From an optimization exercise on the open Yosys and OpenROAD flow, aimed at small area; shortcuts taken in it are not production practice.
RTL that was checked went through simulation tests only; none was proved equivalent to the original.
The series may have gaps, and a smaller design here may also do less where the tests do not look.
Function not checked in runs 2 and 10: the RTL went through the layout flow alone.

==> run_1/layer_met3.png <==
Drawn at 1 px/um. Cells faint in the background.
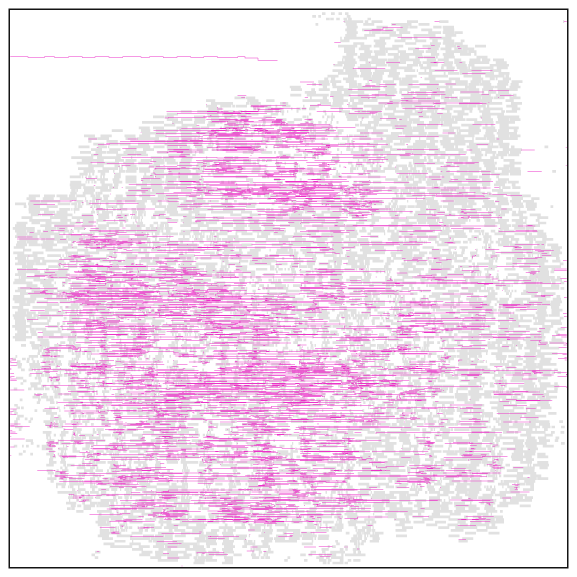
==> run_1/flops_by_reg.png <==
Drawn at 1 px/um. Other sequential cells in the stronger grey, the rest of the logic in the fainter grey.
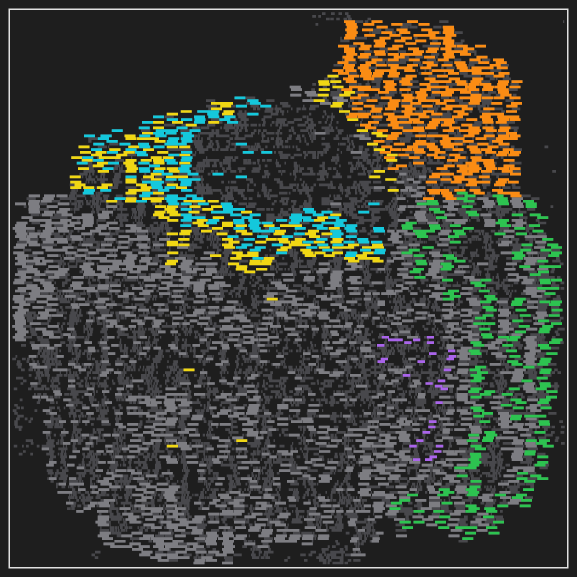
==> run_1/wires.png <==
Drawn at 1 px/um.
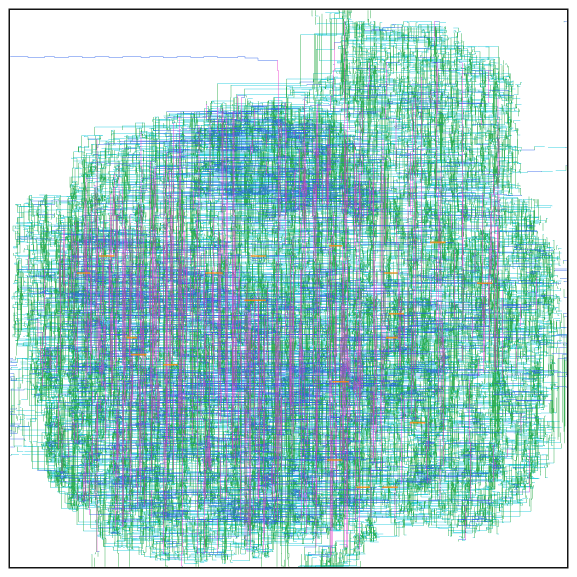
==> run_1/detail.png <==
Window x 266 to 291, y 155 to 180 um. Cells in grey, sequential cells in the stronger grey; small squares are vias.
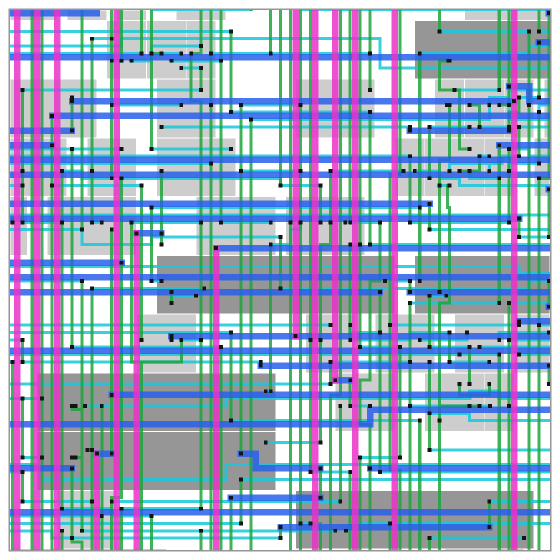
$ cat flow/config.mk
export PLATFORM = sky130hd
export DESIGN_NAME = home_inventory_top
export DESIGN_NICKNAME = home_inventory_top
export VERILOG_FILES = /design/flow/design.v
export SDC_FILE = /design/flow/constraint.sdc
export NUM_CORES = 8
export LEC_CHECK = 0
export CAP_MARGIN = 30
export CORE_MARGIN = 2
export CORE_UTILIZATION = 40
export PLACE_DENSITY = 0.6
export SLEW_MARGIN = 35
$ cat flow/constraint.sdc
create_clock -name core_clock -period 15.0 [get_ports {wb_clk_i}]
set_input_delay 3.0000 -clock core_clock [delete_from_list [all_inputs] [get_ports {wb_clk_i}]]
set_output_delay 3.0000 -clock core_clock [all_outputs]
set_load 0.01 [all_outputs]
$ cat flow/design.v
`timescale 1ns/1ps
`default_nettype none
module home_inventory_top (
    input  wire        wb_clk_i,
    input  wire        wb_rst_i,
    input  wire        wbs_stb_i,
    input  wire        wbs_cyc_i,
    input  wire        wbs_we_i,
    input  wire [3:0]  wbs_sel_i,
    input  wire [31:0] wbs_dat_i,
    input  wire [31:0] wbs_adr_i,
    output wire        wbs_ack_o,
    output wire [31:0] wbs_dat_o,
    input  wire [7:0]  core_status,
    output wire        ctrl_enable,
    output wire        ctrl_start,
    output wire [2:0]  irq_en
    ,
    output wire        adc_sclk,
    output wire        adc_cs_n,
    output wire        adc_mosi,
    input  wire        adc_miso
);
    wire clk = wb_clk_i;
    wire rst = wb_rst_i;
    reg         ack_r;
    reg  [31:0] dat_r;
    wire        wb_valid = wbs_cyc_i & wbs_stb_i;
    wire        wb_fire  = wb_valid & ~ack_r;
    wire        hi_ok    = (wbs_adr_i[31:11] == 21'h0);
    wire [8:0]  wa       = wbs_adr_i[10:2];           
    wire        wr       = wb_fire & wbs_we_i & hi_ok;
    wire        rd       = wb_fire & ~wbs_we_i & hi_ok;
    wire [3:0]  sel      = wbs_sel_i;
    wire [31:0] din      = wbs_dat_i;
    wire wr_ctrl   = wr & (wa == 9'h040);
    wire wr_irq    = wr & (wa == 9'h041);
    wire wr_time   = wr & (wa == 9'h043);
    wire wr_adccfg = wr & (wa == 9'h080);
    wire wr_fstat  = wr & (wa == 9'h082);
    wire wr_snap   = wr & (wa == 9'h08C);
    wire wr_evtcfg = wr & (wa == 9'h111);
    wire rd_fdata  = rd & (wa == 9'h083);
    wire start_fire = wr_ctrl & sel[0] & din[1];
    wire clr_cnt    = wr_evtcfg & sel[1] & din[8];
    wire clr_hist   = wr_evtcfg & sel[1] & din[9];
    wire any_clr    = clr_cnt | clr_hist;
    wire [31:0] wdat = rst ? 32'h0 : din;
    reg        enable_r;
    reg  [2:0] irq_r;
    reg  [3:0] numch_r;
    reg        st_pend_r;
    reg        st_pulse_r;
    reg  [7:0] evt_en_r;
    assign ctrl_enable = enable_r;
    assign ctrl_start  = st_pulse_r;
    assign irq_en      = irq_r;
    assign wbs_ack_o   = ack_r;
    assign wbs_dat_o   = dat_r;
    always @(posedge clk) begin
        if (rst | (wr_ctrl & sel[0]))   enable_r <= wdat[0];
        if (rst | (wr_irq & sel[0]))    irq_r    <= wdat[2:0];
        if (rst | (wr_adccfg & sel[0])) numch_r  <= rst ? 4'h8 : din[3:0];
        if (rst | (wr_evtcfg & sel[0])) evt_en_r <= wdat[7:0];
    end
    always @(posedge clk) begin
        if (rst) begin
            ack_r      <= 1'b0;
            st_pend_r  <= 1'b0;
            st_pulse_r <= 1'b0;
        end else begin
            ack_r      <= wb_valid & ~ack_r;
            st_pend_r  <= start_fire;
            st_pulse_r <= st_pend_r;
        end
    end
    reg [31:0] time_r;
    always @(posedge clk) begin
        if (rst)
            time_r <= 32'h0;
        else if (wr_time) begin
            if (sel[0]) time_r[ 7: 0] <= din[ 7: 0];
            if (sel[1]) time_r[15: 8] <= din[15: 8];
            if (sel[2]) time_r[23:16] <= din[23:16];
            if (sel[3]) time_r[31:24] <= din[31:24];
        end else
            time_r <= time_r + 32'h1;
    end
    reg [255:0] tare_r;
    reg [255:0] scale_r;
    reg [255:0] thr_r;
    genvar gk, gb;
    generate
        for (gk = 0; gk < 8; gk = gk + 1) begin : g_cal
            wire wr_tare  = wr & (wa == (9'h0C0 + gk));
            wire wr_scale = wr & (wa == (9'h0C8 + gk));
            wire wr_thr   = wr & (wa == (9'h120 + gk));
            for (gb = 0; gb < 4; gb = gb + 1) begin : g_byte
                always @(posedge clk) begin
                    if (rst | (wr_tare & sel[gb]))
                        tare_r[32*gk + 8*gb +: 8] <= wdat[8*gb +: 8];
                    if (rst | (wr_thr & sel[gb]))
                        thr_r[32*gk + 8*gb +: 8]  <= wdat[8*gb +: 8];
                    if (rst | (wr_scale & sel[gb]))
                        scale_r[32*gk + 8*gb +: 8] <= (gb == 2) ? {wdat[23:17], rst | din[16]} : wdat[8*gb +: 8];
                end
            end
        end
    endgenerate
    reg          busy_r;
    reg          fv_r;
    reg  [10:0]  cap_cnt;
    reg  [215:0] frame_r;
    assign adc_sclk = cap_cnt[2];
    assign adc_cs_n = ~busy_r;
    assign adc_mosi = 1'b0;
    wire cap_last = (cap_cnt == 11'd1919);
    always @(posedge clk) begin
        if (rst) begin
            busy_r  <= 1'b0;
            fv_r    <= 1'b0;
            cap_cnt <= 11'd0;
        end else begin
            fv_r <= busy_r & cap_last;
            if (!busy_r) begin
                if (st_pulse_r) busy_r <= 1'b1;
            end else if (cap_last) begin
                busy_r  <= 1'b0;
                cap_cnt <= 11'd0;
            end else begin
                cap_cnt <= cap_cnt + 11'd1;
            end
        end
    end
    always @(posedge clk) begin
        if (busy_r && (cap_cnt[2:0] == 3'd7) && (cap_cnt[10:3] < 8'd216))
            frame_r <= {frame_r[214:0], adc_miso};
    end
    wire [23:0] f_status = frame_r[215:192];
    wire [23:0] f_ch [0:7];
    generate
        for (gk = 0; gk < 8; gk = gk + 1) begin : g_fch
            assign f_ch[gk] = frame_r[191 - 24*gk -: 24];
        end
    endgenerate
    reg [191:0] raw_r;
    reg         raw_ok;
    always @(posedge clk) begin
        if (fv_r) raw_r <= frame_r[191:0];
        if (rst)       raw_ok <= 1'b0;
        else if (fv_r) raw_ok <= 1'b1;
    end
    reg [31:0] snap_r;
    always @(posedge clk) begin
        if (rst)
            snap_r <= 32'h0;
        else if (wr_snap) begin
            if (sel[0]) snap_r[ 7: 0] <= din[ 7: 0];
            if (sel[1]) snap_r[15: 8] <= din[15: 8];
            if (sel[2]) snap_r[23:16] <= din[23:16];
            if (sel[3]) snap_r[31:24] <= din[31:24];
        end else if (fv_r)
            snap_r <= snap_r + 32'h1;
    end
    reg [3:0] seq_r;    
    always @(posedge clk) begin
        if (rst)                 seq_r <= 4'd0;
        else if (fv_r)           seq_r <= 4'd1;
        else if (seq_r == 4'd9)  seq_r <= 4'd0;
        else if (seq_r != 4'd0)  seq_r <= seq_r + 4'd1;
    end
    reg [24:0] push_w;
    always @(*) begin
        case (seq_r)
            4'd2:    push_w = {raw_r[191], raw_r[191:168]};
            4'd3:    push_w = {raw_r[167], raw_r[167:144]};
            4'd4:    push_w = {raw_r[143], raw_r[143:120]};
            4'd5:    push_w = {raw_r[119], raw_r[119: 96]};
            4'd6:    push_w = {raw_r[ 95], raw_r[ 95: 72]};
            4'd7:    push_w = {raw_r[ 71], raw_r[ 71: 48]};
            4'd8:    push_w = {raw_r[ 47], raw_r[ 47: 24]};
            4'd9:    push_w = {raw_r[ 23], raw_r[ 23:  0]};
            default: push_w = {1'b0, f_status};
        endcase
    end
    reg [24:0] fifo_mem [0:15];
    reg [3:0]  rp_r, wp_r;
    reg [4:0]  lvl_r;
    reg        ovr_r;
    wire push_v  = (seq_r != 4'd0);
    wire f_full  = lvl_r[4];
    wire f_empty = (lvl_r == 5'd0);
    wire do_push = push_v & ~f_full;
    wire do_pop  = rd_fdata & ~f_empty;
    always @(posedge clk) begin
        if (do_push) fifo_mem[wp_r] <= push_w;
    end
    always @(posedge clk) begin
        if (rst) begin
            rp_r  <= 4'd0;
            wp_r  <= 4'd0;
            lvl_r <= 5'd0;
            ovr_r <= 1'b0;
        end else begin
            if (wr_fstat & sel[2] & din[16]) ovr_r <= 1'b0;
            if (push_v & f_full)             ovr_r <= 1'b1;
            if (do_push) wp_r <= wp_r + 4'd1;
            if (do_pop)  rp_r <= rp_r + 4'd1;
            if (do_push & ~do_pop)      lvl_r <= lvl_r + 5'd1;
            else if (~do_push & do_pop) lvl_r <= lvl_r - 5'd1;
        end
    end
    wire [24:0] fifo_out = fifo_mem[rp_r];
    reg [7:0]   prev_en_r;
    reg [7:0]   pend_r;
    reg [7:0]   seen_r;
    reg [7:0]   zd_r;        
    reg         lts_ok;      
    reg [31:0]  lts_r;
    reg [255:0] ts_r;        
    reg [255:0] pts_r;       
    reg [255:0] cnt_r;
    wire [7:0] hit;
    generate
        for (gk = 0; gk < 8; gk = gk + 1) begin : g_hit
            assign hit[gk] = evt_en_r[gk] &
                ($signed({{8{f_ch[gk][23]}}, f_ch[gk]}) >= $signed(thr_r[32*gk +: 32]));
        end
    endgenerate
    wire       smp      = fv_r & ~any_clr;
    wire [7:0] pend_nx  = (pend_r | (~prev_en_r & evt_en_r)) & evt_en_r;
    wire [7:0] evt      = hit & {8{smp}};
    integer k;
    always @(posedge clk) begin
        if (rst) begin
            prev_en_r <= 8'h00;
            pend_r    <= 8'h00;
            seen_r    <= 8'h00;
            zd_r      <= 8'hFF;
            lts_ok    <= 1'b0;
        end else begin
            prev_en_r <= evt_en_r;
            if (any_clr) begin
                if (clr_hist) begin
                    pend_r <= 8'h00;
                    seen_r <= 8'h00;
                    zd_r   <= 8'hFF;
                    lts_ok <= 1'b0;
                end
            end else if (fv_r) begin
                pend_r <= 8'h00;
                for (k = 0; k < 8; k = k + 1) begin
                    if (hit[k]) begin
                        seen_r[k] <= 1'b1;
                        zd_r[k]   <= pend_nx[k] | ~seen_r[k];
                    end else if (pend_nx[k]) begin
                        seen_r[k] <= 1'b0;
                        zd_r[k]   <= 1'b1;
                    end
                end
                if (|hit) lts_ok <= 1'b1;
            end else begin
                pend_r <= pend_nx;
            end
        end
    end
    always @(posedge clk) begin
        if (|evt) lts_r <= time_r;
    end
    wire cnt_wr = wr & (wa[8:3] == 6'b100000);
    generate
        for (gk = 0; gk < 8; gk = gk + 1) begin : g_evt
            always @(posedge clk) begin
                if (evt[gk]) begin
                    ts_r[32*gk +: 32]  <= time_r;
                    pts_r[32*gk +: 32] <= ts_r[32*gk +: 32];
                end
            end
            wire [31:0] c    = cnt_r[32*gk +: 32];
            wire        cwr  = cnt_wr & (wa[2:0] == gk);
            always @(posedge clk) begin
                if (rst)
                    cnt_r[32*gk +: 32] <= 32'h0;
                else if (cwr) begin
                    if (sel[0]) cnt_r[32*gk +  0 +: 8] <= din[ 7: 0];
                    if (sel[1]) cnt_r[32*gk +  8 +: 8] <= din[15: 8];
                    if (sel[2]) cnt_r[32*gk + 16 +: 8] <= din[23:16];
                    if (sel[3]) cnt_r[32*gk + 24 +: 8] <= din[31:24];
                end else if (clr_cnt)
                    cnt_r[32*gk +: 32] <= 32'h0;
                else if (evt[gk] && !clr_hist && (c != 32'hFFFF_FFFF))
                    cnt_r[32*gk +: 32] <= c + 32'h1;
            end
        end
    endgenerate
    wire [2:0]  dch   = wa[2:0];
    wire [31:0] d_ts  = ts_r[32*dch +: 32];
    wire [31:0] d_pts = pts_r[32*dch +: 32];
    wire [31:0] delta = zd_r[dch] ? 32'h0 : (d_ts - d_pts);
    reg [31:0] rdata;
    always @(*) begin
        rdata = 32'h0;
        casez (wa)
            9'h000: rdata = 32'h4849_4348;
            9'h001: rdata = 32'h0000_0001;
            9'h040: rdata = {31'h0, enable_r};
            9'h041: rdata = {29'h0, irq_r};
            9'h042: rdata = {24'h0, core_status};
            9'h043: rdata = time_r;
            9'h080: rdata = {28'h0, numch_r};
            9'h082: rdata = {14'h0, busy_r, ovr_r, 11'h0, lvl_r};
            9'h083: rdata = f_empty ? 32'h0 : {{8{fifo_out[24]}}, fifo_out[23:0]};
            9'h084, 9'h085, 9'h086, 9'h087,
            9'h088, 9'h089, 9'h08A, 9'h08B: begin
                rdata = raw_ok ? {{8{raw_r[191 - 24*(wa[3:0]-4'd4)]}}, raw_r[191 - 24*(wa[3:0]-4'd4) -: 24]} : 32'h0;
            end
            9'h08C: rdata = snap_r;
            9'b0_1100_0???: rdata = tare_r[32*wa[2:0] +: 32];
            9'b0_1100_1???: rdata = scale_r[32*wa[2:0] +: 32];
            9'b1_0000_0???: rdata = cnt_r[32*wa[2:0] +: 32];
            9'b1_0000_1???: rdata = delta;
            9'h110: rdata = lts_ok ? lts_r : 32'h0;
            9'h111: rdata = {24'h0, evt_en_r};
            9'h112, 9'h113, 9'h114, 9'h115,
            9'h116, 9'h117, 9'h118, 9'h119: begin
                rdata = seen_r[wa[3:0]-4'd2] ? ts_r[32*(wa[3:0]-4'd2) +: 32] : 32'h0;
            end
            9'b1_0010_0???: rdata = thr_r[32*wa[2:0] +: 32];
            default: rdata = 32'h0;
        endcase
        if (!hi_ok) rdata = 32'h0;
    end
    always @(posedge clk) begin
        if (rst | wb_fire) dat_r <= rst ? 32'h0 : rdata;
    end
endmodule
`default_nettype wire
localparam [31:0] ADR_ID                 = 32'h00000000;
localparam [31:0] ADR_VERSION            = 32'h00000004;
localparam [31:0] ADR_CTRL               = 32'h00000100;
localparam [31:0] ADR_IRQ_EN             = 32'h00000104;
localparam [31:0] ADR_STATUS             = 32'h00000108;
localparam [31:0] ADR_TIME_NOW           = 32'h0000010C;
localparam [31:0] ADR_ADC_CFG            = 32'h00000200;
localparam [31:0] ADR_ADC_CMD            = 32'h00000204;
localparam [31:0] ADR_ADC_FIFO_STATUS    = 32'h00000208;
localparam [31:0] ADR_ADC_FIFO_DATA      = 32'h0000020C;
localparam [31:0] ADR_ADC_RAW_CH0        = 32'h00000210;
localparam [31:0] ADR_ADC_RAW_CH1        = 32'h00000214;
localparam [31:0] ADR_ADC_RAW_CH2        = 32'h00000218;
localparam [31:0] ADR_ADC_RAW_CH3        = 32'h0000021C;
localparam [31:0] ADR_ADC_RAW_CH4        = 32'h00000220;
localparam [31:0] ADR_ADC_RAW_CH5        = 32'h00000224;
localparam [31:0] ADR_ADC_RAW_CH6        = 32'h00000228;
localparam [31:0] ADR_ADC_RAW_CH7        = 32'h0000022C;
localparam [31:0] ADR_ADC_SNAPSHOT_COUNT = 32'h00000230;
localparam [31:0] ADR_TARE_CH0           = 32'h00000300;
localparam [31:0] ADR_TARE_CH1           = 32'h00000304;
localparam [31:0] ADR_TARE_CH2           = 32'h00000308;
localparam [31:0] ADR_TARE_CH3           = 32'h0000030C;
localparam [31:0] ADR_TARE_CH4           = 32'h00000310;
localparam [31:0] ADR_TARE_CH5           = 32'h00000314;
localparam [31:0] ADR_TARE_CH6           = 32'h00000318;
localparam [31:0] ADR_TARE_CH7           = 32'h0000031C;
localparam [31:0] ADR_SCALE_CH0          = 32'h00000320;
localparam [31:0] ADR_SCALE_CH1          = 32'h00000324;
localparam [31:0] ADR_SCALE_CH2          = 32'h00000328;
localparam [31:0] ADR_SCALE_CH3          = 32'h0000032C;
localparam [31:0] ADR_SCALE_CH4          = 32'h00000330;
localparam [31:0] ADR_SCALE_CH5          = 32'h00000334;
localparam [31:0] ADR_SCALE_CH6          = 32'h00000338;
localparam [31:0] ADR_SCALE_CH7          = 32'h0000033C;
localparam [31:0] ADR_EVT_COUNT_CH0      = 32'h00000400;
localparam [31:0] ADR_EVT_COUNT_CH1      = 32'h00000404;
localparam [31:0] ADR_EVT_COUNT_CH2      = 32'h00000408;
localparam [31:0] ADR_EVT_COUNT_CH3      = 32'h0000040C;
localparam [31:0] ADR_EVT_COUNT_CH4      = 32'h00000410;
localparam [31:0] ADR_EVT_COUNT_CH5      = 32'h00000414;
localparam [31:0] ADR_EVT_COUNT_CH6      = 32'h00000418;
localparam [31:0] ADR_EVT_COUNT_CH7      = 32'h0000041C;
localparam [31:0] ADR_EVT_LAST_DELTA_CH0 = 32'h00000420;
localparam [31:0] ADR_EVT_LAST_DELTA_CH1 = 32'h00000424;
localparam [31:0] ADR_EVT_LAST_DELTA_CH2 = 32'h00000428;
localparam [31:0] ADR_EVT_LAST_DELTA_CH3 = 32'h0000042C;
localparam [31:0] ADR_EVT_LAST_DELTA_CH4 = 32'h00000430;
localparam [31:0] ADR_EVT_LAST_DELTA_CH5 = 32'h00000434;
localparam [31:0] ADR_EVT_LAST_DELTA_CH6 = 32'h00000438;
localparam [31:0] ADR_EVT_LAST_DELTA_CH7 = 32'h0000043C;
localparam [31:0] ADR_EVT_LAST_TS        = 32'h00000440;
localparam [31:0] ADR_EVT_CFG            = 32'h00000444;
localparam [31:0] ADR_EVT_LAST_TS_CH0    = 32'h00000448;
localparam [31:0] ADR_EVT_LAST_TS_CH1    = 32'h0000044C;
localparam [31:0] ADR_EVT_LAST_TS_CH2    = 32'h00000450;
localparam [31:0] ADR_EVT_LAST_TS_CH3    = 32'h00000454;
localparam [31:0] ADR_EVT_LAST_TS_CH4    = 32'h00000458;
localparam [31:0] ADR_EVT_LAST_TS_CH5    = 32'h0000045C;
localparam [31:0] ADR_EVT_LAST_TS_CH6    = 32'h00000460;
localparam [31:0] ADR_EVT_LAST_TS_CH7    = 32'h00000464;
localparam [31:0] ADR_EVT_THRESH_CH0     = 32'h00000480;
localparam [31:0] ADR_EVT_THRESH_CH1     = 32'h00000484;
localparam [31:0] ADR_EVT_THRESH_CH2     = 32'h00000488;
localparam [31:0] ADR_EVT_THRESH_CH3     = 32'h0000048C;
localparam [31:0] ADR_EVT_THRESH_CH4     = 32'h00000490;
localparam [31:0] ADR_EVT_THRESH_CH5     = 32'h00000494;
localparam [31:0] ADR_EVT_THRESH_CH6     = 32'h00000498;
localparam [31:0] ADR_EVT_THRESH_CH7     = 32'h0000049C;
$ cat flow/run.sh
#!/bin/bash
# synth_recipe.tcl (not shown) runs the flow's synth.tcl, then flattens the netlist and writes it again
# the make line also repeats each setting of config.mk as NAME=value (left out here)
make -C /OpenROAD-flow-scripts/flow DESIGN_CONFIG=/design/flow/config.mk WORK_HOME=/design/flow/orfs CLKGATE_MAP_FILE= SYNTH_SCRIPT=/design/flow/synth_recipe.tcl finish
==> impl_metrics.csv, run 1 <==
group,metric,value,unit
synth,yosysSeqAreaShare,59.6,%
critical_path,cp_common_cell,"buf_4",
timing,tightest_slew,1.11,ns
synth,synth_mux_area_share,10.6,%
synth,synth-xor-area-share,1.17,%
synth,async_flop_share,0,%
timing,setup_violations,0,
floorplan,die_x,557,um
layout,diodes,25,
detailed_routing,dr_wl_met2,207,mm
synth,synth.most_common_cell,"edfxtp_1",
synth,syn_avg_cell_area,13.1,um2
clock_network,cts_tree,"yes",
layout,buffer_area_share,3.00,%
detailed_routing,highest_layer,"met5",
synth,yosysWarnings,1,
detailed_routing,drcViolationCount,0,
detailed_routing,wl_met3,60.3,mm
layout,multi_input_area_share,33.3,%
layout,multi_input_area,0.0463,mm2
global_routing,grt_busiest_layer,"met2",
critical_path,crit_buf_inv,7,
global_routing,grt_pass1_vias,85793,
synth,synth_top_family_by_area,"compound AO/OA/AOI/OAI gates",
synth,yosysTopAreaCell,"edfxtp_1",
global_routing,use_met1,39.7,%
clock_network,postCtsResizedCells,0,
hold_path,holdPathEnd,"frame_r[209]",
critical_path,crit_required,15.61,ns
global_routing,grtUsageMet2,44.6,%
timing,relSlewSlack,25.4,%
synth,ys_types,107,
clock_network,clock_sink_count,2560,
floorplan,die-area,0.310,mm2
placement,routabilityCongestion,1.03,
run_status,status,"complete, no violations",
layout,syn2layout_area_growth,13.8,%
synth,yosysTopAreaCellShare,53.2,%
layout,n_clock_buffer,358,
global_routing,antenna_found_initial,59,
timing,period_share,61.0,%
timing,drv_slew,0,
synth,post_synth_inst_count,9320,
global_routing,overflow,0,
-- layer_met3.png (at the start) --
longest straight run: 261 um
main direction: horizontal
share of all routed wire: 12%
GR Layer Usage met3: 9.02%
WL final: 486 mm
via count: 91,125

-- flops_by_reg.png (at the start) --
legend:
  `raw_r`:
    colour: cyan
    sequential_cells: 192
  `fifo_mem`:
    colour: orange
    sequential_cells: 400
    where: top right
  `pts_r`:
    colour: green
    sequential_cells: 256
  `snap_r`:
    colour: purple
    sequential_cells: 32
  `frame_r`:
    colour: yellow
    sequential_cells: 216
not coloured: 1,464
fraction of area in registers: 52.4%
FF+latch area: 0.0730 mm2
Final Util: 45.6%

-- wires.png (at the start) --
legend:
  metal 3:
    colour: blue
    wire_length: 60.3 mm
  metal 5:
    colour: orange
    wire_length: 255 um
  metal 4:
    colour: magenta
    wire_length: 36.5 mm
  metal 1:
    colour: cyan
    wire_length: 182 mm
  metal 2:
    colour: green
    wire_length: 207 mm
Avg WL per Cell: 35.1 um
GRT Util Overall: 30.5%

-- detail.png (at the start) --
legend:
  metal 1:
    colour: cyan
  metal 2:
    colour: green
  metal 3:
    colour: blue
  metal 4:
    colour: magenta
most frequent: nor2_1 (4), a211oi_1 (4), edfxtp_1 (4)
sequential cells in the window: 6
netlist names of flops here include: `cnt_r` (2), `scale_r` (2), `thr_r` (2)
cells with their middle in the window: 32

==> run 2, diff against run 1 <==
--- a/flow/design.v
+++ b/flow/design.v
@@ -23,6 +23,14 @@
 );
     wire clk = wb_clk_i;
     wire rst = wb_rst_i;
+    function automatic [2:0] lowest8(input [7:0] v);
+        integer i;
+        begin
+            lowest8 = 3'd0;
+            for (i = 7; i >= 0; i = i - 1)
+                if (v[i]) lowest8 = i[2:0];
+        end
+    endfunction
     reg         ack_r;
     reg  [31:0] dat_r;
     wire        wb_valid = wbs_cyc_i & wbs_stb_i;
@@ -41,6 +49,8 @@
     wire wr_snap   = wr & (wa == 9'h08C);
     wire wr_evtcfg = wr & (wa == 9'h111);
     wire rd_fdata  = rd & (wa == 9'h083);
+    wire wr_cnt    = wr & (wa[8:3] == 6'b100000);
+    wire wr_thr    = wr & (wa[8:3] == 6'b100100);
     wire start_fire = wr_ctrl & sel[0] & din[1];
     wire clr_cnt    = wr_evtcfg & sel[1] & din[8];
     wire clr_hist   = wr_evtcfg & sel[1] & din[9];
@@ -94,12 +104,12 @@
         for (gk = 0; gk < 8; gk = gk + 1) begin : g_cal
             wire wr_tare  = wr & (wa == (9'h0C0 + gk));
             wire wr_scale = wr & (wa == (9'h0C8 + gk));
-            wire wr_thr   = wr & (wa == (9'h120 + gk));
+            wire wr_thr_k = wr_thr & (wa[2:0] == gk);
             for (gb = 0; gb < 4; gb = gb + 1) begin : g_byte
                 always @(posedge clk) begin
                     if (rst | (wr_tare & sel[gb]))
                         tare_r[32*gk + 8*gb +: 8] <= wdat[8*gb +: 8];
-                    if (rst | (wr_thr & sel[gb]))
+                    if (rst | (wr_thr_k & sel[gb]))
                         thr_r[32*gk + 8*gb +: 8]  <= wdat[8*gb +: 8];
                     if (rst | (wr_scale & sel[gb]))
                         scale_r[32*gk + 8*gb +: 8] <= (gb == 2) ? {wdat[23:17], rst | din[16]} : wdat[8*gb +: 8];
@@ -115,6 +125,7 @@
     assign adc_cs_n = ~busy_r;
     assign adc_mosi = 1'b0;
     wire cap_last = (cap_cnt == 11'd1919);
+    wire cap_chans_done = busy_r & (cap_cnt == 11'd1727);
     always @(posedge clk) begin
         if (rst) begin
             busy_r  <= 1'b0;
@@ -137,12 +148,6 @@
             frame_r <= {frame_r[214:0], adc_miso};
     end
     wire [23:0] f_status = frame_r[215:192];
-    wire [23:0] f_ch [0:7];
-    generate
-        for (gk = 0; gk < 8; gk = gk + 1) begin : g_fch
-            assign f_ch[gk] = frame_r[191 - 24*gk -: 24];
-        end
-    endgenerate
     reg [191:0] raw_r;
     reg         raw_ok;
     always @(posedge clk) begin
@@ -210,23 +215,36 @@
             else if (~do_push & do_pop) lvl_r <= lvl_r - 5'd1;
         end
     end
-    wire [24:0] fifo_out = fifo_mem[rp_r];
+    reg  [7:0] dirty_r;
+    reg  [7:0] cmp_r;
+    wire [2:0] cmp_ch = lowest8(dirty_r);
+    wire [7:0] cmp_oh = 8'h01 << cmp_ch;
+    reg [23:0] cmp_s;
+    reg [31:0] cmp_t;
+    always @(*) begin
+        cmp_s = frame_r[191 - 24*cmp_ch -: 24];
+        cmp_t = thr_r[32*cmp_ch +: 32];
+    end
+    wire cmp_ge = $signed({{8{cmp_s[23]}}, cmp_s}) >= $signed(cmp_t);
+    wire [7:0] thr_wr_oh = wr_thr ? (8'h01 << wa[2:0]) : 8'h00;
+    always @(posedge clk) begin
+        if (cap_chans_done)
+            dirty_r <= 8'hFF;
+        else
+            dirty_r <= (dirty_r & ~cmp_oh) | thr_wr_oh;
+        if (|dirty_r)
+            cmp_r[cmp_ch] <= cmp_ge;
+    end
+    wire [7:0] ge_now = (dirty_r & cmp_oh) ? (cmp_oh & {8{cmp_ge}}) | (cmp_r & ~cmp_oh) : cmp_r;
     reg [7:0]   prev_en_r;
     reg [7:0]   pend_r;
     reg [7:0]   seen_r;
     reg [7:0]   zd_r;        
     reg         lts_ok;      
-    reg [31:0]  lts_r;
+    reg [2:0]   lts_ch;      
     reg [255:0] ts_r;        
     reg [255:0] pts_r;       
-    reg [255:0] cnt_r;
-    wire [7:0] hit;
-    generate
-        for (gk = 0; gk < 8; gk = gk + 1) begin : g_hit
-            assign hit[gk] = evt_en_r[gk] &
-                ($signed({{8{f_ch[gk][23]}}, f_ch[gk]}) >= $signed(thr_r[32*gk +: 32]));
-        end
-    endgenerate
+    wire [7:0] hit      = evt_en_r & ge_now;
     wire       smp      = fv_r & ~any_clr;
     wire [7:0] pend_nx  = (pend_r | (~prev_en_r & evt_en_r)) & evt_en_r;
     wire [7:0] evt      = hit & {8{smp}};
@@ -265,69 +283,105 @@
         end
     end
     always @(posedge clk) begin
-        if (|evt) lts_r <= time_r;
+        if (|evt) lts_ch <= lowest8(evt);
     end
-    wire cnt_wr = wr & (wa[8:3] == 6'b100000);
     generate
-        for (gk = 0; gk < 8; gk = gk + 1) begin : g_evt
+        for (gk = 0; gk < 8; gk = gk + 1) begin : g_ts
             always @(posedge clk) begin
                 if (evt[gk]) begin
                     ts_r[32*gk +: 32]  <= time_r;
                     pts_r[32*gk +: 32] <= ts_r[32*gk +: 32];
                 end
             end
-            wire [31:0] c    = cnt_r[32*gk +: 32];
-            wire        cwr  = cnt_wr & (wa[2:0] == gk);
+        end
+    endgenerate
+    reg [255:0] cnt_r;
+    reg [7:0]   cinc_r;      
+    wire        commit  = ~wb_fire & (|cinc_r);
+    wire [2:0]  cpend   = lowest8(cinc_r);
+    wire [2:0]  cidx    = wb_fire ? wa[2:0] : cpend;
+    reg  [31:0] cm;
+    wire [7:0]  cidx_oh = 8'h01 << cidx;
+    integer jc;
+    always @(*) begin
+        cm = 32'h0;
+        for (jc = 0; jc < 8; jc = jc + 1)
+            if (cidx_oh[jc]) cm = cm | cnt_r[32*jc +: 32];
+    end
+    wire [31:0] cm_inc  = (&cm) ? cm : cm + 32'h1;
+    wire [31:0] cvis    = cinc_r[cidx] ? cm_inc : cm;
+    wire [31:0] cnt_wmerge = {sel[3] ? din[31:24] : cvis[31:24],
+                              sel[2] ? din[23:16] : cvis[23:16],
+                              sel[1] ? din[15: 8] : cvis[15: 8],
+                              sel[0] ? din[ 7: 0] : cvis[ 7: 0]};
+    wire [31:0] cnt_bus = (rst | clr_cnt) ? 32'h0 : (wr_cnt ? cnt_wmerge : cm_inc);
+    wire [7:0] cwr_oh = wr_cnt ? (8'h01 << wa[2:0]) : 8'h00;
+    wire [7:0] ccm_oh = commit ? (8'h01 << cpend) : 8'h00;
+    generate
+        for (gk = 0; gk < 8; gk = gk + 1) begin : g_cnt
             always @(posedge clk) begin
-                if (rst)
-                    cnt_r[32*gk +: 32] <= 32'h0;
-                else if (cwr) begin
-                    if (sel[0]) cnt_r[32*gk +  0 +: 8] <= din[ 7: 0];
-                    if (sel[1]) cnt_r[32*gk +  8 +: 8] <= din[15: 8];
-                    if (sel[2]) cnt_r[32*gk + 16 +: 8] <= din[23:16];
-                    if (sel[3]) cnt_r[32*gk + 24 +: 8] <= din[31:24];
-                end else if (clr_cnt)
-                    cnt_r[32*gk +: 32] <= 32'h0;
-                else if (evt[gk] && !clr_hist && (c != 32'hFFFF_FFFF))
-                    cnt_r[32*gk +: 32] <= c + 32'h1;
+                if (rst | clr_cnt | cwr_oh[gk] | ccm_oh[gk])
+                    cnt_r[32*gk +: 32] <= cnt_bus;
             end
         end
     endgenerate
-    wire [2:0]  dch   = wa[2:0];
-    wire [31:0] d_ts  = ts_r[32*dch +: 32];
-    wire [31:0] d_pts = pts_r[32*dch +: 32];
-    wire [31:0] delta = zd_r[dch] ? 32'h0 : (d_ts - d_pts);
-    reg [31:0] rdata;
+    always @(posedge clk) begin
+        if (rst | clr_cnt)
+            cinc_r <= 8'h00;
+        else
+            cinc_r <= ((cinc_r & ~ccm_oh) | evt) & ~cwr_oh;
+    end
+    wire [7:0] wa_oh = 8'h01 << wa[2:0];
+    wire        is_delta = (wa[8:3] == 6'b100001);
+    wire        is_lts   = (wa == 9'h110);
+    wire [7:0]  lts_oh   = 8'h01 << lts_ch;
+    wire [7:0]  tsch_oh;
+    genvar gr;
+    generate
+        for (gr = 0; gr < 8; gr = gr + 1) begin : g_tsch
+            assign tsch_oh[gr] = (wa == 9'h112 + gr);
+        end
+    endgenerate
+    wire [7:0]  tsel_oh  = ({8{is_delta}} & wa_oh) | ({8{is_lts}} & lts_oh) | tsch_oh;
+    reg  [31:0] ts_sel, pts_sel;
+    reg  [31:0] rdata;
+    integer j;
+    always @(*) begin
+        ts_sel = 32'h0;
+        pts_sel = 32'h0;
+        for (j = 0; j < 8; j = j + 1) begin
+            if (tsel_oh[j]) ts_sel = ts_sel | ts_r[32*j +: 32];
+            if (wa_oh[j])   pts_sel = pts_sel | pts_r[32*j +: 32];
+        end
+    end
+    wire [31:0] delta    = ts_sel - pts_sel;
+    wire        delta_ok = is_delta & ~(|(zd_r & wa_oh));
+    wire        ts_ok    = (is_lts & lts_ok) | (|(tsch_oh & seen_r));
     always @(*) begin
         rdata = 32'h0;
-        casez (wa)
-            9'h000: rdata = 32'h4849_4348;
-            9'h001: rdata = 32'h0000_0001;
-            9'h040: rdata = {31'h0, enable_r};
-            9'h041: rdata = {29'h0, irq_r};
-            9'h042: rdata = {24'h0, core_status};
-            9'h043: rdata = time_r;
-            9'h080: rdata = {28'h0, numch_r};
-            9'h082: rdata = {14'h0, busy_r, ovr_r, 11'h0, lvl_r};
-            9'h083: rdata = f_empty ? 32'h0 : {{8{fifo_out[24]}}, fifo_out[23:0]};
-            9'h084, 9'h085, 9'h086, 9'h087,
-            9'h088, 9'h089, 9'h08A, 9'h08B: begin
-                rdata = raw_ok ? {{8{raw_r[191 - 24*(wa[3:0]-4'd4)]}}, raw_r[191 - 24*(wa[3:0]-4'd4) -: 24]} : 32'h0;
-            end
-            9'h08C: rdata = snap_r;
-            9'b0_1100_0???: rdata = tare_r[32*wa[2:0] +: 32];
-            9'b0_1100_1???: rdata = scale_r[32*wa[2:0] +: 32];
-            9'b1_0000_0???: rdata = cnt_r[32*wa[2:0] +: 32];
-            9'b1_0000_1???: rdata = delta;
-            9'h110: rdata = lts_ok ? lts_r : 32'h0;
-            9'h111: rdata = {24'h0, evt_en_r};
-            9'h112, 9'h113, 9'h114, 9'h115,
-            9'h116, 9'h117, 9'h118, 9'h119: begin
-                rdata = seen_r[wa[3:0]-4'd2] ? ts_r[32*(wa[3:0]-4'd2) +: 32] : 32'h0;
-            end
-            9'b1_0010_0???: rdata = thr_r[32*wa[2:0] +: 32];
-            default: rdata = 32'h0;
-        endcase
+        if (wa == 9'h000) rdata = rdata | 32'h4849_4348;
+        if (wa == 9'h001) rdata = rdata | 32'h0000_0001;
+        if (wa == 9'h040) rdata = rdata | {31'h0, enable_r};
+        if (wa == 9'h041) rdata = rdata | {29'h0, irq_r};
+        if (wa == 9'h042) rdata = rdata | {24'h0, core_status};
+        if (wa == 9'h043) rdata = rdata | time_r;
+        if (wa == 9'h080) rdata = rdata | {28'h0, numch_r};
+        if (wa == 9'h082) rdata = rdata | {14'h0, busy_r, ovr_r, 11'h0, lvl_r};
+        for (j = 0; j < 16; j = j + 1)
+            if ((wa == 9'h083) && !f_empty && (rp_r == j))
+                rdata = rdata | {{8{fifo_mem[j][24]}}, fifo_mem[j][23:0]};
+        for (j = 0; j < 8; j = j + 1) begin
+            if ((wa == 9'h084 + j) && raw_ok)
+                rdata = rdata | {{8{raw_r[191 - 24*j]}}, raw_r[191 - 24*j -: 24]};
+            if (wa == 9'h0C0 + j) rdata = rdata | tare_r[32*j +: 32];
+            if (wa == 9'h0C8 + j) rdata = rdata | scale_r[32*j +: 32];
+            if (wa == 9'h120 + j) rdata = rdata | thr_r[32*j +: 32];
+        end
+        if (wa == 9'h08C) rdata = rdata | snap_r;
+        if (wa[8:3] == 6'b100000) rdata = rdata | cvis;
+        if (delta_ok) rdata = rdata | delta;
+        if (ts_ok) rdata = rdata | ts_sel;
+        if (wa == 9'h111) rdata = rdata | {24'h0, evt_en_r};
         if (!hi_ok) rdata = 32'h0;
     end
     always @(posedge clk) begin
==> flow/config.mk (replaced) <==
export PLATFORM = sky130hd
export DESIGN_NAME = home_inventory_top
export DESIGN_NICKNAME = home_inventory_top
export VERILOG_FILES = /design/flow/design.v
export SDC_FILE = /design/flow/constraint.sdc
export NUM_CORES = 8
export LEC_CHECK = 0
export CAP_MARGIN = 20
export CORE_MARGIN = 2
export CORE_UTILIZATION = 60
export CTS_BUF_LIST = sky130_fd_sc_hd__clkbuf_4 sky130_fd_sc_hd__clkbuf_8
export PLACE_DENSITY = 0.75
export SLEW_MARGIN = 20
==> run 2 against run 1 <==
Net effect:
- global-route usage increased by 16 points
- flip-flop and latch count fell by 9
- core utilization increased by 22 points
- fmax fell by 25%
==> impl_metrics.csv, run 2 <==
group,metric,value,unit
run_status,status,"complete, no violations",
timing,relSlewSlack,4.16,%
critical_path,crit_required,15.82,ns
layout,nFillCells,12268,
synth,yosysWarnings,1,
synth,yosysTopAreaCell,"edfxtp_1",
detailed_routing,dr_wl_met2,183,mm
floorplan,floorplan.initialDensity,60.5,%
timing,tightest_slew,1.43,ns
placement,routabilityCongestion,1.09,
global_routing,overflow,0,
synth,yosysSeqAreaShare,68.4,%
clock_network,clock_sink_count,2551,
synth,syn_avg_cell_area,14.6,um2
global_routing,antenna_found_initial,61,
detailed_routing,drcViolationCount,0,
synth,post_synth_inst_count,7530,
layout,buffer_area_share,3.05,%
layout,fin_area,0.123,mm2
detailed_routing,highest_layer,"met5",
synth,synth_compound_area_share,14.1,%
synth,yosysTopAreaCellShare,65.7,%
layout,n_clock_buffer,567,
global_routing,grt_busiest_layer,"met2",
synth,ys_types,107,
global_routing,use_met1,56.6,%
synth,synth_top_family_by_area,"compound AO/OA/AOI/OAI gates",
layout,multi_input_area_share,26.9,%
floorplan,die_x,432,um
layout,diodes,61,
timing,setup_violations,0,
clock_network,cts_tree,"yes",
hold_path,holdPathEnd,"pts_r[147]",
timing,drv_slew,0,
layout,multi_input_area,0.0332,mm2
synth,synth_mux_area_share,5.66,%
global_routing,grtUsageMet2,65.5,%
critical_path,cp_common_cell,"a21oi_1",
synth,async_flop_share,0,%
clock_network,postCtsResizedCells,0,
synth,synth-xor-area-share,0.766,%
timing,skew,0.0885,ns
global_routing,use_met3,19.6,%
global_routing,grt_pass1_vias,75750,
layout,syn2layout_area_growth,12.5,%
job,cap_violations,0,
==> run_2/wires.png <==
Drawn at 1 px/um.
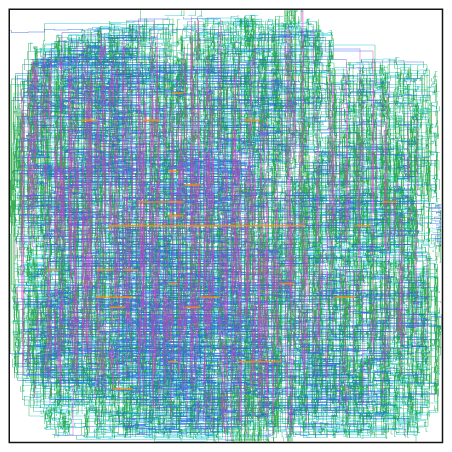
legend:
  metal 2:
    colour: green
    wire_length: 183 mm
  metal 5:
    colour: orange
    wire_length: 598 um
  metal 3:
    colour: blue
    wire_length: 74.0 mm
  metal 1:
    colour: cyan
    wire_length: 138 mm
  metal 4:
    colour: magenta
    wire_length: 44.1 mm
WL final: 439 mm
via count: 82,217
GRT Util Overall: 46.5%
Avg WL per Cell: 41.2 um

==> run_2/flops_by_reg.png <==
Drawn at 1 px/um. Other sequential cells in the stronger grey, the rest of the logic in the fainter grey.
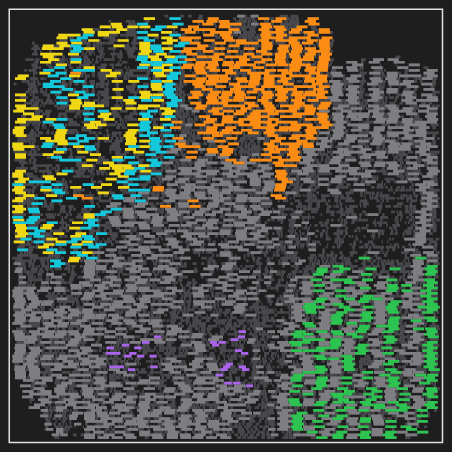
legend:
  `snap_r`:
    colour: purple
    sequential_cells: 32
    where: bottom middle
  `raw_r`:
    colour: cyan
    sequential_cells: 192
  `frame_r`:
    colour: yellow
    sequential_cells: 216
  `pts_r`:
    colour: green
    sequential_cells: 256
    where: bottom right
  `fifo_mem`:
    colour: orange
    sequential_cells: 400
    where: top middle
not coloured: 1,455
fraction of area in registers: 60.8%
Final Util: 68.1%
FF+latch area: 0.0751 mm2

==> run_2/chip.png <==
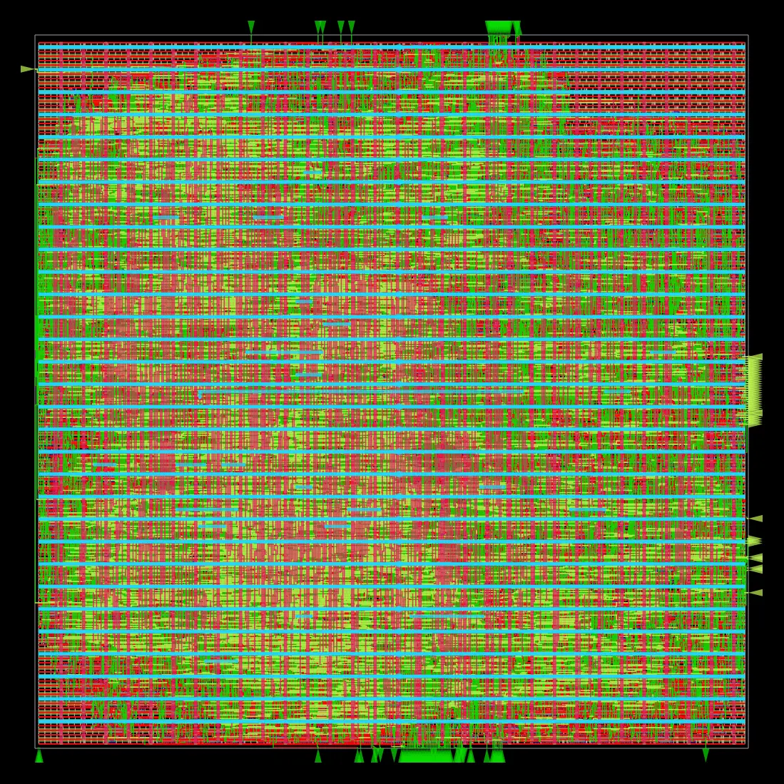
die footprint: 0.186 mm2
I/O pin cnt: 123
Finished Layout Cells: 10,644
die height: 432 um

==> run 3, diff against run 2 <==
--- a/flow/design.v
+++ b/flow/design.v
@@ -222,8 +222,16 @@
     reg [23:0] cmp_s;
     reg [31:0] cmp_t;
     always @(*) begin
-        cmp_s = frame_r[191 - 24*cmp_ch -: 24];
-        cmp_t = thr_r[32*cmp_ch +: 32];
+        case (cmp_ch)
+            3'd0:    begin cmp_s = frame_r[191:168]; cmp_t = thr_r[ 31:  0]; end
+            3'd1:    begin cmp_s = frame_r[167:144]; cmp_t = thr_r[ 63: 32]; end
+            3'd2:    begin cmp_s = frame_r[143:120]; cmp_t = thr_r[ 95: 64]; end
+            3'd3:    begin cmp_s = frame_r[119: 96]; cmp_t = thr_r[127: 96]; end
+            3'd4:    begin cmp_s = frame_r[ 95: 72]; cmp_t = thr_r[159:128]; end
+            3'd5:    begin cmp_s = frame_r[ 71: 48]; cmp_t = thr_r[191:160]; end
+            3'd6:    begin cmp_s = frame_r[ 47: 24]; cmp_t = thr_r[223:192]; end
+            default: begin cmp_s = frame_r[ 23:  0]; cmp_t = thr_r[255:224]; end
+        endcase
     end
     wire cmp_ge = $signed({{8{cmp_s[23]}}, cmp_s}) >= $signed(cmp_t);
     wire [7:0] thr_wr_oh = wr_thr ? (8'h01 << wa[2:0]) : 8'h00;
--- a/flow/config.mk
+++ b/flow/config.mk
@@ -8,6 +8,8 @@
 export CAP_MARGIN = 20
 export CORE_MARGIN = 2
 export CORE_UTILIZATION = 60
-export CTS_BUF_LIST = sky130_fd_sc_hd__clkbuf_4 sky130_fd_sc_hd__clkbuf_8
+export CTS_BUF_LIST = sky130_fd_sc_hd__clkbuf_16
+export CTS_CLUSTER_DIAMETER = 60
+export CTS_CLUSTER_SIZE = 24
 export PLACE_DENSITY = 0.75
 export SLEW_MARGIN = 20
==> run_3/chip.png <==
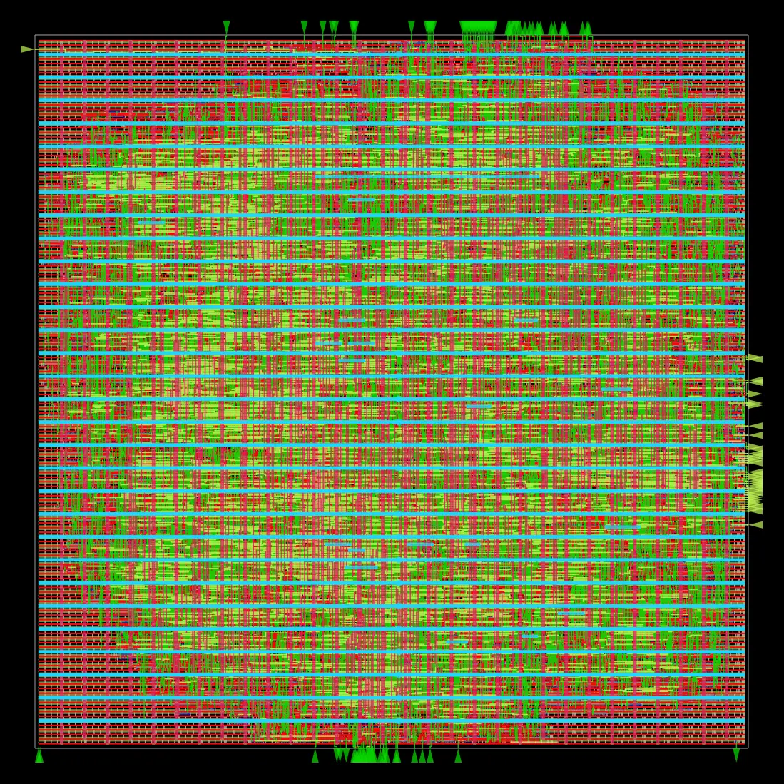
die width: 422 um
die footprint: 0.178 mm2

==> run_3/detail.png <==
Window x 199 to 224, y 114 to 139 um. Cells in grey, sequential cells in the stronger grey; small squares are vias.
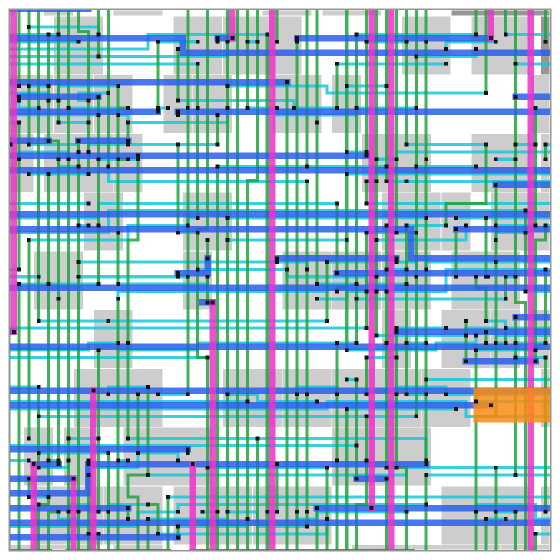
legend:
  metal 4:
    colour: magenta
  metal 5:
    colour: orange
  metal 3:
    colour: blue
  metal 2:
    colour: green
  metal 1:
    colour: cyan
most frequent: nand2_1 (7)
sequential cells in the window: 0
cells with their middle in the window: 47

==> run_3/wires.png <==
Drawn at 1 px/um.
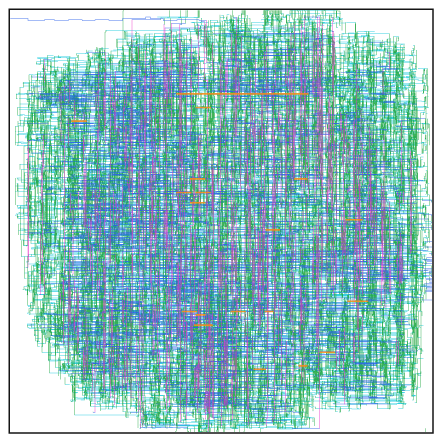
via count: 72,854
Avg WL per Cell: 36.8 um
WL final: 356 mm

==> run 3 against run 2 <==
Net effect:
- sequential share of layout area up 4.6 points
- synthesized cell count down 4.8%
- count of clock-buffer cells in the layout down 409
- worst hold slack better by 0.028 ns
- fmax up 23%
- setup slack better by 2.3 ns
==> impl_metrics.csv, run 3 <==
group,metric,value,unit
run_status,status,"complete, no violations",
global_routing,grtUsageMet2,56.7,%
global_routing,use_met1,50.8,%
layout,regArea,0.0751,mm2
timing,hold_violations,0,
critical_path,rr_endpoint,"lts_ch[1]",
synth,synth_compound_area_share,14.7,%
layout,seqAreaFraction,65.5,%
layout,post-route-util,66.0,%
timing,drv_slew,0,
timing,period_share,65.9,%
synth,synth.most_common_cell,"edfxtp_1",
clock_network,clock_path_buffers,3,
clock_network,cts_tree,"yes",
global_routing,use_met3,12.6,%
layout,multi_input_area,0.0284,mm2
synth,yosysWarnings,1,
synth,synth_top_family_by_area,"compound AO/OA/AOI/OAI gates",
placement,dp_slack,4.78,ns
hold_path,worstHoldPathType,"reg2reg",
timing,tightest_slew,1.27,ns
synth,synth-xor-area-share,0.709,%
job,cap_violations,0,
critical_path,crit_buf_inv,7,
layout,nNonClkBuffers,344,
detailed_routing,highest_layer,"met5",
global_routing,grt_pass1_vias,67964,
critical_path,crit_required,15.59,ns
layout,multi_input_area_share,24.7,%
floorplan,floorplan.initialDensity,60.4,%
placement,routabilityCongestion,0.991,
critical_path,cp_common_cell,"buf_4",
synth,ys_types,107,
layout,diodes,24,
clock_network,postCtsResizedCells,0,
clock_network,clock_sink_count,2551,
clock_network,clk-insertion-delay-late,0.85,ns
layout,n_clock_buffer,158,
floorplan,pin_count,123,
critical_path,critPathLaunch,"dirty_r[3]",
timing,skew,0.0325,ns
synth,yosysTopAreaCellShare,68.8,%
timing,setup_violations,0,
synth,async_flop_share,0,%
hold_path,holdPathEnd,"frame_r[205]",
layout,syn2layout_area_growth,9.36,%
global_routing,overflow,0,
critical_path,crit_type,"reg2reg",
layout,largest_reg_flops,400,
detailed_routing,dr_wl_met2,152,mm
synth,yosysTopAreaCell,"edfxtp_1",
synth,syn_avg_cell_area,14.6,um2
timing,relSlewSlack,14.8,%
global_routing,antenna_found_initial,38,
layout,nFillCells,12034,
synth,synth_mux_area_share,2.02,%
global_routing,grt_usage,39.1,%
timing,worst_hold_slack,0.439,ns
layout,fin_cells,9676,
layout,fin_area,0.115,mm2
hold_path,hold_depth,0,
detailed_routing,drcViolationCount,0,
floorplan,coreArea,0.174,mm2
synth,post_synth_inst_count,7165,
detailed_routing,viasPerCell,7.53,
layout,buffer_area_share,2.52,%
synth,yosysSeqAreaShare,71.6,%
detailed_routing,wl_met3,58.0,mm
global_routing,grt_busiest_layer,"met2",
==> run 4, diff against run 3 <==
==> flow/flow/run.sh (new file) <==
#!/bin/bash
set -euo pipefail
W=$PWD
S=$W/orfs_scripts
rm -rf "$S"
cp -r "$FLOW_HOME/scripts" "$S"
cp "$W/flow/abc_area.script" "$S/abc_speed.script"
sed -i 's/-sink_clustering_enable \\/-sink_clustering_enable -dont_use_dummy_load \\/' "$S/cts.tcl"
grep -q dont_use_dummy_load "$S/cts.tcl"
bash standard.sh SCRIPTS_DIR="$S" RECOVER_POWER=100 finish > "$W/standard_finish.log" 2>&1
==> flow/flow/abc_area.script (new file) <==
&get -n
&st
&dch
&nf
&st
&dch
&nf
&st
&dch
&nf
&st
&dch
&nf
&put
topo
stime -c
==> flow/standard.sh (new file) <==
#!/bin/bash
# synth_recipe.tcl (not shown) runs the flow's synth.tcl, then flattens the netlist and writes it again
# the make line also repeats each setting of config.mk as NAME=value (left out here)
make -C /OpenROAD-flow-scripts/flow DESIGN_CONFIG=/design/flow/config.mk WORK_HOME=/design/flow/orfs CLKGATE_MAP_FILE= SYNTH_SCRIPT=/design/flow/synth_recipe.tcl "${@:-finish}"
removed: flow/run.sh
==> run_4/wires.png <==
Drawn at 1 px/um.
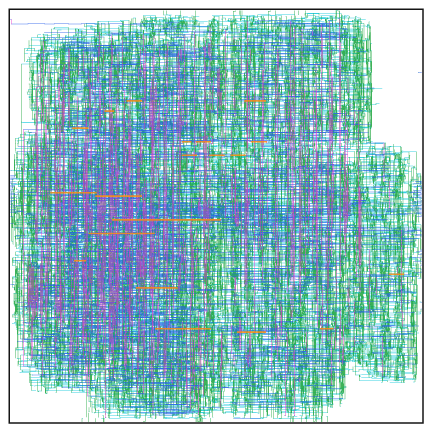
Avg WL per Cell: 39.8 um
GRT Util Overall: 42.1%
WL final: 362 mm

==> run_4/layer_met3.png <==
Drawn at 1 px/um. Cells faint in the background.
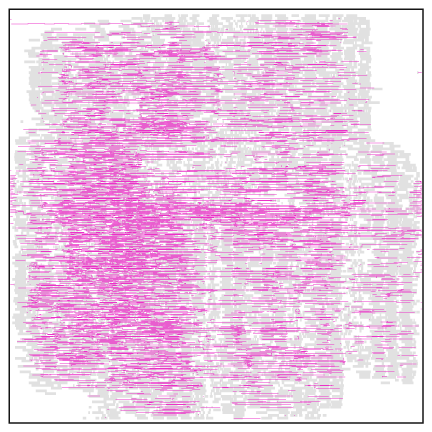
nets with wire on the layer: 1,429
wire length on this layer: 64.7 mm
share of all routed wire: 18%
main direction: horizontal
longest straight run: 258 um
GR Layer Usage met3: 17.3%
via count: 71,398

==> run 4 against run 3 <==
Net effect:
- now fails the layout checks on max-capacitance violations, max-slew violations
- setup slack worse by 3.0 ns
- sequential share of layout area up 2.9 points
- via count down 2.0%
- area after synthesis down 4.7%
- synthesized cell count down 12%
- final area down 4.2%
- non-clock buffer count increased by 45
- first-iteration DRC count increased by 13%
- flip-flop and latch count is the same
- critical path depth fell by 1
- critical path type unchanged
- highest routed layer unchanged
==> impl_metrics.csv, run 4 <==
group,metric,value,unit
layout,final_cell_mix,"edfxtp_1 (2,403), nand2_1 (600), a22oi_1 (430)",
critical_path,startpoint_type,"flop",
synth,synth_mux_area_share,0.335,%
floorplan,coreArea,0.165,mm2
placement,dp_cells,8906,
layout,buffer_area_share,2.60,%
floorplan,floorplan.initialDensity,60.5,%
synth,synth_top_family_by_area,"compound AO/OA/AOI/OAI gates",
global_routing,use_met1,54.2,%
floorplan,tap-cell-count,2189,
critical_path,cp_common_cell,"o21ai_0",
placement,routabilityCongestion,1.02,
detailed_routing,highest_layer,"met5",
critical_path,crit_buf_inv,4,
timing,rsz0062_at_grt,"no",
layout,fin_cells,9106,
clock_network,cts_tree,"yes",
hold_path,min_from,"ts_r[97]",
layout,flops_and_latches,2551,
layout,syn2layout_area_growth,9.99,%
synth,synth_common_cells,"edfxtp_1 (2,403), nand2_1 (602), a22oi_1 (430)",
critical_path,critPathArrivalTime,13.35,ns
critical_path,cp_slowest_cell,"clkbuf_1",
critical_path,crit_path_end,"lts_ch[1]",
synth,async_flop_share,0,%
layout,nNonClkBuffers,389,
synth,synth_compound_area_share,14.4,%
detailed_routing,wl_met1,116,mm
timing,tightest_slew,6.40,ns
timing,relSlewSlack,-326,%
floorplan,rows,149,
timing,drv_slew,2267,
detailed_routing,wl_met3,64.7,mm
layout,inv_count,51,
layout,largest_reg_flops,400,
critical_path,worstRegToRegCells,26,
critical_path,rr_endpoint,"lts_ch[1]",
synth,synth_enable_flop_cells,2403,
critical_path,crit_type,"reg2reg",
layout,dominant_cells,"flip-flops and latches",
run_status,status,"finished with violations",
critical_path,worst-path-stages,26,
layout,post-route-util,66.6,%
layout,multi_input_area,0.0252,mm2
placement,dpl_cell_area,0.107,mm2
critical_path,worst-path-max-fanout,56,
layout,multi_input_area_share,22.9,%
critical_path,crit_required,15.48,ns
synth,synth.most_common_cell,"edfxtp_1",
timing,hold_violations,0,
floorplan,pin_count,123,
run_status,check.faults,"max-capacitance violations, max-slew violations",
synth,yosysWarnings,1,
critical_path,r2r-start,"dirty_r[4]",
job,cap_violations,76,
clock_network,clock_sink_count,2551,
placement,dp_slack,3.16,ns
clock_network,h-tree-depth,4,
timing,setup_violations,0,
hold_path,hold_depth,0,
critical_path,critical-path-top-delay-family,"buffers and inverters",
global_routing,antenna_found_initial,36,
timing,worst_hold_slack,0.425,ns
layout,fin_area,0.110,mm2
clock_network,clk-insertion-delay-late,0.87,ns
layout,nFillCells,11370,
critical_path,critPathLaunch,"dirty_r[4]",
hold_path,holdPathEnd,"pts_r[97]",
timing,period_share,85.8,%
clock_network,path_clk_slew,0.09,ns
global_routing,grt_pass1_wl,496,mm
hold_path,worstHoldPathType,"reg2reg",
synth,syn_avg_cell_area,15.8,um2
detailed_routing,viasPerCell,7.84,
global_routing,grt_busiest_layer,"met2",
detailed_routing,drcViolationCount,0,
clock_network,postCtsResizedCells,0,
timing,skew,0.0895,ns
synth,synthSimpleGateAreaFrac,8.14,%
synth,post_synth_inst_count,6337,
synth,yosysTopAreaCell,"edfxtp_1",
synth,yosysSeqAreaShare,75.1,%
clock_network,clock_path_buffers,3,
synth,synth-xor-area-share,0.596,%
synth,yosysTopAreaCellShare,72.2,%
global_routing,grtUsageMet2,58.5,%
synth,synth_nets,6511,
detailed_routing,ant_nets,0,
layout,regArea,0.0751,mm2
layout,diodes,42,
detailed_routing,dr_wl_met2,150,mm
synth,ys_types,67,
global_routing,grt_pass1_vias,66122,
critical_path,crit_path_end_kind,"flop",
layout,seqAreaFraction,68.3,%
layout,n_clock_buffer,150,
global_routing,overflow,0,
==> run_4/chip.png <==
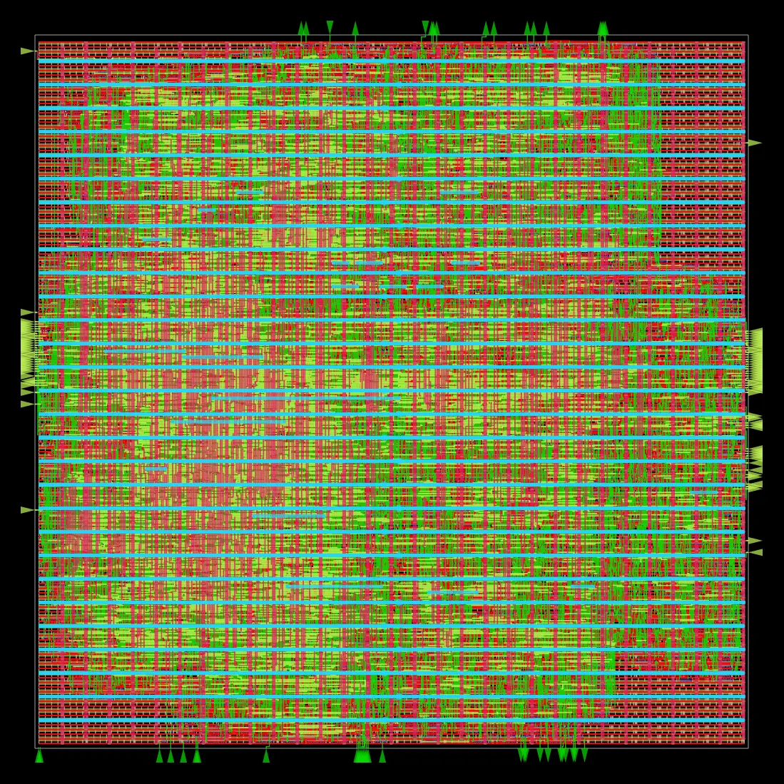
die footprint: 0.170 mm2
die width: 412 um
die height: 412 um

==> run_4/flops_by_reg.png <==
Drawn at 1 px/um. Other sequential cells in the stronger grey, the rest of the logic in the fainter grey.
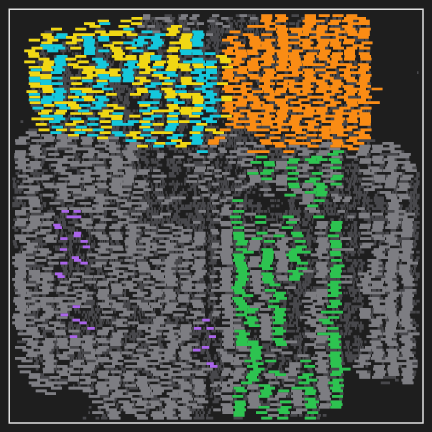

==> run 5, diff against run 4 <==
--- a/flow/design.v
+++ b/flow/design.v
@@ -155,18 +155,6 @@
         if (rst)       raw_ok <= 1'b0;
         else if (fv_r) raw_ok <= 1'b1;
     end
-    reg [31:0] snap_r;
-    always @(posedge clk) begin
-        if (rst)
-            snap_r <= 32'h0;
-        else if (wr_snap) begin
-            if (sel[0]) snap_r[ 7: 0] <= din[ 7: 0];
-            if (sel[1]) snap_r[15: 8] <= din[15: 8];
-            if (sel[2]) snap_r[23:16] <= din[23:16];
-            if (sel[3]) snap_r[31:24] <= din[31:24];
-        end else if (fv_r)
-            snap_r <= snap_r + 32'h1;
-    end
     reg [3:0] seq_r;    
     always @(posedge clk) begin
         if (rst)                 seq_r <= 4'd0;
@@ -304,27 +292,36 @@
         end
     endgenerate
     reg [255:0] cnt_r;
-    reg [7:0]   cinc_r;      
+    reg [31:0]  snap_r;
+    reg [8:0]   cinc_r;      
+    function automatic [3:0] lowest9(input [8:0] v);
+        integer i;
+        begin
+            lowest9 = 4'd0;
+            for (i = 8; i >= 0; i = i - 1)
+                if (v[i]) lowest9 = i[3:0];
+        end
+    endfunction
     wire        commit  = ~wb_fire & (|cinc_r);
-    wire [2:0]  cpend   = lowest8(cinc_r);
-    wire [2:0]  cidx    = wb_fire ? wa[2:0] : cpend;
+    wire [3:0]  cpend   = lowest9(cinc_r);
+    wire [3:0]  cidx    = wb_fire ? (wr_snap | (wa == 9'h08C) ? 4'd8 : {1'b0, wa[2:0]}) : cpend;
+    wire [8:0]  cidx_oh = 9'h001 << cidx;
     reg  [31:0] cm;
-    wire [7:0]  cidx_oh = 8'h01 << cidx;
     integer jc;
     always @(*) begin
-        cm = 32'h0;
+        cm = cidx_oh[8] ? snap_r : 32'h0;
         for (jc = 0; jc < 8; jc = jc + 1)
             if (cidx_oh[jc]) cm = cm | cnt_r[32*jc +: 32];
     end
-    wire [31:0] cm_inc  = (&cm) ? cm : cm + 32'h1;
-    wire [31:0] cvis    = cinc_r[cidx] ? cm_inc : cm;
+    wire [31:0] cm_inc  = ((&cm) & ~cidx_oh[8]) ? cm : cm + 32'h1;
+    wire [31:0] cvis    = (|(cinc_r & cidx_oh)) ? cm_inc : cm;
     wire [31:0] cnt_wmerge = {sel[3] ? din[31:24] : cvis[31:24],
                               sel[2] ? din[23:16] : cvis[23:16],
                               sel[1] ? din[15: 8] : cvis[15: 8],
                               sel[0] ? din[ 7: 0] : cvis[ 7: 0]};
-    wire [31:0] cnt_bus = (rst | clr_cnt) ? 32'h0 : (wr_cnt ? cnt_wmerge : cm_inc);
-    wire [7:0] cwr_oh = wr_cnt ? (8'h01 << wa[2:0]) : 8'h00;
-    wire [7:0] ccm_oh = commit ? (8'h01 << cpend) : 8'h00;
+    wire [31:0] cnt_bus = (rst | clr_cnt) ? 32'h0 : ((wr_cnt | wr_snap) ? cnt_wmerge : cm_inc);
+    wire [8:0] cwr_oh = {wr_snap, wr_cnt ? (8'h01 << wa[2:0]) : 8'h00};
+    wire [8:0] ccm_oh = commit ? cidx_oh : 9'h000;
     generate
         for (gk = 0; gk < 8; gk = gk + 1) begin : g_cnt
             always @(posedge clk) begin
@@ -334,10 +331,16 @@
         end
     endgenerate
     always @(posedge clk) begin
-        if (rst | clr_cnt)
-            cinc_r <= 8'h00;
-        else
-            cinc_r <= ((cinc_r & ~ccm_oh) | evt) & ~cwr_oh;
+        if (rst | cwr_oh[8] | ccm_oh[8])
+            snap_r <= cnt_bus;
+    end
+    always @(posedge clk) begin
+        if (rst)
+            cinc_r <= 9'h000;
+        else begin
+            cinc_r <= ((cinc_r & ~ccm_oh) | {fv_r, evt}) & ~cwr_oh;
+            if (clr_cnt) cinc_r[7:0] <= 8'h00;
+        end
     end
     wire [7:0] wa_oh = 8'h01 << wa[2:0];
     wire        is_delta = (wa[8:3] == 6'b100001);
@@ -385,8 +388,7 @@
             if (wa == 9'h0C8 + j) rdata = rdata | scale_r[32*j +: 32];
             if (wa == 9'h120 + j) rdata = rdata | thr_r[32*j +: 32];
         end
-        if (wa == 9'h08C) rdata = rdata | snap_r;
-        if (wa[8:3] == 6'b100000) rdata = rdata | cvis;
+        if ((wa == 9'h08C) || (wa[8:3] == 6'b100000)) rdata = rdata | cvis;
         if (delta_ok) rdata = rdata | delta;
         if (ts_ok) rdata = rdata | ts_sel;
         if (wa == 9'h111) rdata = rdata | {24'h0, evt_en_r};
==> flow/run.sh (new file) <==
#!/bin/bash
# synth_recipe.tcl (not shown) runs the flow's synth.tcl, then flattens the netlist and writes it again
# the make line also repeats each setting of config.mk as NAME=value (left out here)
make -C /OpenROAD-flow-scripts/flow DESIGN_CONFIG=/design/flow/config.mk WORK_HOME=/design/flow/orfs CLKGATE_MAP_FILE= SYNTH_SCRIPT=/design/flow/synth_recipe.tcl finish
removed: flow/flow/run.sh
removed: flow/flow/abc_area.script
removed: flow/standard.sh
==> run_5/flops_by_reg.png <==
Drawn at 1 px/um. Other sequential cells in the stronger grey, the rest of the logic in the fainter grey.
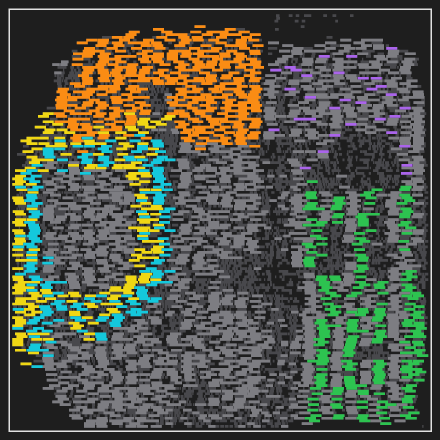
legend:
  `pts_r`:
    colour: green
    sequential_cells: 256
  `raw_r`:
    colour: cyan
    sequential_cells: 192
  `snap_r`:
    colour: purple
    sequential_cells: 32
    where: top right
  `fifo_mem`:
    colour: orange
    sequential_cells: 400
  `frame_r`:
    colour: yellow
    sequential_cells: 216
not coloured: 1,456
Final Util: 66.6%
fraction of area in registers: 65.9%

==> run_5/detail.png <==
Window x 198 to 223, y 114 to 139 um. Cells in grey, sequential cells in the stronger grey; small squares are vias.
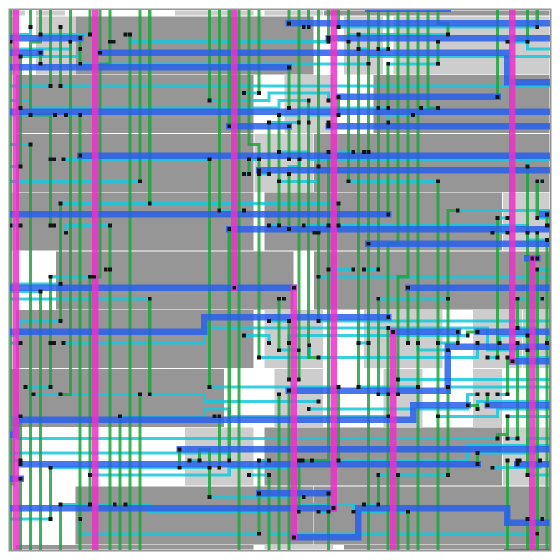
legend:
  metal 4:
    colour: magenta
  metal 2:
    colour: green
  metal 3:
    colour: blue
  metal 1:
    colour: cyan
netlist names of flops here include: `tare_r` (7), `scale_r` (6)
cells with their middle in the window: 28
sequential cells in the window: 14
most frequent: edfxtp_1 (14), a22oi_1 (3), nand4_1 (3)

==> run 5 against run 4 <==
Net effect:
- now clean on timing, DRC and antenna
- core utilization is essentially flat
- clock skew shrank 0.048 ns
- count of clock-buffer cells in the layout grew 12
- setup slack gained 2.8 ns
- cell count grew 4.7%
- critical endpoint is now snap_r[21]
==> impl_metrics.csv, run 5 <==
group,metric,value,unit
detailed_routing,ant_nets,0,
hold_path,holdPathEnd,"frame_r[199]",
layout,largest_reg_flops,400,
placement,dp_cells,9231,
layout,fin_area,0.115,mm2
floorplan,pin_count,123,
critical_path,r2r-start,"dirty_r[7]",
critical_path,crit_required,15.54,ns
clock_network,cts_tree,"yes",
run_status,status,"complete, no violations",
hold_path,worstHoldPathType,"reg2reg",
job,cap_violations,0,
synth,synth_nets,7171,
global_routing,antenna_found_initial,39,
global_routing,use_met1,50.8,%
critical_path,crit_buf_inv,3,
floorplan,floorplan.initialDensity,60.5,%
detailed_routing,highest_layer,"met5",
critical_path,crit_path_end,"snap_r[21]",
clock_network,clock_sink_count,2552,
floorplan,die-area,0.177,mm2
layout,buffer_area_share,2.66,%
synth,synth_compound_area_share,14.6,%
timing,relSlewSlack,12.2,%
layout,nMultiInputCombCells,3948,
layout,nFillCells,11769,
critical_path,cp_slowest_cell,"nand3_1",
critical_path,worst-path-stages,18,
critical_path,rr_endpoint,"lts_ch[0]",
timing,drv_slew,0,
detailed_routing,wl_met1,115,mm
floorplan,tap-cell-count,2310,
synth,post_synth_inst_count,6998,
layout,nNonClkBuffers,365,
critical_path,critPathArrivalTime,10.66,ns
floorplan,coreArea,0.172,mm2
critical_path,crit_type,"in2reg",
layout,final_cell_mix,"edfxtp_1 (2,435), nand2_1 (594), a22oi_1 (575)",
hold_path,hold_depth,0,
detailed_routing,wire_per_inst,37.7,um
synth,ys_types,105,
timing,setup_violations,0,
clock_network,clock_path_buffers,3,
floorplan,die_x,420,um
synth,yosysTopAreaCellShare,70.3,%
floorplan,rows,152,
synth,yosysWarnings,1,
layout,syn2layout_area_growth,10.0,%
synth,synth_mux_area_share,1.13,%
layout,inv_count,59,
detailed_routing,wl_met3,58.5,mm
synth,synth.most_common_cell,"edfxtp_1",
timing,period_share,67.5,%
synth,yosysSeqAreaShare,72.5,%
layout,multi_input_area,0.0274,mm2
critical_path,worstRegToRegCells,24,
detailed_routing,viasPerCell,7.59,
placement,routabilityCongestion,0.982,
critical_path,critical-path-top-delay-family,"simple AND/OR/NAND/NOR gates",
layout,regArea,0.0755,mm2
layout,multi_input_area_share,24.0,%
synth,synthSimpleGateAreaFrac,8.01,%
layout,n_clock_buffer,162,
timing,fmax,0.0988,GHz
global_routing,grtUsageMet2,58.4,%
timing,skew,0.0413,ns
timing,tightest_slew,1.31,ns
timing,hold_violations,0,
detailed_routing,dr_wl_met2,154,mm
synth,synth-xor-area-share,0.690,%
layout,flops_and_latches,2552,
clock_network,clk-insertion-delay-late,0.86,ns
layout,fin_cells,9536,
global_routing,grt_busiest_layer,"met2",
synth,synth_enable_flop_cells,2435,
critical_path,cp_common_cell,"buf_4",
clock_network,h-tree-depth,4,
global_routing,grt_pass1_wl,497,mm
global_routing,grt_usage,40.2,%
timing,rsz0062_at_grt,"no",
placement,dp_slack,4.33,ns
critical_path,worst-path-max-fanout,35,
critical_path,startpoint_type,"primary input",
detailed_routing,drcViolationCount,0,
clock_network,postCtsResizedCells,0,
global_routing,overflow,0,
==> run_5/layer_met3.png <==
Drawn at 1 px/um. Cells faint in the background.
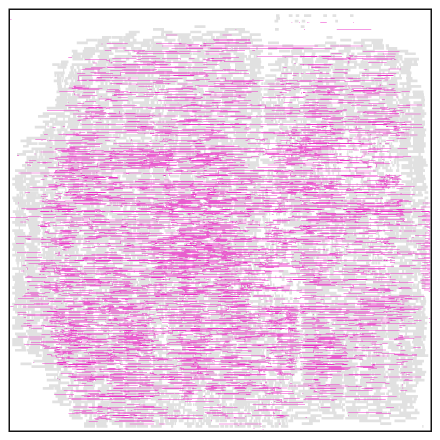
WL final: 360 mm
via count: 72,385
GR Layer Usage met3: 13.0%

==> run 6, diff against run 5 <==
==> flow/flow/run.sh (new file) <==
#!/bin/bash
set -euo pipefail
W=$PWD
S=$W/orfs_scripts
rm -rf "$S"
cp -r "$FLOW_HOME/scripts" "$S"
cp "$W/flow/abc_area.script" "$S/abc_speed.script"
sed -i 's/-sink_clustering_enable \\/-sink_clustering_enable -dont_use_dummy_load \\/' "$S/cts.tcl"
grep -q dont_use_dummy_load "$S/cts.tcl"
bash standard.sh SCRIPTS_DIR="$S" "BUFFER_PORTS_ARGS=-buffer_cell sky130_fd_sc_hd__buf_2" finish > "$W/standard_finish.log" 2>&1
==> flow/flow/abc_area.script (new file) <==
&get -n
&st
&dch
&nf
&st
&dch
&nf
&st
&dch
&nf
&st
&dch
&nf
&put
topo
stime -c
==> flow/standard.sh (new file) <==
#!/bin/bash
# synth_recipe.tcl (not shown) runs the flow's synth.tcl, then flattens the netlist and writes it again
# the make line also repeats each setting of config.mk as NAME=value (left out here)
make -C /OpenROAD-flow-scripts/flow DESIGN_CONFIG=/design/flow/config.mk WORK_HOME=/design/flow/orfs CLKGATE_MAP_FILE= SYNTH_SCRIPT=/design/flow/synth_recipe.tcl "${@:-finish}"
removed: flow/run.sh
==> run_6/wires.png <==
Drawn at 1 px/um.
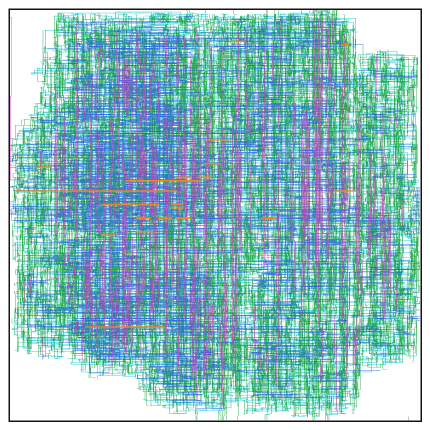
legend:
  metal 4:
    colour: magenta
    wire_length: 29.0 mm
  metal 1:
    colour: cyan
    wire_length: 114 mm
  metal 5:
    colour: orange
    wire_length: 585 um
  metal 2:
    colour: green
    wire_length: 151 mm
  metal 3:
    colour: blue
    wire_length: 64.1 mm
WL final: 359 mm
GRT Util Overall: 41.7%
Avg WL per Cell: 41.2 um
via count: 69,261

==> run_6/chip.png <==
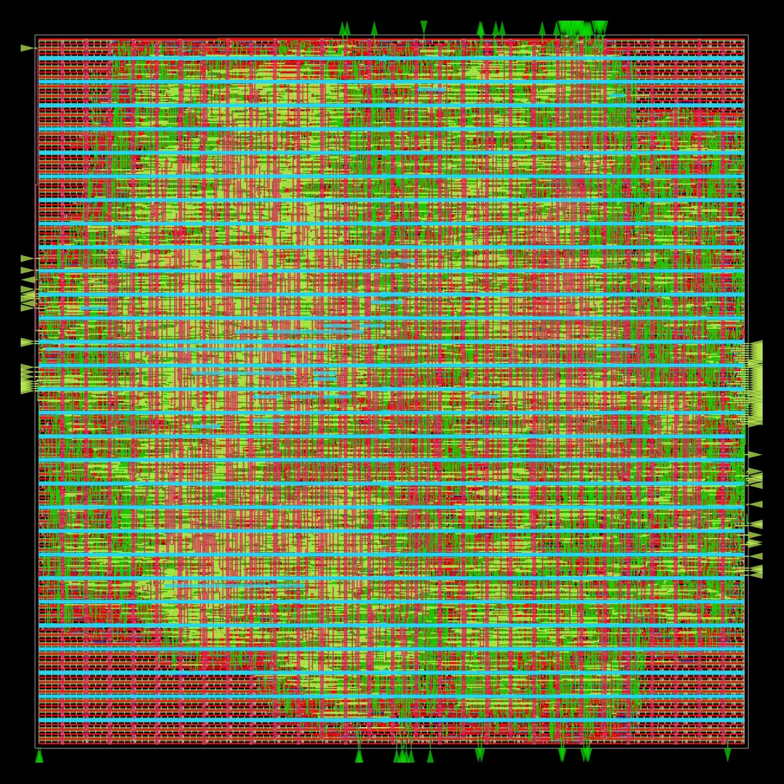
row count: 149
die footprint: 0.168 mm2
die width: 410 um
fin area: 0.109 mm2

==> run_6/detail.png <==
Window x 193 to 218, y 111 to 136 um. Cells in grey, sequential cells in the stronger grey; small squares are vias.
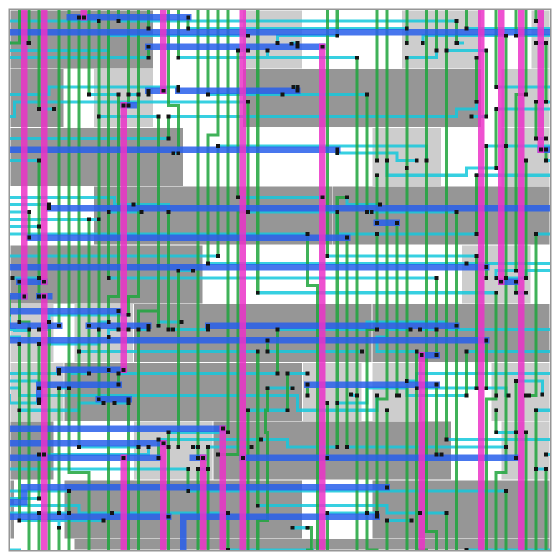
legend:
  metal 1:
    colour: cyan
  metal 4:
    colour: magenta
  metal 3:
    colour: blue
  metal 2:
    colour: green
sequential cells in the window: 12
most frequent: edfxtp_1 (11)
netlist names of flops here include: `tare_r` (9)
cells with their middle in the window: 28

==> run 6 against run 5 <==
Net effect:
- still clean
- worst hold slack got worse by 0.026 ns
- clock skew up 0.058 ns
- critical endpoint is now lts_ch[2]
- critical path depth grew 7
- critical path type is now reg2reg
==> impl_metrics.csv, run 6 <==
group,metric,value,unit
floorplan,tap-cell-count,2189,
critical_path,crit_path_end_kind,"flop",
synth,synth_nets,6179,
floorplan,floorplan.initialDensity,60.3,%
synth,post_synth_inst_count,6006,
synth,yosysSeqAreaShare,76.1,%
layout,inv_count,92,
critical_path,worstRegToRegCells,25,
clock_network,postCtsResizedCells,0,
synth,yosysWarnings,1,
critical_path,cp_slowest_cell,"nor4_1",
critical_path,crit_buf_inv,5,
timing,skew,0.0994,ns
layout,buffer_area_share,2.24,%
detailed_routing,dr_wl_met2,151,mm
detailed_routing,ant_nets,0,
clock_network,cts_tree,"yes",
detailed_routing,wl_met1,114,mm
layout,nMultiInputCombCells,3361,
layout,final_cell_mix,"edfxtp_1 (2,435), a222oi_1 (458), a22oi_1 (344)",
layout,nFillCells,11231,
synth,synthSimpleGateAreaFrac,6.53,%
global_routing,use_met1,53.3,%
hold_path,holdPathEnd,"raw_r[83]",
layout,fin_cells,8720,
timing,worst_hold_slack,0.424,ns
critical_path,critPathArrivalTime,11.83,ns
timing,fmax,0.0885,GHz
hold_path,hold_depth,0,
global_routing,overflow,0,
detailed_routing,wl_met3,64.1,mm
critical_path,critPathLaunch,"dirty_r[4]",
placement,dp_slack,3.90,ns
synth,synth_mux_area_share,0.288,%
critical_path,crit_path_end,"lts_ch[2]",
critical_path,worst-path-stages,25,
hold_path,min_from,"frame_r[83]",
layout,nNonClkBuffers,365,
hold_path,worstHoldPathType,"reg2reg",
timing,relSlewSlack,10.5,%
layout,n_clock_buffer,151,
layout,drive_gt1_share,10.3,%
layout,syn2layout_area_growth,9.83,%
floorplan,pin_count,123,
global_routing,grt_pass1_vias,63603,
critical_path,rr_endpoint,"lts_ch[2]",
run_status,status,"complete, no violations",
critical_path,cp_common_cell,"nand2_1",
critical_path,startpoint_type,"flop",
clock_network,clk-insertion-delay-late,0.85,ns
timing,setup_violations,0,
timing,drv_slew,0,
timing,hold_violations,0,
layout,fin_nets,6696,
placement,dp_cells,8556,
clock_network,clock_sink_count,2552,
synth,yosysTopAreaCellShare,73.8,%
synth,syn_avg_cell_area,16.5,um2
synth,synth_enable_flop_cells,2435,
clock_network,path_clk_slew,0.09,ns
layout,seqAreaFraction,69.3,%
synth,synth_compound_area_share,15.0,%
critical_path,crit_type,"reg2reg",
layout,dominant_cells,"flip-flops and latches",
critical_path,worst-path-max-fanout,39,
synth,synth_top_family_by_area,"compound AO/OA/AOI/OAI gates",
critical_path,r2r-start,"dirty_r[4]",
synth,async_flop_share,0,%
job,cap_violations,0,
global_routing,grt_pass1_wl,489,mm
synth,synth_common_cells,"edfxtp_1 (2,435), a222oi_1 (458), a22oi_1 (344)",
layout,diodes,10,
synth,synth.most_common_cell,"edfxtp_1",
critical_path,critical-path-top-delay-family,"simple AND/OR/NAND/NOR gates",
layout,largest_reg_flops,400,
detailed_routing,viasPerCell,7.94,
detailed_routing,drcViolationCount,0,
layout,multi_input_area_share,22.1,%
synth,synth-xor-area-share,0.521,%
global_routing,grt_busiest_layer,"met2",
timing,rsz0062_at_grt,"no",
synth,yosysTopAreaCell,"edfxtp_1",
layout,multi_input_area,0.0241,mm2
layout,flops_and_latches,2552,
placement,dpl_cell_area,0.105,mm2
clock_network,h-tree-depth,4,
clock_network,clock_path_buffers,3,
layout,post-route-util,66.2,%
detailed_routing,highest_layer,"met5",
==> run 7, diff against run 6 <==
==> flow/flow/abc_area.script (replaced) <==
&get -n
&st
&dch
&nf -R 1000
&st
&dch
&nf -R 1000
&st
&dch
&nf -R 1000
&st
&dch
&nf -R 1000
&st
&dch
&nf -R 1000
&st
&dch
&nf -R 1000
&st
&dch
&nf -R 1000
&put
topo
stime -c
--- a/flow/config.mk
+++ b/flow/config.mk
@@ -9,7 +9,7 @@
 export CORE_MARGIN = 2
 export CORE_UTILIZATION = 60
 export CTS_BUF_LIST = sky130_fd_sc_hd__clkbuf_16
-export CTS_CLUSTER_DIAMETER = 60
-export CTS_CLUSTER_SIZE = 24
+export CTS_CLUSTER_DIAMETER = 50
+export CTS_CLUSTER_SIZE = 28
 export PLACE_DENSITY = 0.75
 export SLEW_MARGIN = 20
==> run_7/wires.png <==
Drawn at 1 px/um.
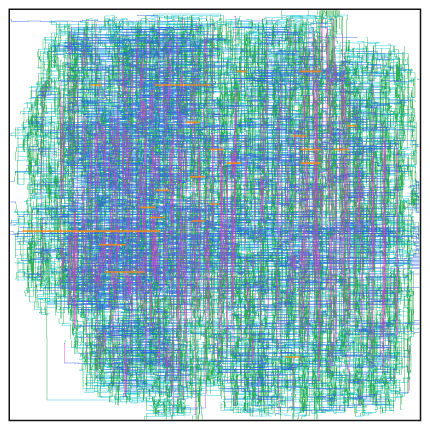
legend:
  metal 1:
    colour: cyan
    wire_length: 113 mm
  metal 4:
    colour: magenta
    wire_length: 29.8 mm
  metal 3:
    colour: blue
    wire_length: 66.6 mm
  metal 2:
    colour: green
    wire_length: 146 mm
  metal 5:
    colour: orange
    wire_length: 491 um
via count: 69,225
GRT Util Overall: 41.6%
Avg WL per Cell: 40.4 um
WL final: 356 mm

==> run_7/layer_met3.png <==
Drawn at 1 px/um. Cells faint in the background.
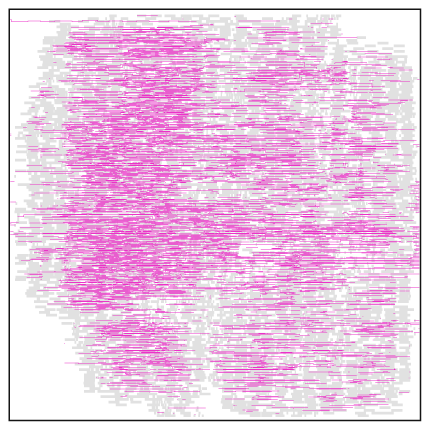
main direction: horizontal
longest straight run: 180 um
wire length on this layer: 66.6 mm
nets with wire on the layer: 1,494
GR Layer Usage met3: 18.8%

==> run_7/flops_by_reg.png <==
Drawn at 1 px/um. Other sequential cells in the stronger grey, the rest of the logic in the fainter grey.
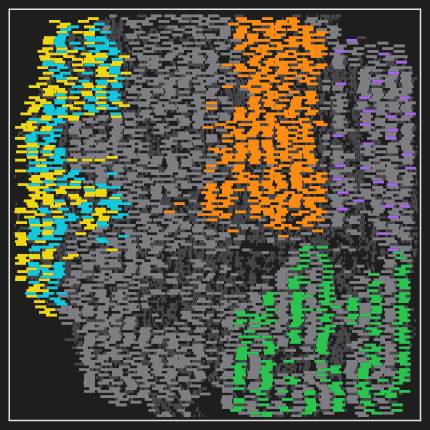
legend:
  `fifo_mem`:
    colour: orange
    sequential_cells: 400
  `snap_r`:
    colour: purple
    sequential_cells: 32
  `pts_r`:
    colour: green
    sequential_cells: 256
  `raw_r`:
    colour: cyan
    sequential_cells: 192
  `frame_r`:
    colour: yellow
    sequential_cells: 216
Final Util: 66.7%
FF+latch area: 0.0755 mm2

==> run 7 against run 6 <==
Net effect:
- count of clock-buffer cells in the layout grew 22
- final area is essentially flat
- global-route usage shrank 0.10 points
- critical path depth shrank 4
- via count is essentially flat
- area after synthesis shrank 0.30%
- die area shrank 0.30%
- sequential share of layout area is essentially flat
- synthesized cell count grew 1.8%
- critical endpoint is now cnt_r[59]
- highest routed layer unchanged
==> impl_metrics.csv, run 7 <==
group,metric,value,unit
layout,largest_reg_flops,400,
run_status,status,"complete, no violations",
critical_path,rr_endpoint,"ts_r[253]",
floorplan,pin_count,123,
synth,synth_enable_flop_cells,2435,
critical_path,critPathLaunch,"wbs_adr_i[5]",
global_routing,grt_pass1_vias,63966,
global_routing,antenna_found_initial,37,
clock_network,postCtsResizedCells,0,
critical_path,crit_path_end,"cnt_r[59]",
layout,nFillCells,10895,
timing,skew,0.0980,ns
layout,inv_count,64,
timing,hold_violations,0,
synth,synth_common_cells,"edfxtp_1 (2,435), nand2_1 (567), a222oi_1 (448)",
layout,n_clock_buffer,173,
synth,yosysSeqAreaShare,76.4,%
synth,post_synth_inst_count,6112,
detailed_routing,ant_nets,0,
hold_path,hold_depth,0,
critical_path,crit_path_end_kind,"flop",
critical_path,critPathArrivalTime,11.86,ns
timing,worst_hold_slack,0.419,ns
synth,async_flop_share,0,%
detailed_routing,viasPerCell,7.86,
critical_path,worstRegToRegCells,25,
timing,drv_slew,0,
placement,routabilityCongestion,0.997,
global_routing,use_met1,53.0,%
floorplan,coreArea,0.163,mm2
synth,yosysTopAreaCell,"edfxtp_1",
global_routing,overflow,0,
synth,synthSimpleGateAreaFrac,7.50,%
layout,multi_input_area_share,21.9,%
floorplan,die_h,410,um
critical_path,worst-path-max-fanout,34,
hold_path,min_from,"ts_r[244]",
synth,synth_nets,6285,
global_routing,grtUsageMet2,57.8,%
clock_network,clock_path_buffers,3,
floorplan,floorplan.initialDensity,60.6,%
clock_network,path_clk_slew,0.09,ns
layout,diodes,22,
layout,flops_and_latches,2552,
detailed_routing,drcViolationCount,0,
hold_path,worstHoldPathType,"reg2reg",
critical_path,crit_type,"in2reg",
synth,synth_mux_area_share,0.184,%
layout,final_cell_mix,"edfxtp_1 (2,435), nand2_1 (560), a222oi_1 (448)",
critical_path,critical-path-top-delay-family,"simple AND/OR/NAND/NOR gates",
global_routing,grt_busiest_layer,"met2",
synth,ys_types,66,
layout,fin_area,0.109,mm2
timing,fmax,0.0879,GHz
detailed_routing,dr_wl_met2,146,mm
clock_network,clk-insertion-delay-late,0.86,ns
synth,synth_compound_area_share,14.1,%
synth,synth.most_common_cell,"edfxtp_1",
global_routing,grt_pass1_wl,487,mm
clock_network,clock_sink_count,2552,
placement,dp_slack,3.30,ns
synth,synth-xor-area-share,0.461,%
critical_path,crit_required,15.49,ns
layout,seqAreaFraction,69.4,%
job,cap_violations,0,
critical_path,r2r-start,"dirty_r[5]",
critical_path,cp_slowest_cell,"a221oi_1",
detailed_routing,wl_met1,113,mm
layout,fin_nets,6785,
layout,multi_input_area,0.0238,mm2
==> run_7/chip.png <==
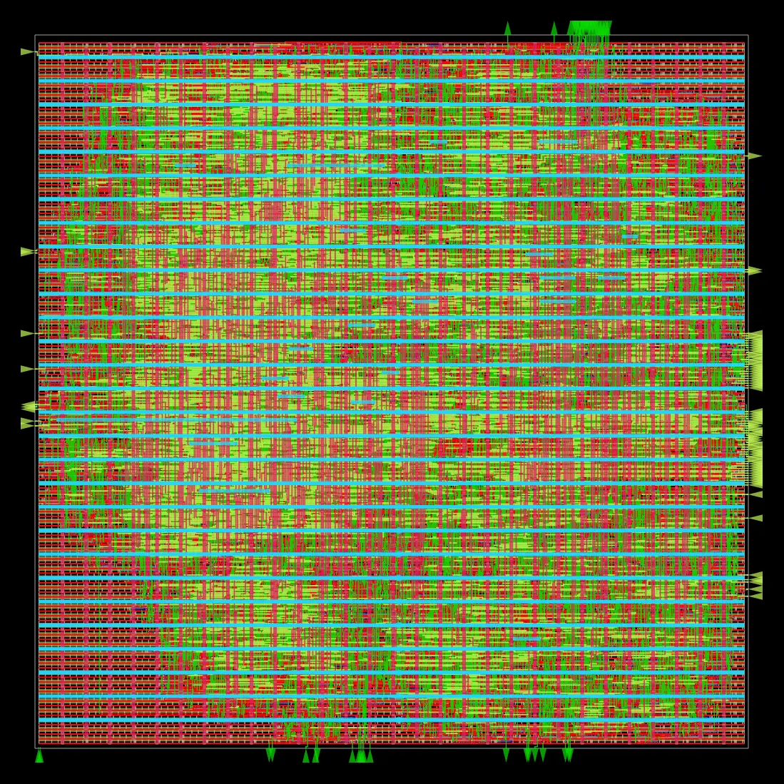

==> run 8, diff against run 7 <==
==> flow/config.mk (replaced) <==
export PLATFORM = sky130hd
export DESIGN_NAME = home_inventory_top
export DESIGN_NICKNAME = home_inventory_top
export VERILOG_FILES = /design/flow/design.v
export SDC_FILE = /design/flow/constraint.sdc
export NUM_CORES = 8
export LEC_CHECK = 0
export CAP_MARGIN = 30
export CORE_MARGIN = 2
export CORE_UTILIZATION = 60
export CTS_BUF_LIST = sky130_fd_sc_hd__clkbuf_16
export CTS_CLUSTER_DIAMETER = 80
export CTS_CLUSTER_SIZE = 26
export PLACE_DENSITY = 0.75
export SLEW_MARGIN = 20
==> run_8/chip.png <==
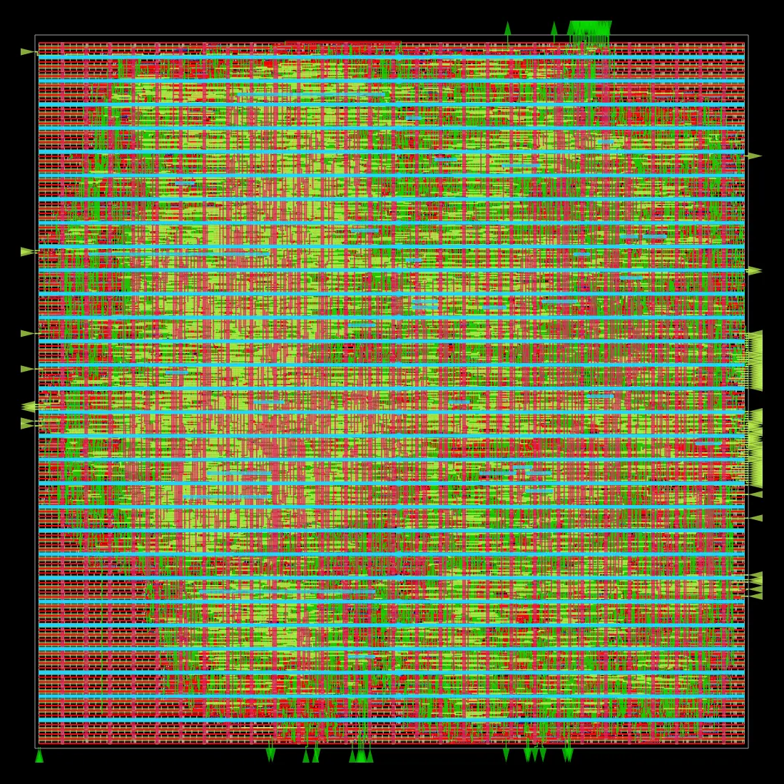
fin area: 0.108 mm2
die width: 410 um
die footprint: 0.168 mm2

==> run_8/detail.png <==
Window x 192 to 217, y 110 to 135 um. Cells in grey, sequential cells in the stronger grey; small squares are vias.
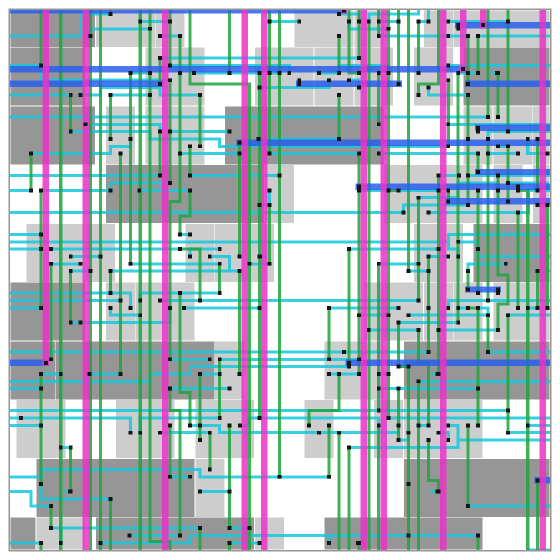
legend:
  metal 3:
    colour: blue
  metal 1:
    colour: cyan
  metal 2:
    colour: green
  metal 4:
    colour: magenta
sequential cells in the window: 10
cells with their middle in the window: 52
most frequent: dfxtp_1 (10), nor2_1 (7), nand2_1 (6)
netlist names of flops here include: `pend_r` (3), `prev_en_r` (3), `seen_r` (2)

==> run_8/flops_by_reg.png <==
Drawn at 1 px/um. Other sequential cells in the stronger grey, the rest of the logic in the fainter grey.
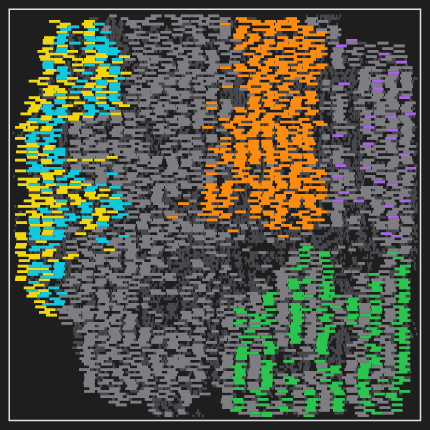
fraction of area in registers: 69.8%
Final Util: 66.3%

==> run 8 against run 7 <==
Net effect:
- die area unchanged
- largest cell class unchanged
- fmax down 0.98%
- critical endpoint is now cnt_r[123]
- worst hold slack improved by 0.028 ns
- non-clock buffer count increased by 44
- count of clock-buffer cells in the layout down 56
- global-route usage shrank 0.16 points
- via count grew 0.21%
- critical path depth did not move
- sequential share of layout area grew 0.46 points
==> impl_metrics.csv, run 8 <==
group,metric,value,unit
global_routing,grt_pass1_vias,63653,
layout,buffer_area_share,2.62,%
synth,post_synth_inst_count,6112,
layout,regArea,0.0755,mm2
global_routing,overflow,0,
clock_network,clk-insertion-delay-late,0.81,ns
critical_path,crit_path_end,"cnt_r[123]",
synth,yosysWarnings,1,
synth,synth_common_cells,"edfxtp_1 (2,435), nand2_1 (567), a222oi_1 (448)",
layout,flops_and_latches,2552,
layout,inv_count,64,
hold_path,holdPathEnd,"pts_r[234]",
layout,nNonClkBuffers,370,
job,cap_violations,0,
critical_path,worst-path-stages,21,
critical_path,worstRegToRegCells,25,
synth,synth_nets,6285,
clock_network,path_clk_slew,0.10,ns
detailed_routing,ant_nets,0,
timing,fmax,0.0871,GHz
layout,drive_gt1_share,9.70,%
layout,fin_nets,6773,
hold_path,worstHoldPathType,"reg2reg",
critical_path,critPathArrivalTime,11.93,ns
layout,largest_reg_flops,400,
placement,dp_cells,8624,
hold_path,min_from,"ts_r[234]",
critical_path,cp_common_cell,"nand2_1",
global_routing,grt_usage,41.5,%
timing,relSlewSlack,18.5,%
synth,ys_types,66,
global_routing,antenna_found_initial,46,
clock_network,clock_path_buffers,3,
detailed_routing,wire_per_inst,40.4,um
critical_path,crit_required,15.45,ns
timing,rsz0062_at_grt,"no",
global_routing,grtUsageMet2,57.4,%
layout,fin_cells,8802,
global_routing,grt_busiest_layer,"met2",
floorplan,tap-cell-count,2175,
critical_path,critPathLaunch,"wbs_adr_i[5]",
timing,drv_slew,0,
run_status,status,"complete, no violations",
floorplan,coreArea,0.163,mm2
layout,diodes,29,
critical_path,r2r-start,"dirty_r[4]",
timing,skew,0.0919,ns
synth,synth_mux_area_share,0.184,%
critical_path,crit_type,"in2reg",
layout,nMultiInputCombCells,3495,
placement,dpl_cell_area,0.105,mm2
layout,syn2layout_area_growth,9.38,%
clock_network,postCtsResizedCells,0,
floorplan,pin_count,123,
timing,worst_hold_slack,0.447,ns
floorplan,floorplan.initialDensity,60.6,%
global_routing,use_met1,53.1,%
synth,synth_top_family_by_area,"compound AO/OA/AOI/OAI gates",
critical_path,critical-path-top-delay-family,"simple AND/OR/NAND/NOR gates",
layout,multi_input_area_share,22.0,%
critical_path,worst-path-max-fanout,34,
layout,n_clock_buffer,117,
global_routing,use_met3,18.1,%
detailed_routing,viasPerCell,7.88,
detailed_routing,finalWirelength,356,mm
synth,yosysTopAreaCell,"edfxtp_1",
critical_path,crit_path_end_kind,"flop",
synth,synth.most_common_cell,"edfxtp_1",
critical_path,startpoint_type,"primary input",
synth,synthSimpleGateAreaFrac,7.50,%
synth,synth_enable_flop_cells,2435,
detailed_routing,wl_met1,113,mm
==> run 9, diff against run 8 <==
--- a/flow/config.mk
+++ b/flow/config.mk
@@ -5,11 +5,11 @@
 export SDC_FILE = /design/flow/constraint.sdc
 export NUM_CORES = 8
 export LEC_CHECK = 0
-export CAP_MARGIN = 30
+export CAP_MARGIN = 15
 export CORE_MARGIN = 2
 export CORE_UTILIZATION = 60
 export CTS_BUF_LIST = sky130_fd_sc_hd__clkbuf_16
 export CTS_CLUSTER_DIAMETER = 80
 export CTS_CLUSTER_SIZE = 26
-export PLACE_DENSITY = 0.75
-export SLEW_MARGIN = 20
+export PLACE_DENSITY = 0.85
+export SLEW_MARGIN = 15
==> run 9 against run 8 <==
Net effect:
- core utilization decreased by 0.37 points
- routed wire length grew 0.11%
- via count is 2.5% higher
- die area stayed put
- global-route usage is essentially flat
- still clean
- critical path depth down 1
- cell count fell by 0.23%
==> impl_metrics.csv, run 9 <==
group,metric,value,unit
run_status,status,"complete, no violations",
detailed_routing,wire_per_inst,40.5,um
floorplan,tap-cell-count,2175,
timing,hold_violations,0,
layout,flops_and_latches,2552,
layout,fin_nets,6757,
critical_path,crit_buf_inv,2,
synth,ys_types,66,
synth,synthSimpleGateAreaFrac,7.50,%
synth,yosysWarnings,1,
global_routing,grt_pass1_wl,489,mm
synth,post_synth_inst_count,6112,
clock_network,cts_tree,"yes",
job,cap_violations,0,
detailed_routing,highest_layer,"met5",
synth,synth.most_common_cell,"edfxtp_1",
clock_network,clock_path_buffers,3,
layout,drive_gt1_share,9.21,%
hold_path,holdPathEnd,"pts_r[236]",
synth,synth_enable_flop_cells,2435,
timing,fmax,0.0910,GHz
layout,multi_input_area_share,22.1,%
timing,worst_hold_slack,0.412,ns
global_routing,grtUsageMet2,57.4,%
hold_path,hold_depth,0,
synth,yosysTopAreaCell,"edfxtp_1",
global_routing,overflow,0,
critical_path,worst-path-stages,20,
timing,setup_violations,0,
critical_path,worstRegToRegCells,29,
critical_path,worst-path-max-fanout,34,
placement,dpl_cell_area,0.104,mm2
synth,yosysTopAreaCellShare,74.0,%
layout,largest_reg_flops,400,
synth,synth-xor-area-share,0.461,%
layout,final_cell_mix,"edfxtp_1 (2,435), nand2_1 (564), a222oi_1 (448)",
critical_path,crit_path_end_kind,"flop",
critical_path,startpoint_type,"primary input",
floorplan,die_x,410,um
floorplan,floorplan.initialDensity,60.6,%
detailed_routing,wl_met1,107,mm
layout,nNonClkBuffers,355,
placement,routabilityCongestion,1.08,
synth,async_flop_share,0,%
detailed_routing,drcViolationCount,0,
layout,multi_input_area,0.0237,mm2
synth,syn_avg_cell_area,16.2,um2
synth,yosysSeqAreaShare,76.4,%
layout,n_clock_buffer,116,
global_routing,grt_busiest_layer,"met2",
timing,drv_slew,0,
critical_path,critical-path-top-delay-family,"simple AND/OR/NAND/NOR gates",
timing,skew,0.0978,ns
critical_path,cp_common_cell,"nand2_1",
synth,synth_compound_area_share,14.1,%
detailed_routing,wl_met3,70.8,mm
clock_network,path_clk_slew,0.10,ns
critical_path,critPathArrivalTime,11.44,ns
placement,dp_slack,3.66,ns
placement,dp_cells,8638,
clock_network,clock_sink_count,2552,
layout,diodes,25,
layout,nFillCells,10635,
critical_path,crit_path_end,"cnt_r[27]",
layout,buffer_area_share,2.20,%
timing,period_share,73.3,%
layout,seqAreaFraction,70.2,%
layout,dominant_cells,"flip-flops and latches",
critical_path,r2r-start,"dirty_r[4]",
critical_path,cp_slowest_cell,"a221oi_1",
global_routing,use_met1,51.4,%
synth,synth_mux_area_share,0.184,%
global_routing,antenna_found_initial,45,
layout,syn2layout_area_growth,8.76,%
clock_network,postCtsResizedCells,0,
hold_path,worstHoldPathType,"reg2reg",
synth,synth_top_family_by_area,"compound AO/OA/AOI/OAI gates",
timing,rsz0062_at_grt,"no",
critical_path,crit_required,15.45,ns
timing,tightest_slew,1.37,ns
global_routing,grt_usage,41.5,%
floorplan,die-area,0.168,mm2
layout,regArea,0.0755,mm2
critical_path,crit_type,"in2reg",
==> run_9/flops_by_reg.png <==
Drawn at 1 px/um. Other sequential cells in the stronger grey, the rest of the logic in the fainter grey.
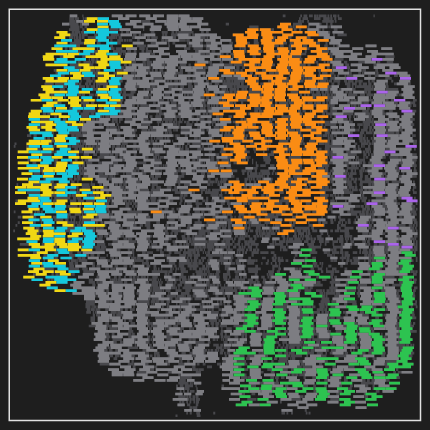
legend:
  `pts_r`:
    colour: green
    sequential_cells: 256
    where: bottom right
  `frame_r`:
    colour: yellow
    sequential_cells: 216
  `snap_r`:
    colour: purple
    sequential_cells: 32
  `raw_r`:
    colour: cyan
    sequential_cells: 192
  `fifo_mem`:
    colour: orange
    sequential_cells: 400
not coloured: 1,456
Final Util: 65.9%

==> run_9/layer_met3.png <==
Drawn at 1 px/um. Cells faint in the background.
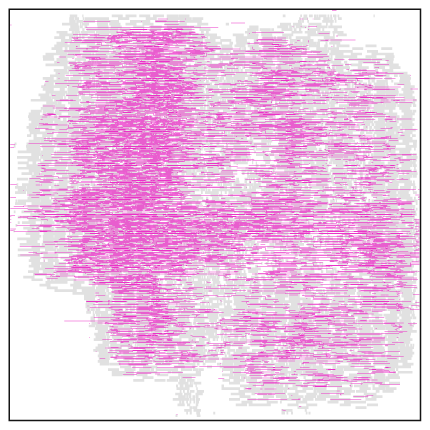
WL final: 356 mm
GR Layer Usage met3: 20.5%
via count: 71,139

==> run_9/chip.png <==
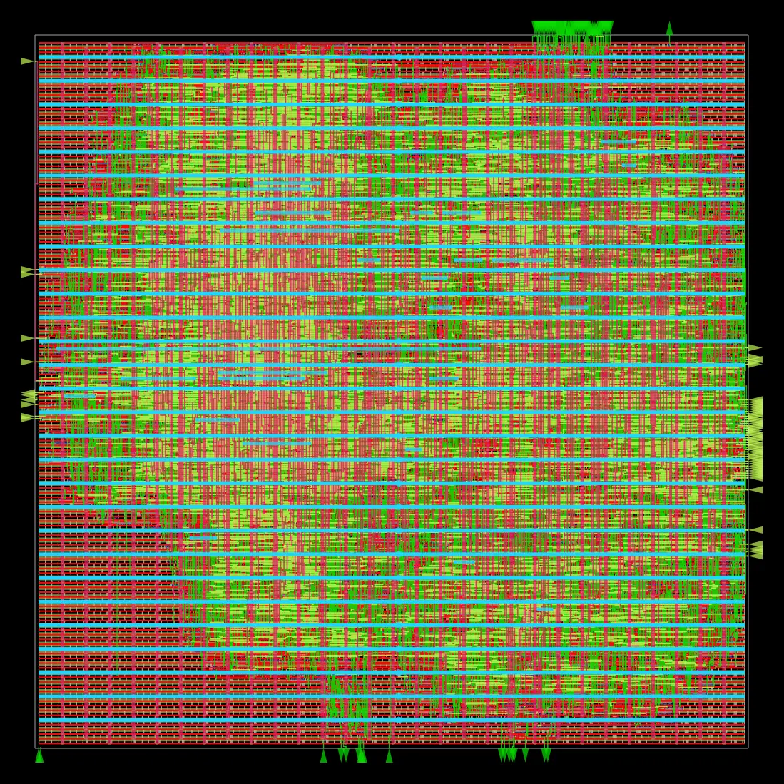
fin area: 0.107 mm2
Finished Layout Cells: 8,782
die height: 410 um
row count: 148

--- run 10: outline of the changes from run 9 ---
flow/design.v: 470 -> 1208 lines; modules unchanged: 0
  adc_stream_fifo: new, 58 lines
  adc_spi_frame_capture: new, 110 lines
  adc_soc_frame_unpack: new, 50 lines
  adc_frame_to_fifo: new, 83 lines
  adc_streaming_ingest: new, 107 lines
  home_inventory_event_detector: new, 211 lines
  home_inventory_wb: new, 453 lines
  home_inventory_top: edited, 398 -> 43 lines
==> module adc_streaming_ingest as of run 10 <==
module adc_streaming_ingest #(
    parameter int unsigned BITS_PER_WORD   = 24,
    parameter int unsigned WORDS_PER_FRAME = 9,
    parameter int unsigned WORDS_OUT       = WORDS_PER_FRAME,
    parameter int unsigned SCLK_DIV        = 4,
    parameter bit          CPOL            = 1'b0,
    parameter bit          CPHA            = 1'b1,
    parameter int unsigned FIFO_DEPTH_WORDS = 64
) (
    input  wire        clk,
    input  wire        rst,
    input  wire        start,
    output wire        adc_sclk,
    output wire        adc_cs_n,
    output wire        adc_mosi,
    input  wire        adc_miso,
    output wire        pop_valid,
    output wire [31:0] pop_data,
    input  wire        pop_ready,
    output wire        capture_busy,
    output wire        fifo_overrun_sticky,
    input  wire        fifo_overrun_clear,
    output wire [$clog2(FIFO_DEPTH_WORDS+1)-1:0] fifo_level_words,
    output wire        tap_valid,
    output wire [32*WORDS_OUT-1:0] tap_words_packed
);
    wire                           frame_valid;
    wire [32*WORDS_PER_FRAME-1:0]  frame_words_packed;
    assign tap_valid = frame_valid;
    genvar gi;
    generate
        for (gi = 0; gi < WORDS_OUT; gi = gi + 1) begin : gen_tap_words
            wire [31:0] w_raw = frame_words_packed[32*gi +: 32];
            if (gi == 0) begin : gen_status
                assign tap_words_packed[32*gi +: 32] = w_raw;
            end else begin : gen_ch
                if (BITS_PER_WORD < 32) begin : gen_sext
                    assign tap_words_packed[32*gi +: 32] = {{(32-BITS_PER_WORD){w_raw[BITS_PER_WORD-1]}}, w_raw[BITS_PER_WORD-1:0]};
                end else begin : gen_nosext
                    assign tap_words_packed[32*gi +: 32] = w_raw;
                end
            end
        end
    endgenerate
    adc_spi_frame_capture #(
        .BITS_PER_WORD(BITS_PER_WORD),
        .WORDS_PER_FRAME(WORDS_PER_FRAME),
        .SCLK_DIV(SCLK_DIV),
        .CPOL(CPOL),
        .CPHA(CPHA)
    ) u_cap (
        .clk(clk),
        .rst(rst),
        .start(start),
        .adc_sclk(adc_sclk),
        .adc_cs_n(adc_cs_n),
        .adc_mosi(adc_mosi),
        .adc_miso(adc_miso),
        .frame_valid(frame_valid),
        .frame_words_packed(frame_words_packed),
        .busy(capture_busy)
    );
    wire        push_valid;
    wire [31:0] push_data;
    wire        push_ready;
    wire        push_seq_busy;
    wire        frame_dropped;
    initial begin
        if (WORDS_OUT < 1) $fatal(1, "WORDS_OUT must be >= 1");
        if (WORDS_OUT > WORDS_PER_FRAME) $fatal(1, "WORDS_OUT must be <= WORDS_PER_FRAME");
    end
    adc_frame_to_fifo #(
        .WORDS_IN(WORDS_PER_FRAME),
        .WORDS_OUT(WORDS_OUT),
        .SIGN_EXTEND_EN(BITS_PER_WORD < 32),
        .SIGN_EXTEND_BITS(BITS_PER_WORD),
        .SIGN_EXTEND_START_IDX(1),
        .SIGN_EXTEND_END_IDX(WORDS_OUT-1)
    ) u_frame_to_fifo (
        .clk(clk),
        .rst(rst),
        .frame_valid(frame_valid),
        .frame_words_packed(frame_words_packed),
        .push_valid(push_valid),
        .push_data(push_data),
        .push_ready(push_ready),
        .busy(push_seq_busy),
        .frame_dropped(frame_dropped)
    );
    adc_stream_fifo #(
        .DEPTH_WORDS(FIFO_DEPTH_WORDS)
    ) u_fifo (
        .clk(clk),
        .rst(rst),
        .push_valid(push_valid),
        .push_data(push_data),
        .push_ready(push_ready),
        .pop_valid(pop_valid),
        .pop_data(pop_data),
        .pop_ready(pop_ready),
        .level_words(fifo_level_words),
        .overrun_sticky(fifo_overrun_sticky),
        .overrun_clear(fifo_overrun_clear)
    );
    wire _unused_frame_dropped = frame_dropped;
    wire _unused_push_seq_busy = push_seq_busy;
endmodule
==> flow/run.sh (new file) <==
#!/bin/bash
# synth_recipe.tcl (not shown) runs the flow's synth.tcl, then flattens the netlist and writes it again
# the make line also repeats each setting of config.mk as NAME=value (left out here)
make -C /OpenROAD-flow-scripts/flow DESIGN_CONFIG=/design/flow/config.mk WORK_HOME=/design/flow/orfs CLKGATE_MAP_FILE= SYNTH_SCRIPT=/design/flow/synth_recipe.tcl finish
==> flow/config.mk (replaced) <==
export PLATFORM = sky130hd
export DESIGN_NAME = home_inventory_top
export DESIGN_NICKNAME = home_inventory_top
export VERILOG_FILES = /design/flow/design.v
export SDC_FILE = /design/flow/constraint.sdc
export NUM_CORES = 8
export LEC_CHECK = 0
export CAP_MARGIN = 30
export CORE_MARGIN = 2
export CORE_UTILIZATION = 40
export PLACE_DENSITY = 0.6
export SLEW_MARGIN = 35
removed: flow/flow/run.sh
removed: flow/flow/abc_area.script
removed: flow/standard.sh
==> run_10/chip.png <==
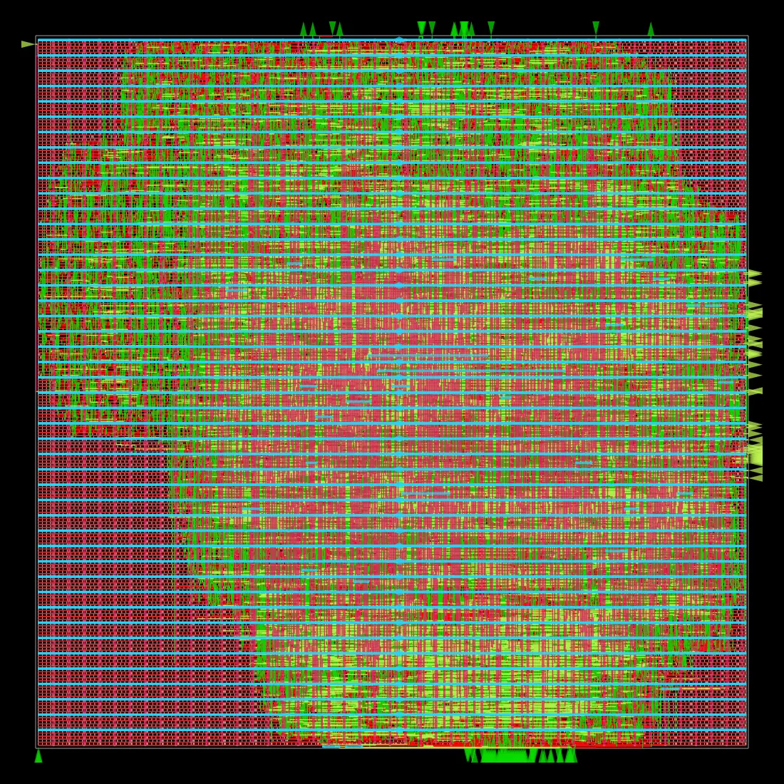
die height: 632 um
WL final: 862 mm
die width: 632 um
fin area: 0.179 mm2
row count: 230

==> run_10/wires.png <==
Drawn at 1 px/um.
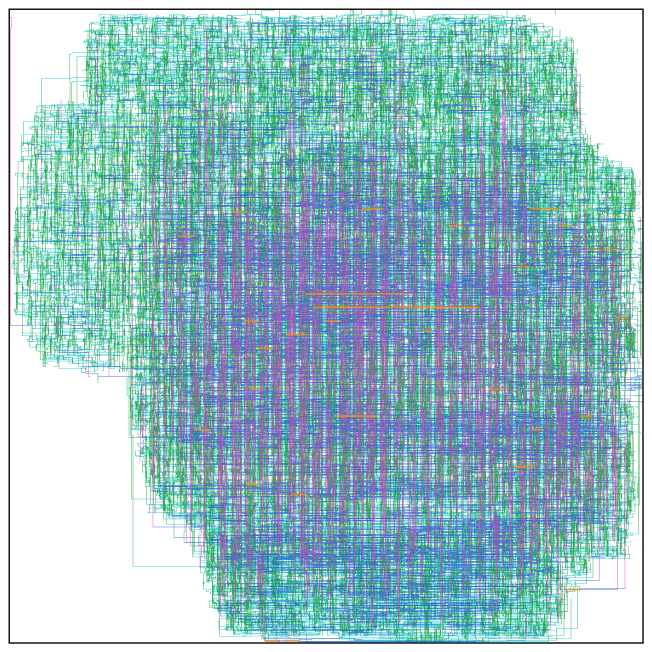
Avg WL per Cell: 36.2 um
GRT Util Overall: 41.5%
via count: 158,906

==> run_10/layer_met3.png <==
Drawn at 1 px/um. Cells faint in the background.
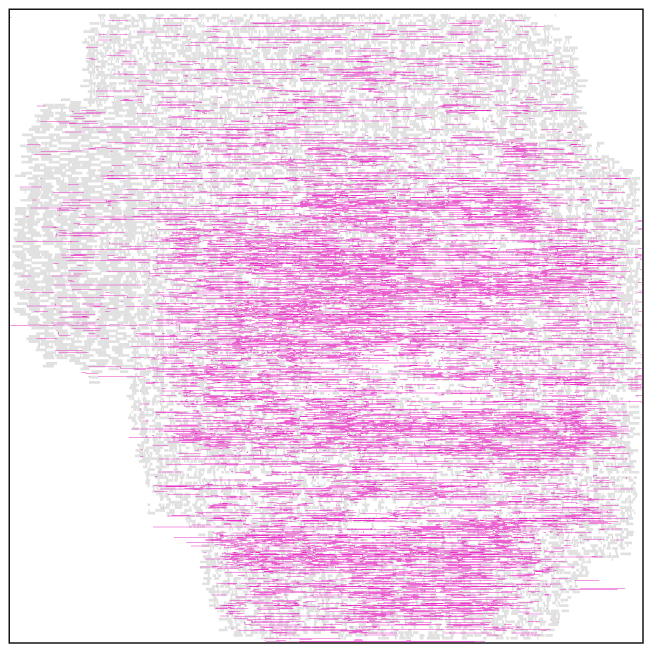
wire length on this layer: 118 mm
share of all routed wire: 14%
longest straight run: 360 um
GR Layer Usage met3: 15.6%

==> run 10 against run 9 <==
Net effect:
- non-clock buffer count increased by 287
- die area increased by 140%
- count of clock-buffer cells in the layout is 409 higher
- clock skew grew 0.017 ns
- critical path depth is 9 lower
- critical endpoint is now u_wb.wbs_dat_o[2]
==> impl_metrics.csv, run 10 <==
group,metric,value,unit
run_status,status,"complete, no violations",
timing,skew,0.115,ns
critical_path,rr_endpoint,"u_wb.u_evt.last_delta_ch4[7]",
layout,fin_cells,23858,
clock_network,clk-insertion-delay-late,1.06,ns
global_routing,antenna_found_initial,121,
critical_path,startpoint_type,"primary input",
synth,synth_top_family_by_area,"compound AO/OA/AOI/OAI gates",
hold_path,min_from,"u_wb.u_adc_ingest.u_cap.div_ctr_r[0]",
clock_network,cts_tree,"yes",
critical_path,critPathLaunch,"wbs_adr_i[27]",
placement,routabilityCongestion,1.11,
layout,flops_and_latches,3243,
clock_network,h-tree-depth,5,
floorplan,coreArea,0.393,mm2
floorplan,tap-cell-count,5220,
layout,nNonClkBuffers,642,
synth,synth_common_cells,"nand2_1 (3,732), dfxtp_1 (2,731), a21oi_1 (1,785)",
clock_network,clock_path_buffers,4,
clock_network,clock_sink_count,3243,
detailed_routing,wl_met3,118,mm
timing,fmax,0.116,GHz
layout,syn2layout_area_growth,13.4,%
layout,multi_input_area_share,45.8,%
synth,ys_types,97,
timing,relSlewSlack,21.5,%
synth,synth.most_common_cell,"nand2_1",
layout,buffer_area_share,3.16,%
global_routing,overflow,0,
synth,syn_avg_cell_area,8.49,um2
synth,synth_mux_area_share,4.98,%
timing,tightest_slew,1.17,ns
detailed_routing,viasPerCell,6.66,
detailed_routing,wl_met1,313,mm
hold_path,holdPathEnd,"u_wb.u_adc_ingest.u_cap.div_ctr_r[0]",
critical_path,worstRegToRegCells,14,

==> gallery <==
Where the registers sit.
Drawn at 1 px/um. Other sequential cells in the stronger grey, the rest of the logic in the fainter grey.
Plate I
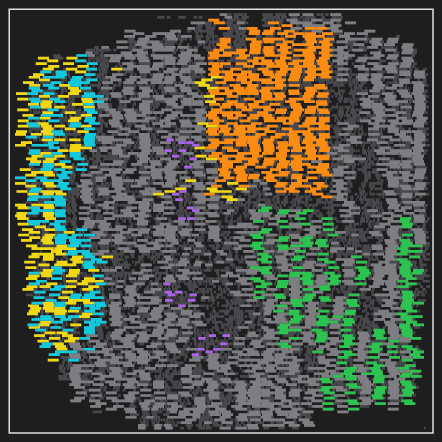
Plate II
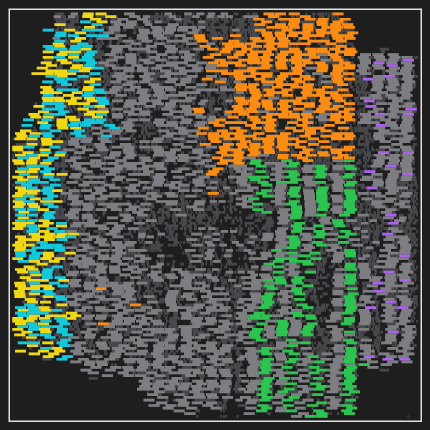
Plate III
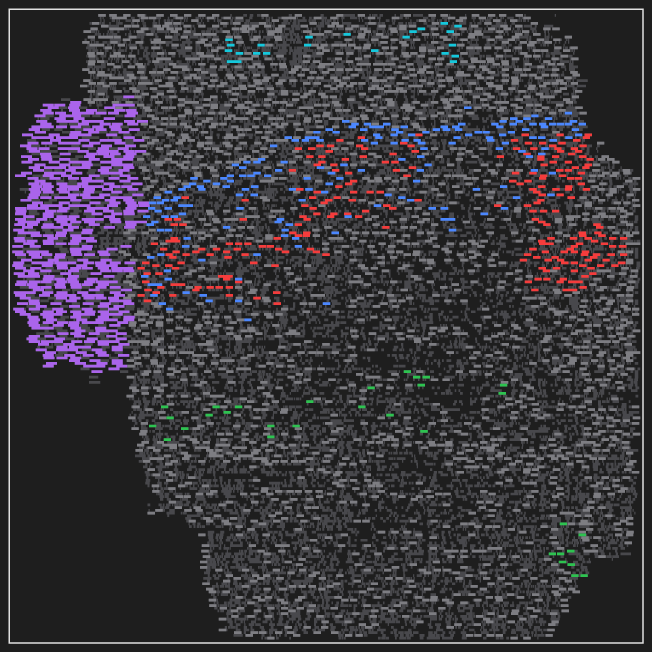
run 6: Plate II
run 3: Plate I
run 10: Plate III
- most sequential cells: Plate III
- largest die: Plate III


==> notes/layouts.md <==
Pictures saved along the way, in no particular order.

Met3 routing.
Drawn at 1 px/um. Cells faint in the background.
panel A
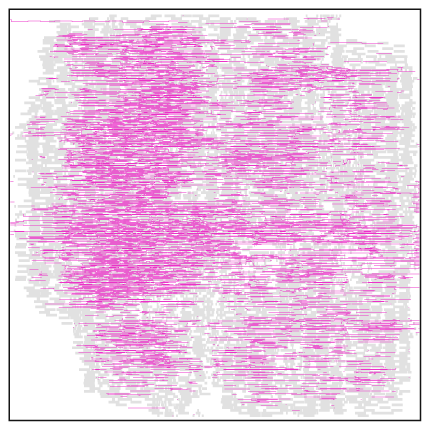
panel B
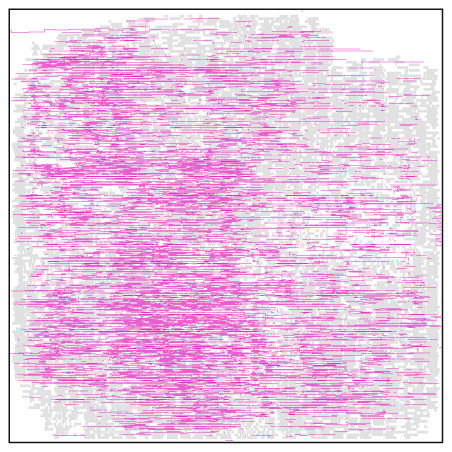
panel C
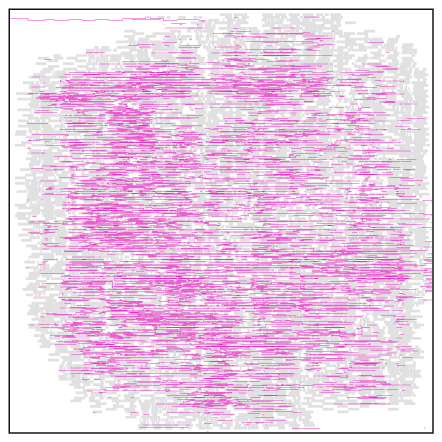
- run 3 = panel C
- run 8 = panel A
- run 2 = panel B

[static timing again, ports no longer ideal]
The results above use ideal ports. As a check the final layouts listed here were re-extracted and re-timed, cells and wires unchanged. Step 1 assumes that a clkbuf_16 drives the clock port and a buf_2 every other input. Step 2 times the ports against the registers' clock, not the clock port: input delays grow and output delays shrink by t, the midpoint of the rising clock arrivals with the driver on. a / b / c = ideal ports / drivers / drivers and shift; a / b = the first two.
run	t, ns	setup WS [ns]	clock arrival spread, ns
run 1	0.992	5.854 / 5.928 / 4.936	0.056 / 0.056
run 2	1.195	2.854 / 2.854 / 2.854	0.100 / 0.101
run 3	0.930	5.108 / 5.108 / 4.485	0.041 / 0.041
run 4	0.922	2.126 / 2.126 / 1.460	0.101 / 0.100
run 5	0.924	4.881 / 4.944 / 4.019	0.050 / 0.051
run 6	0.890	3.705 / 3.705 / 3.282	0.106 / 0.105
run 7	0.914	3.628 / 3.555 / 2.641	0.128 / 0.129
run 8	0.860	3.516 / 3.442 / 2.582	0.096 / 0.096
run 9	0.878	4.011 / 3.903 / 3.024	0.119 / 0.119
run 10	1.115	6.406 / 6.494 / 5.378	0.119 / 0.119
For run 10, which loses most, drivers alone change the setup slack by +0.088 ns; drivers and shift together by -1.028 ns.
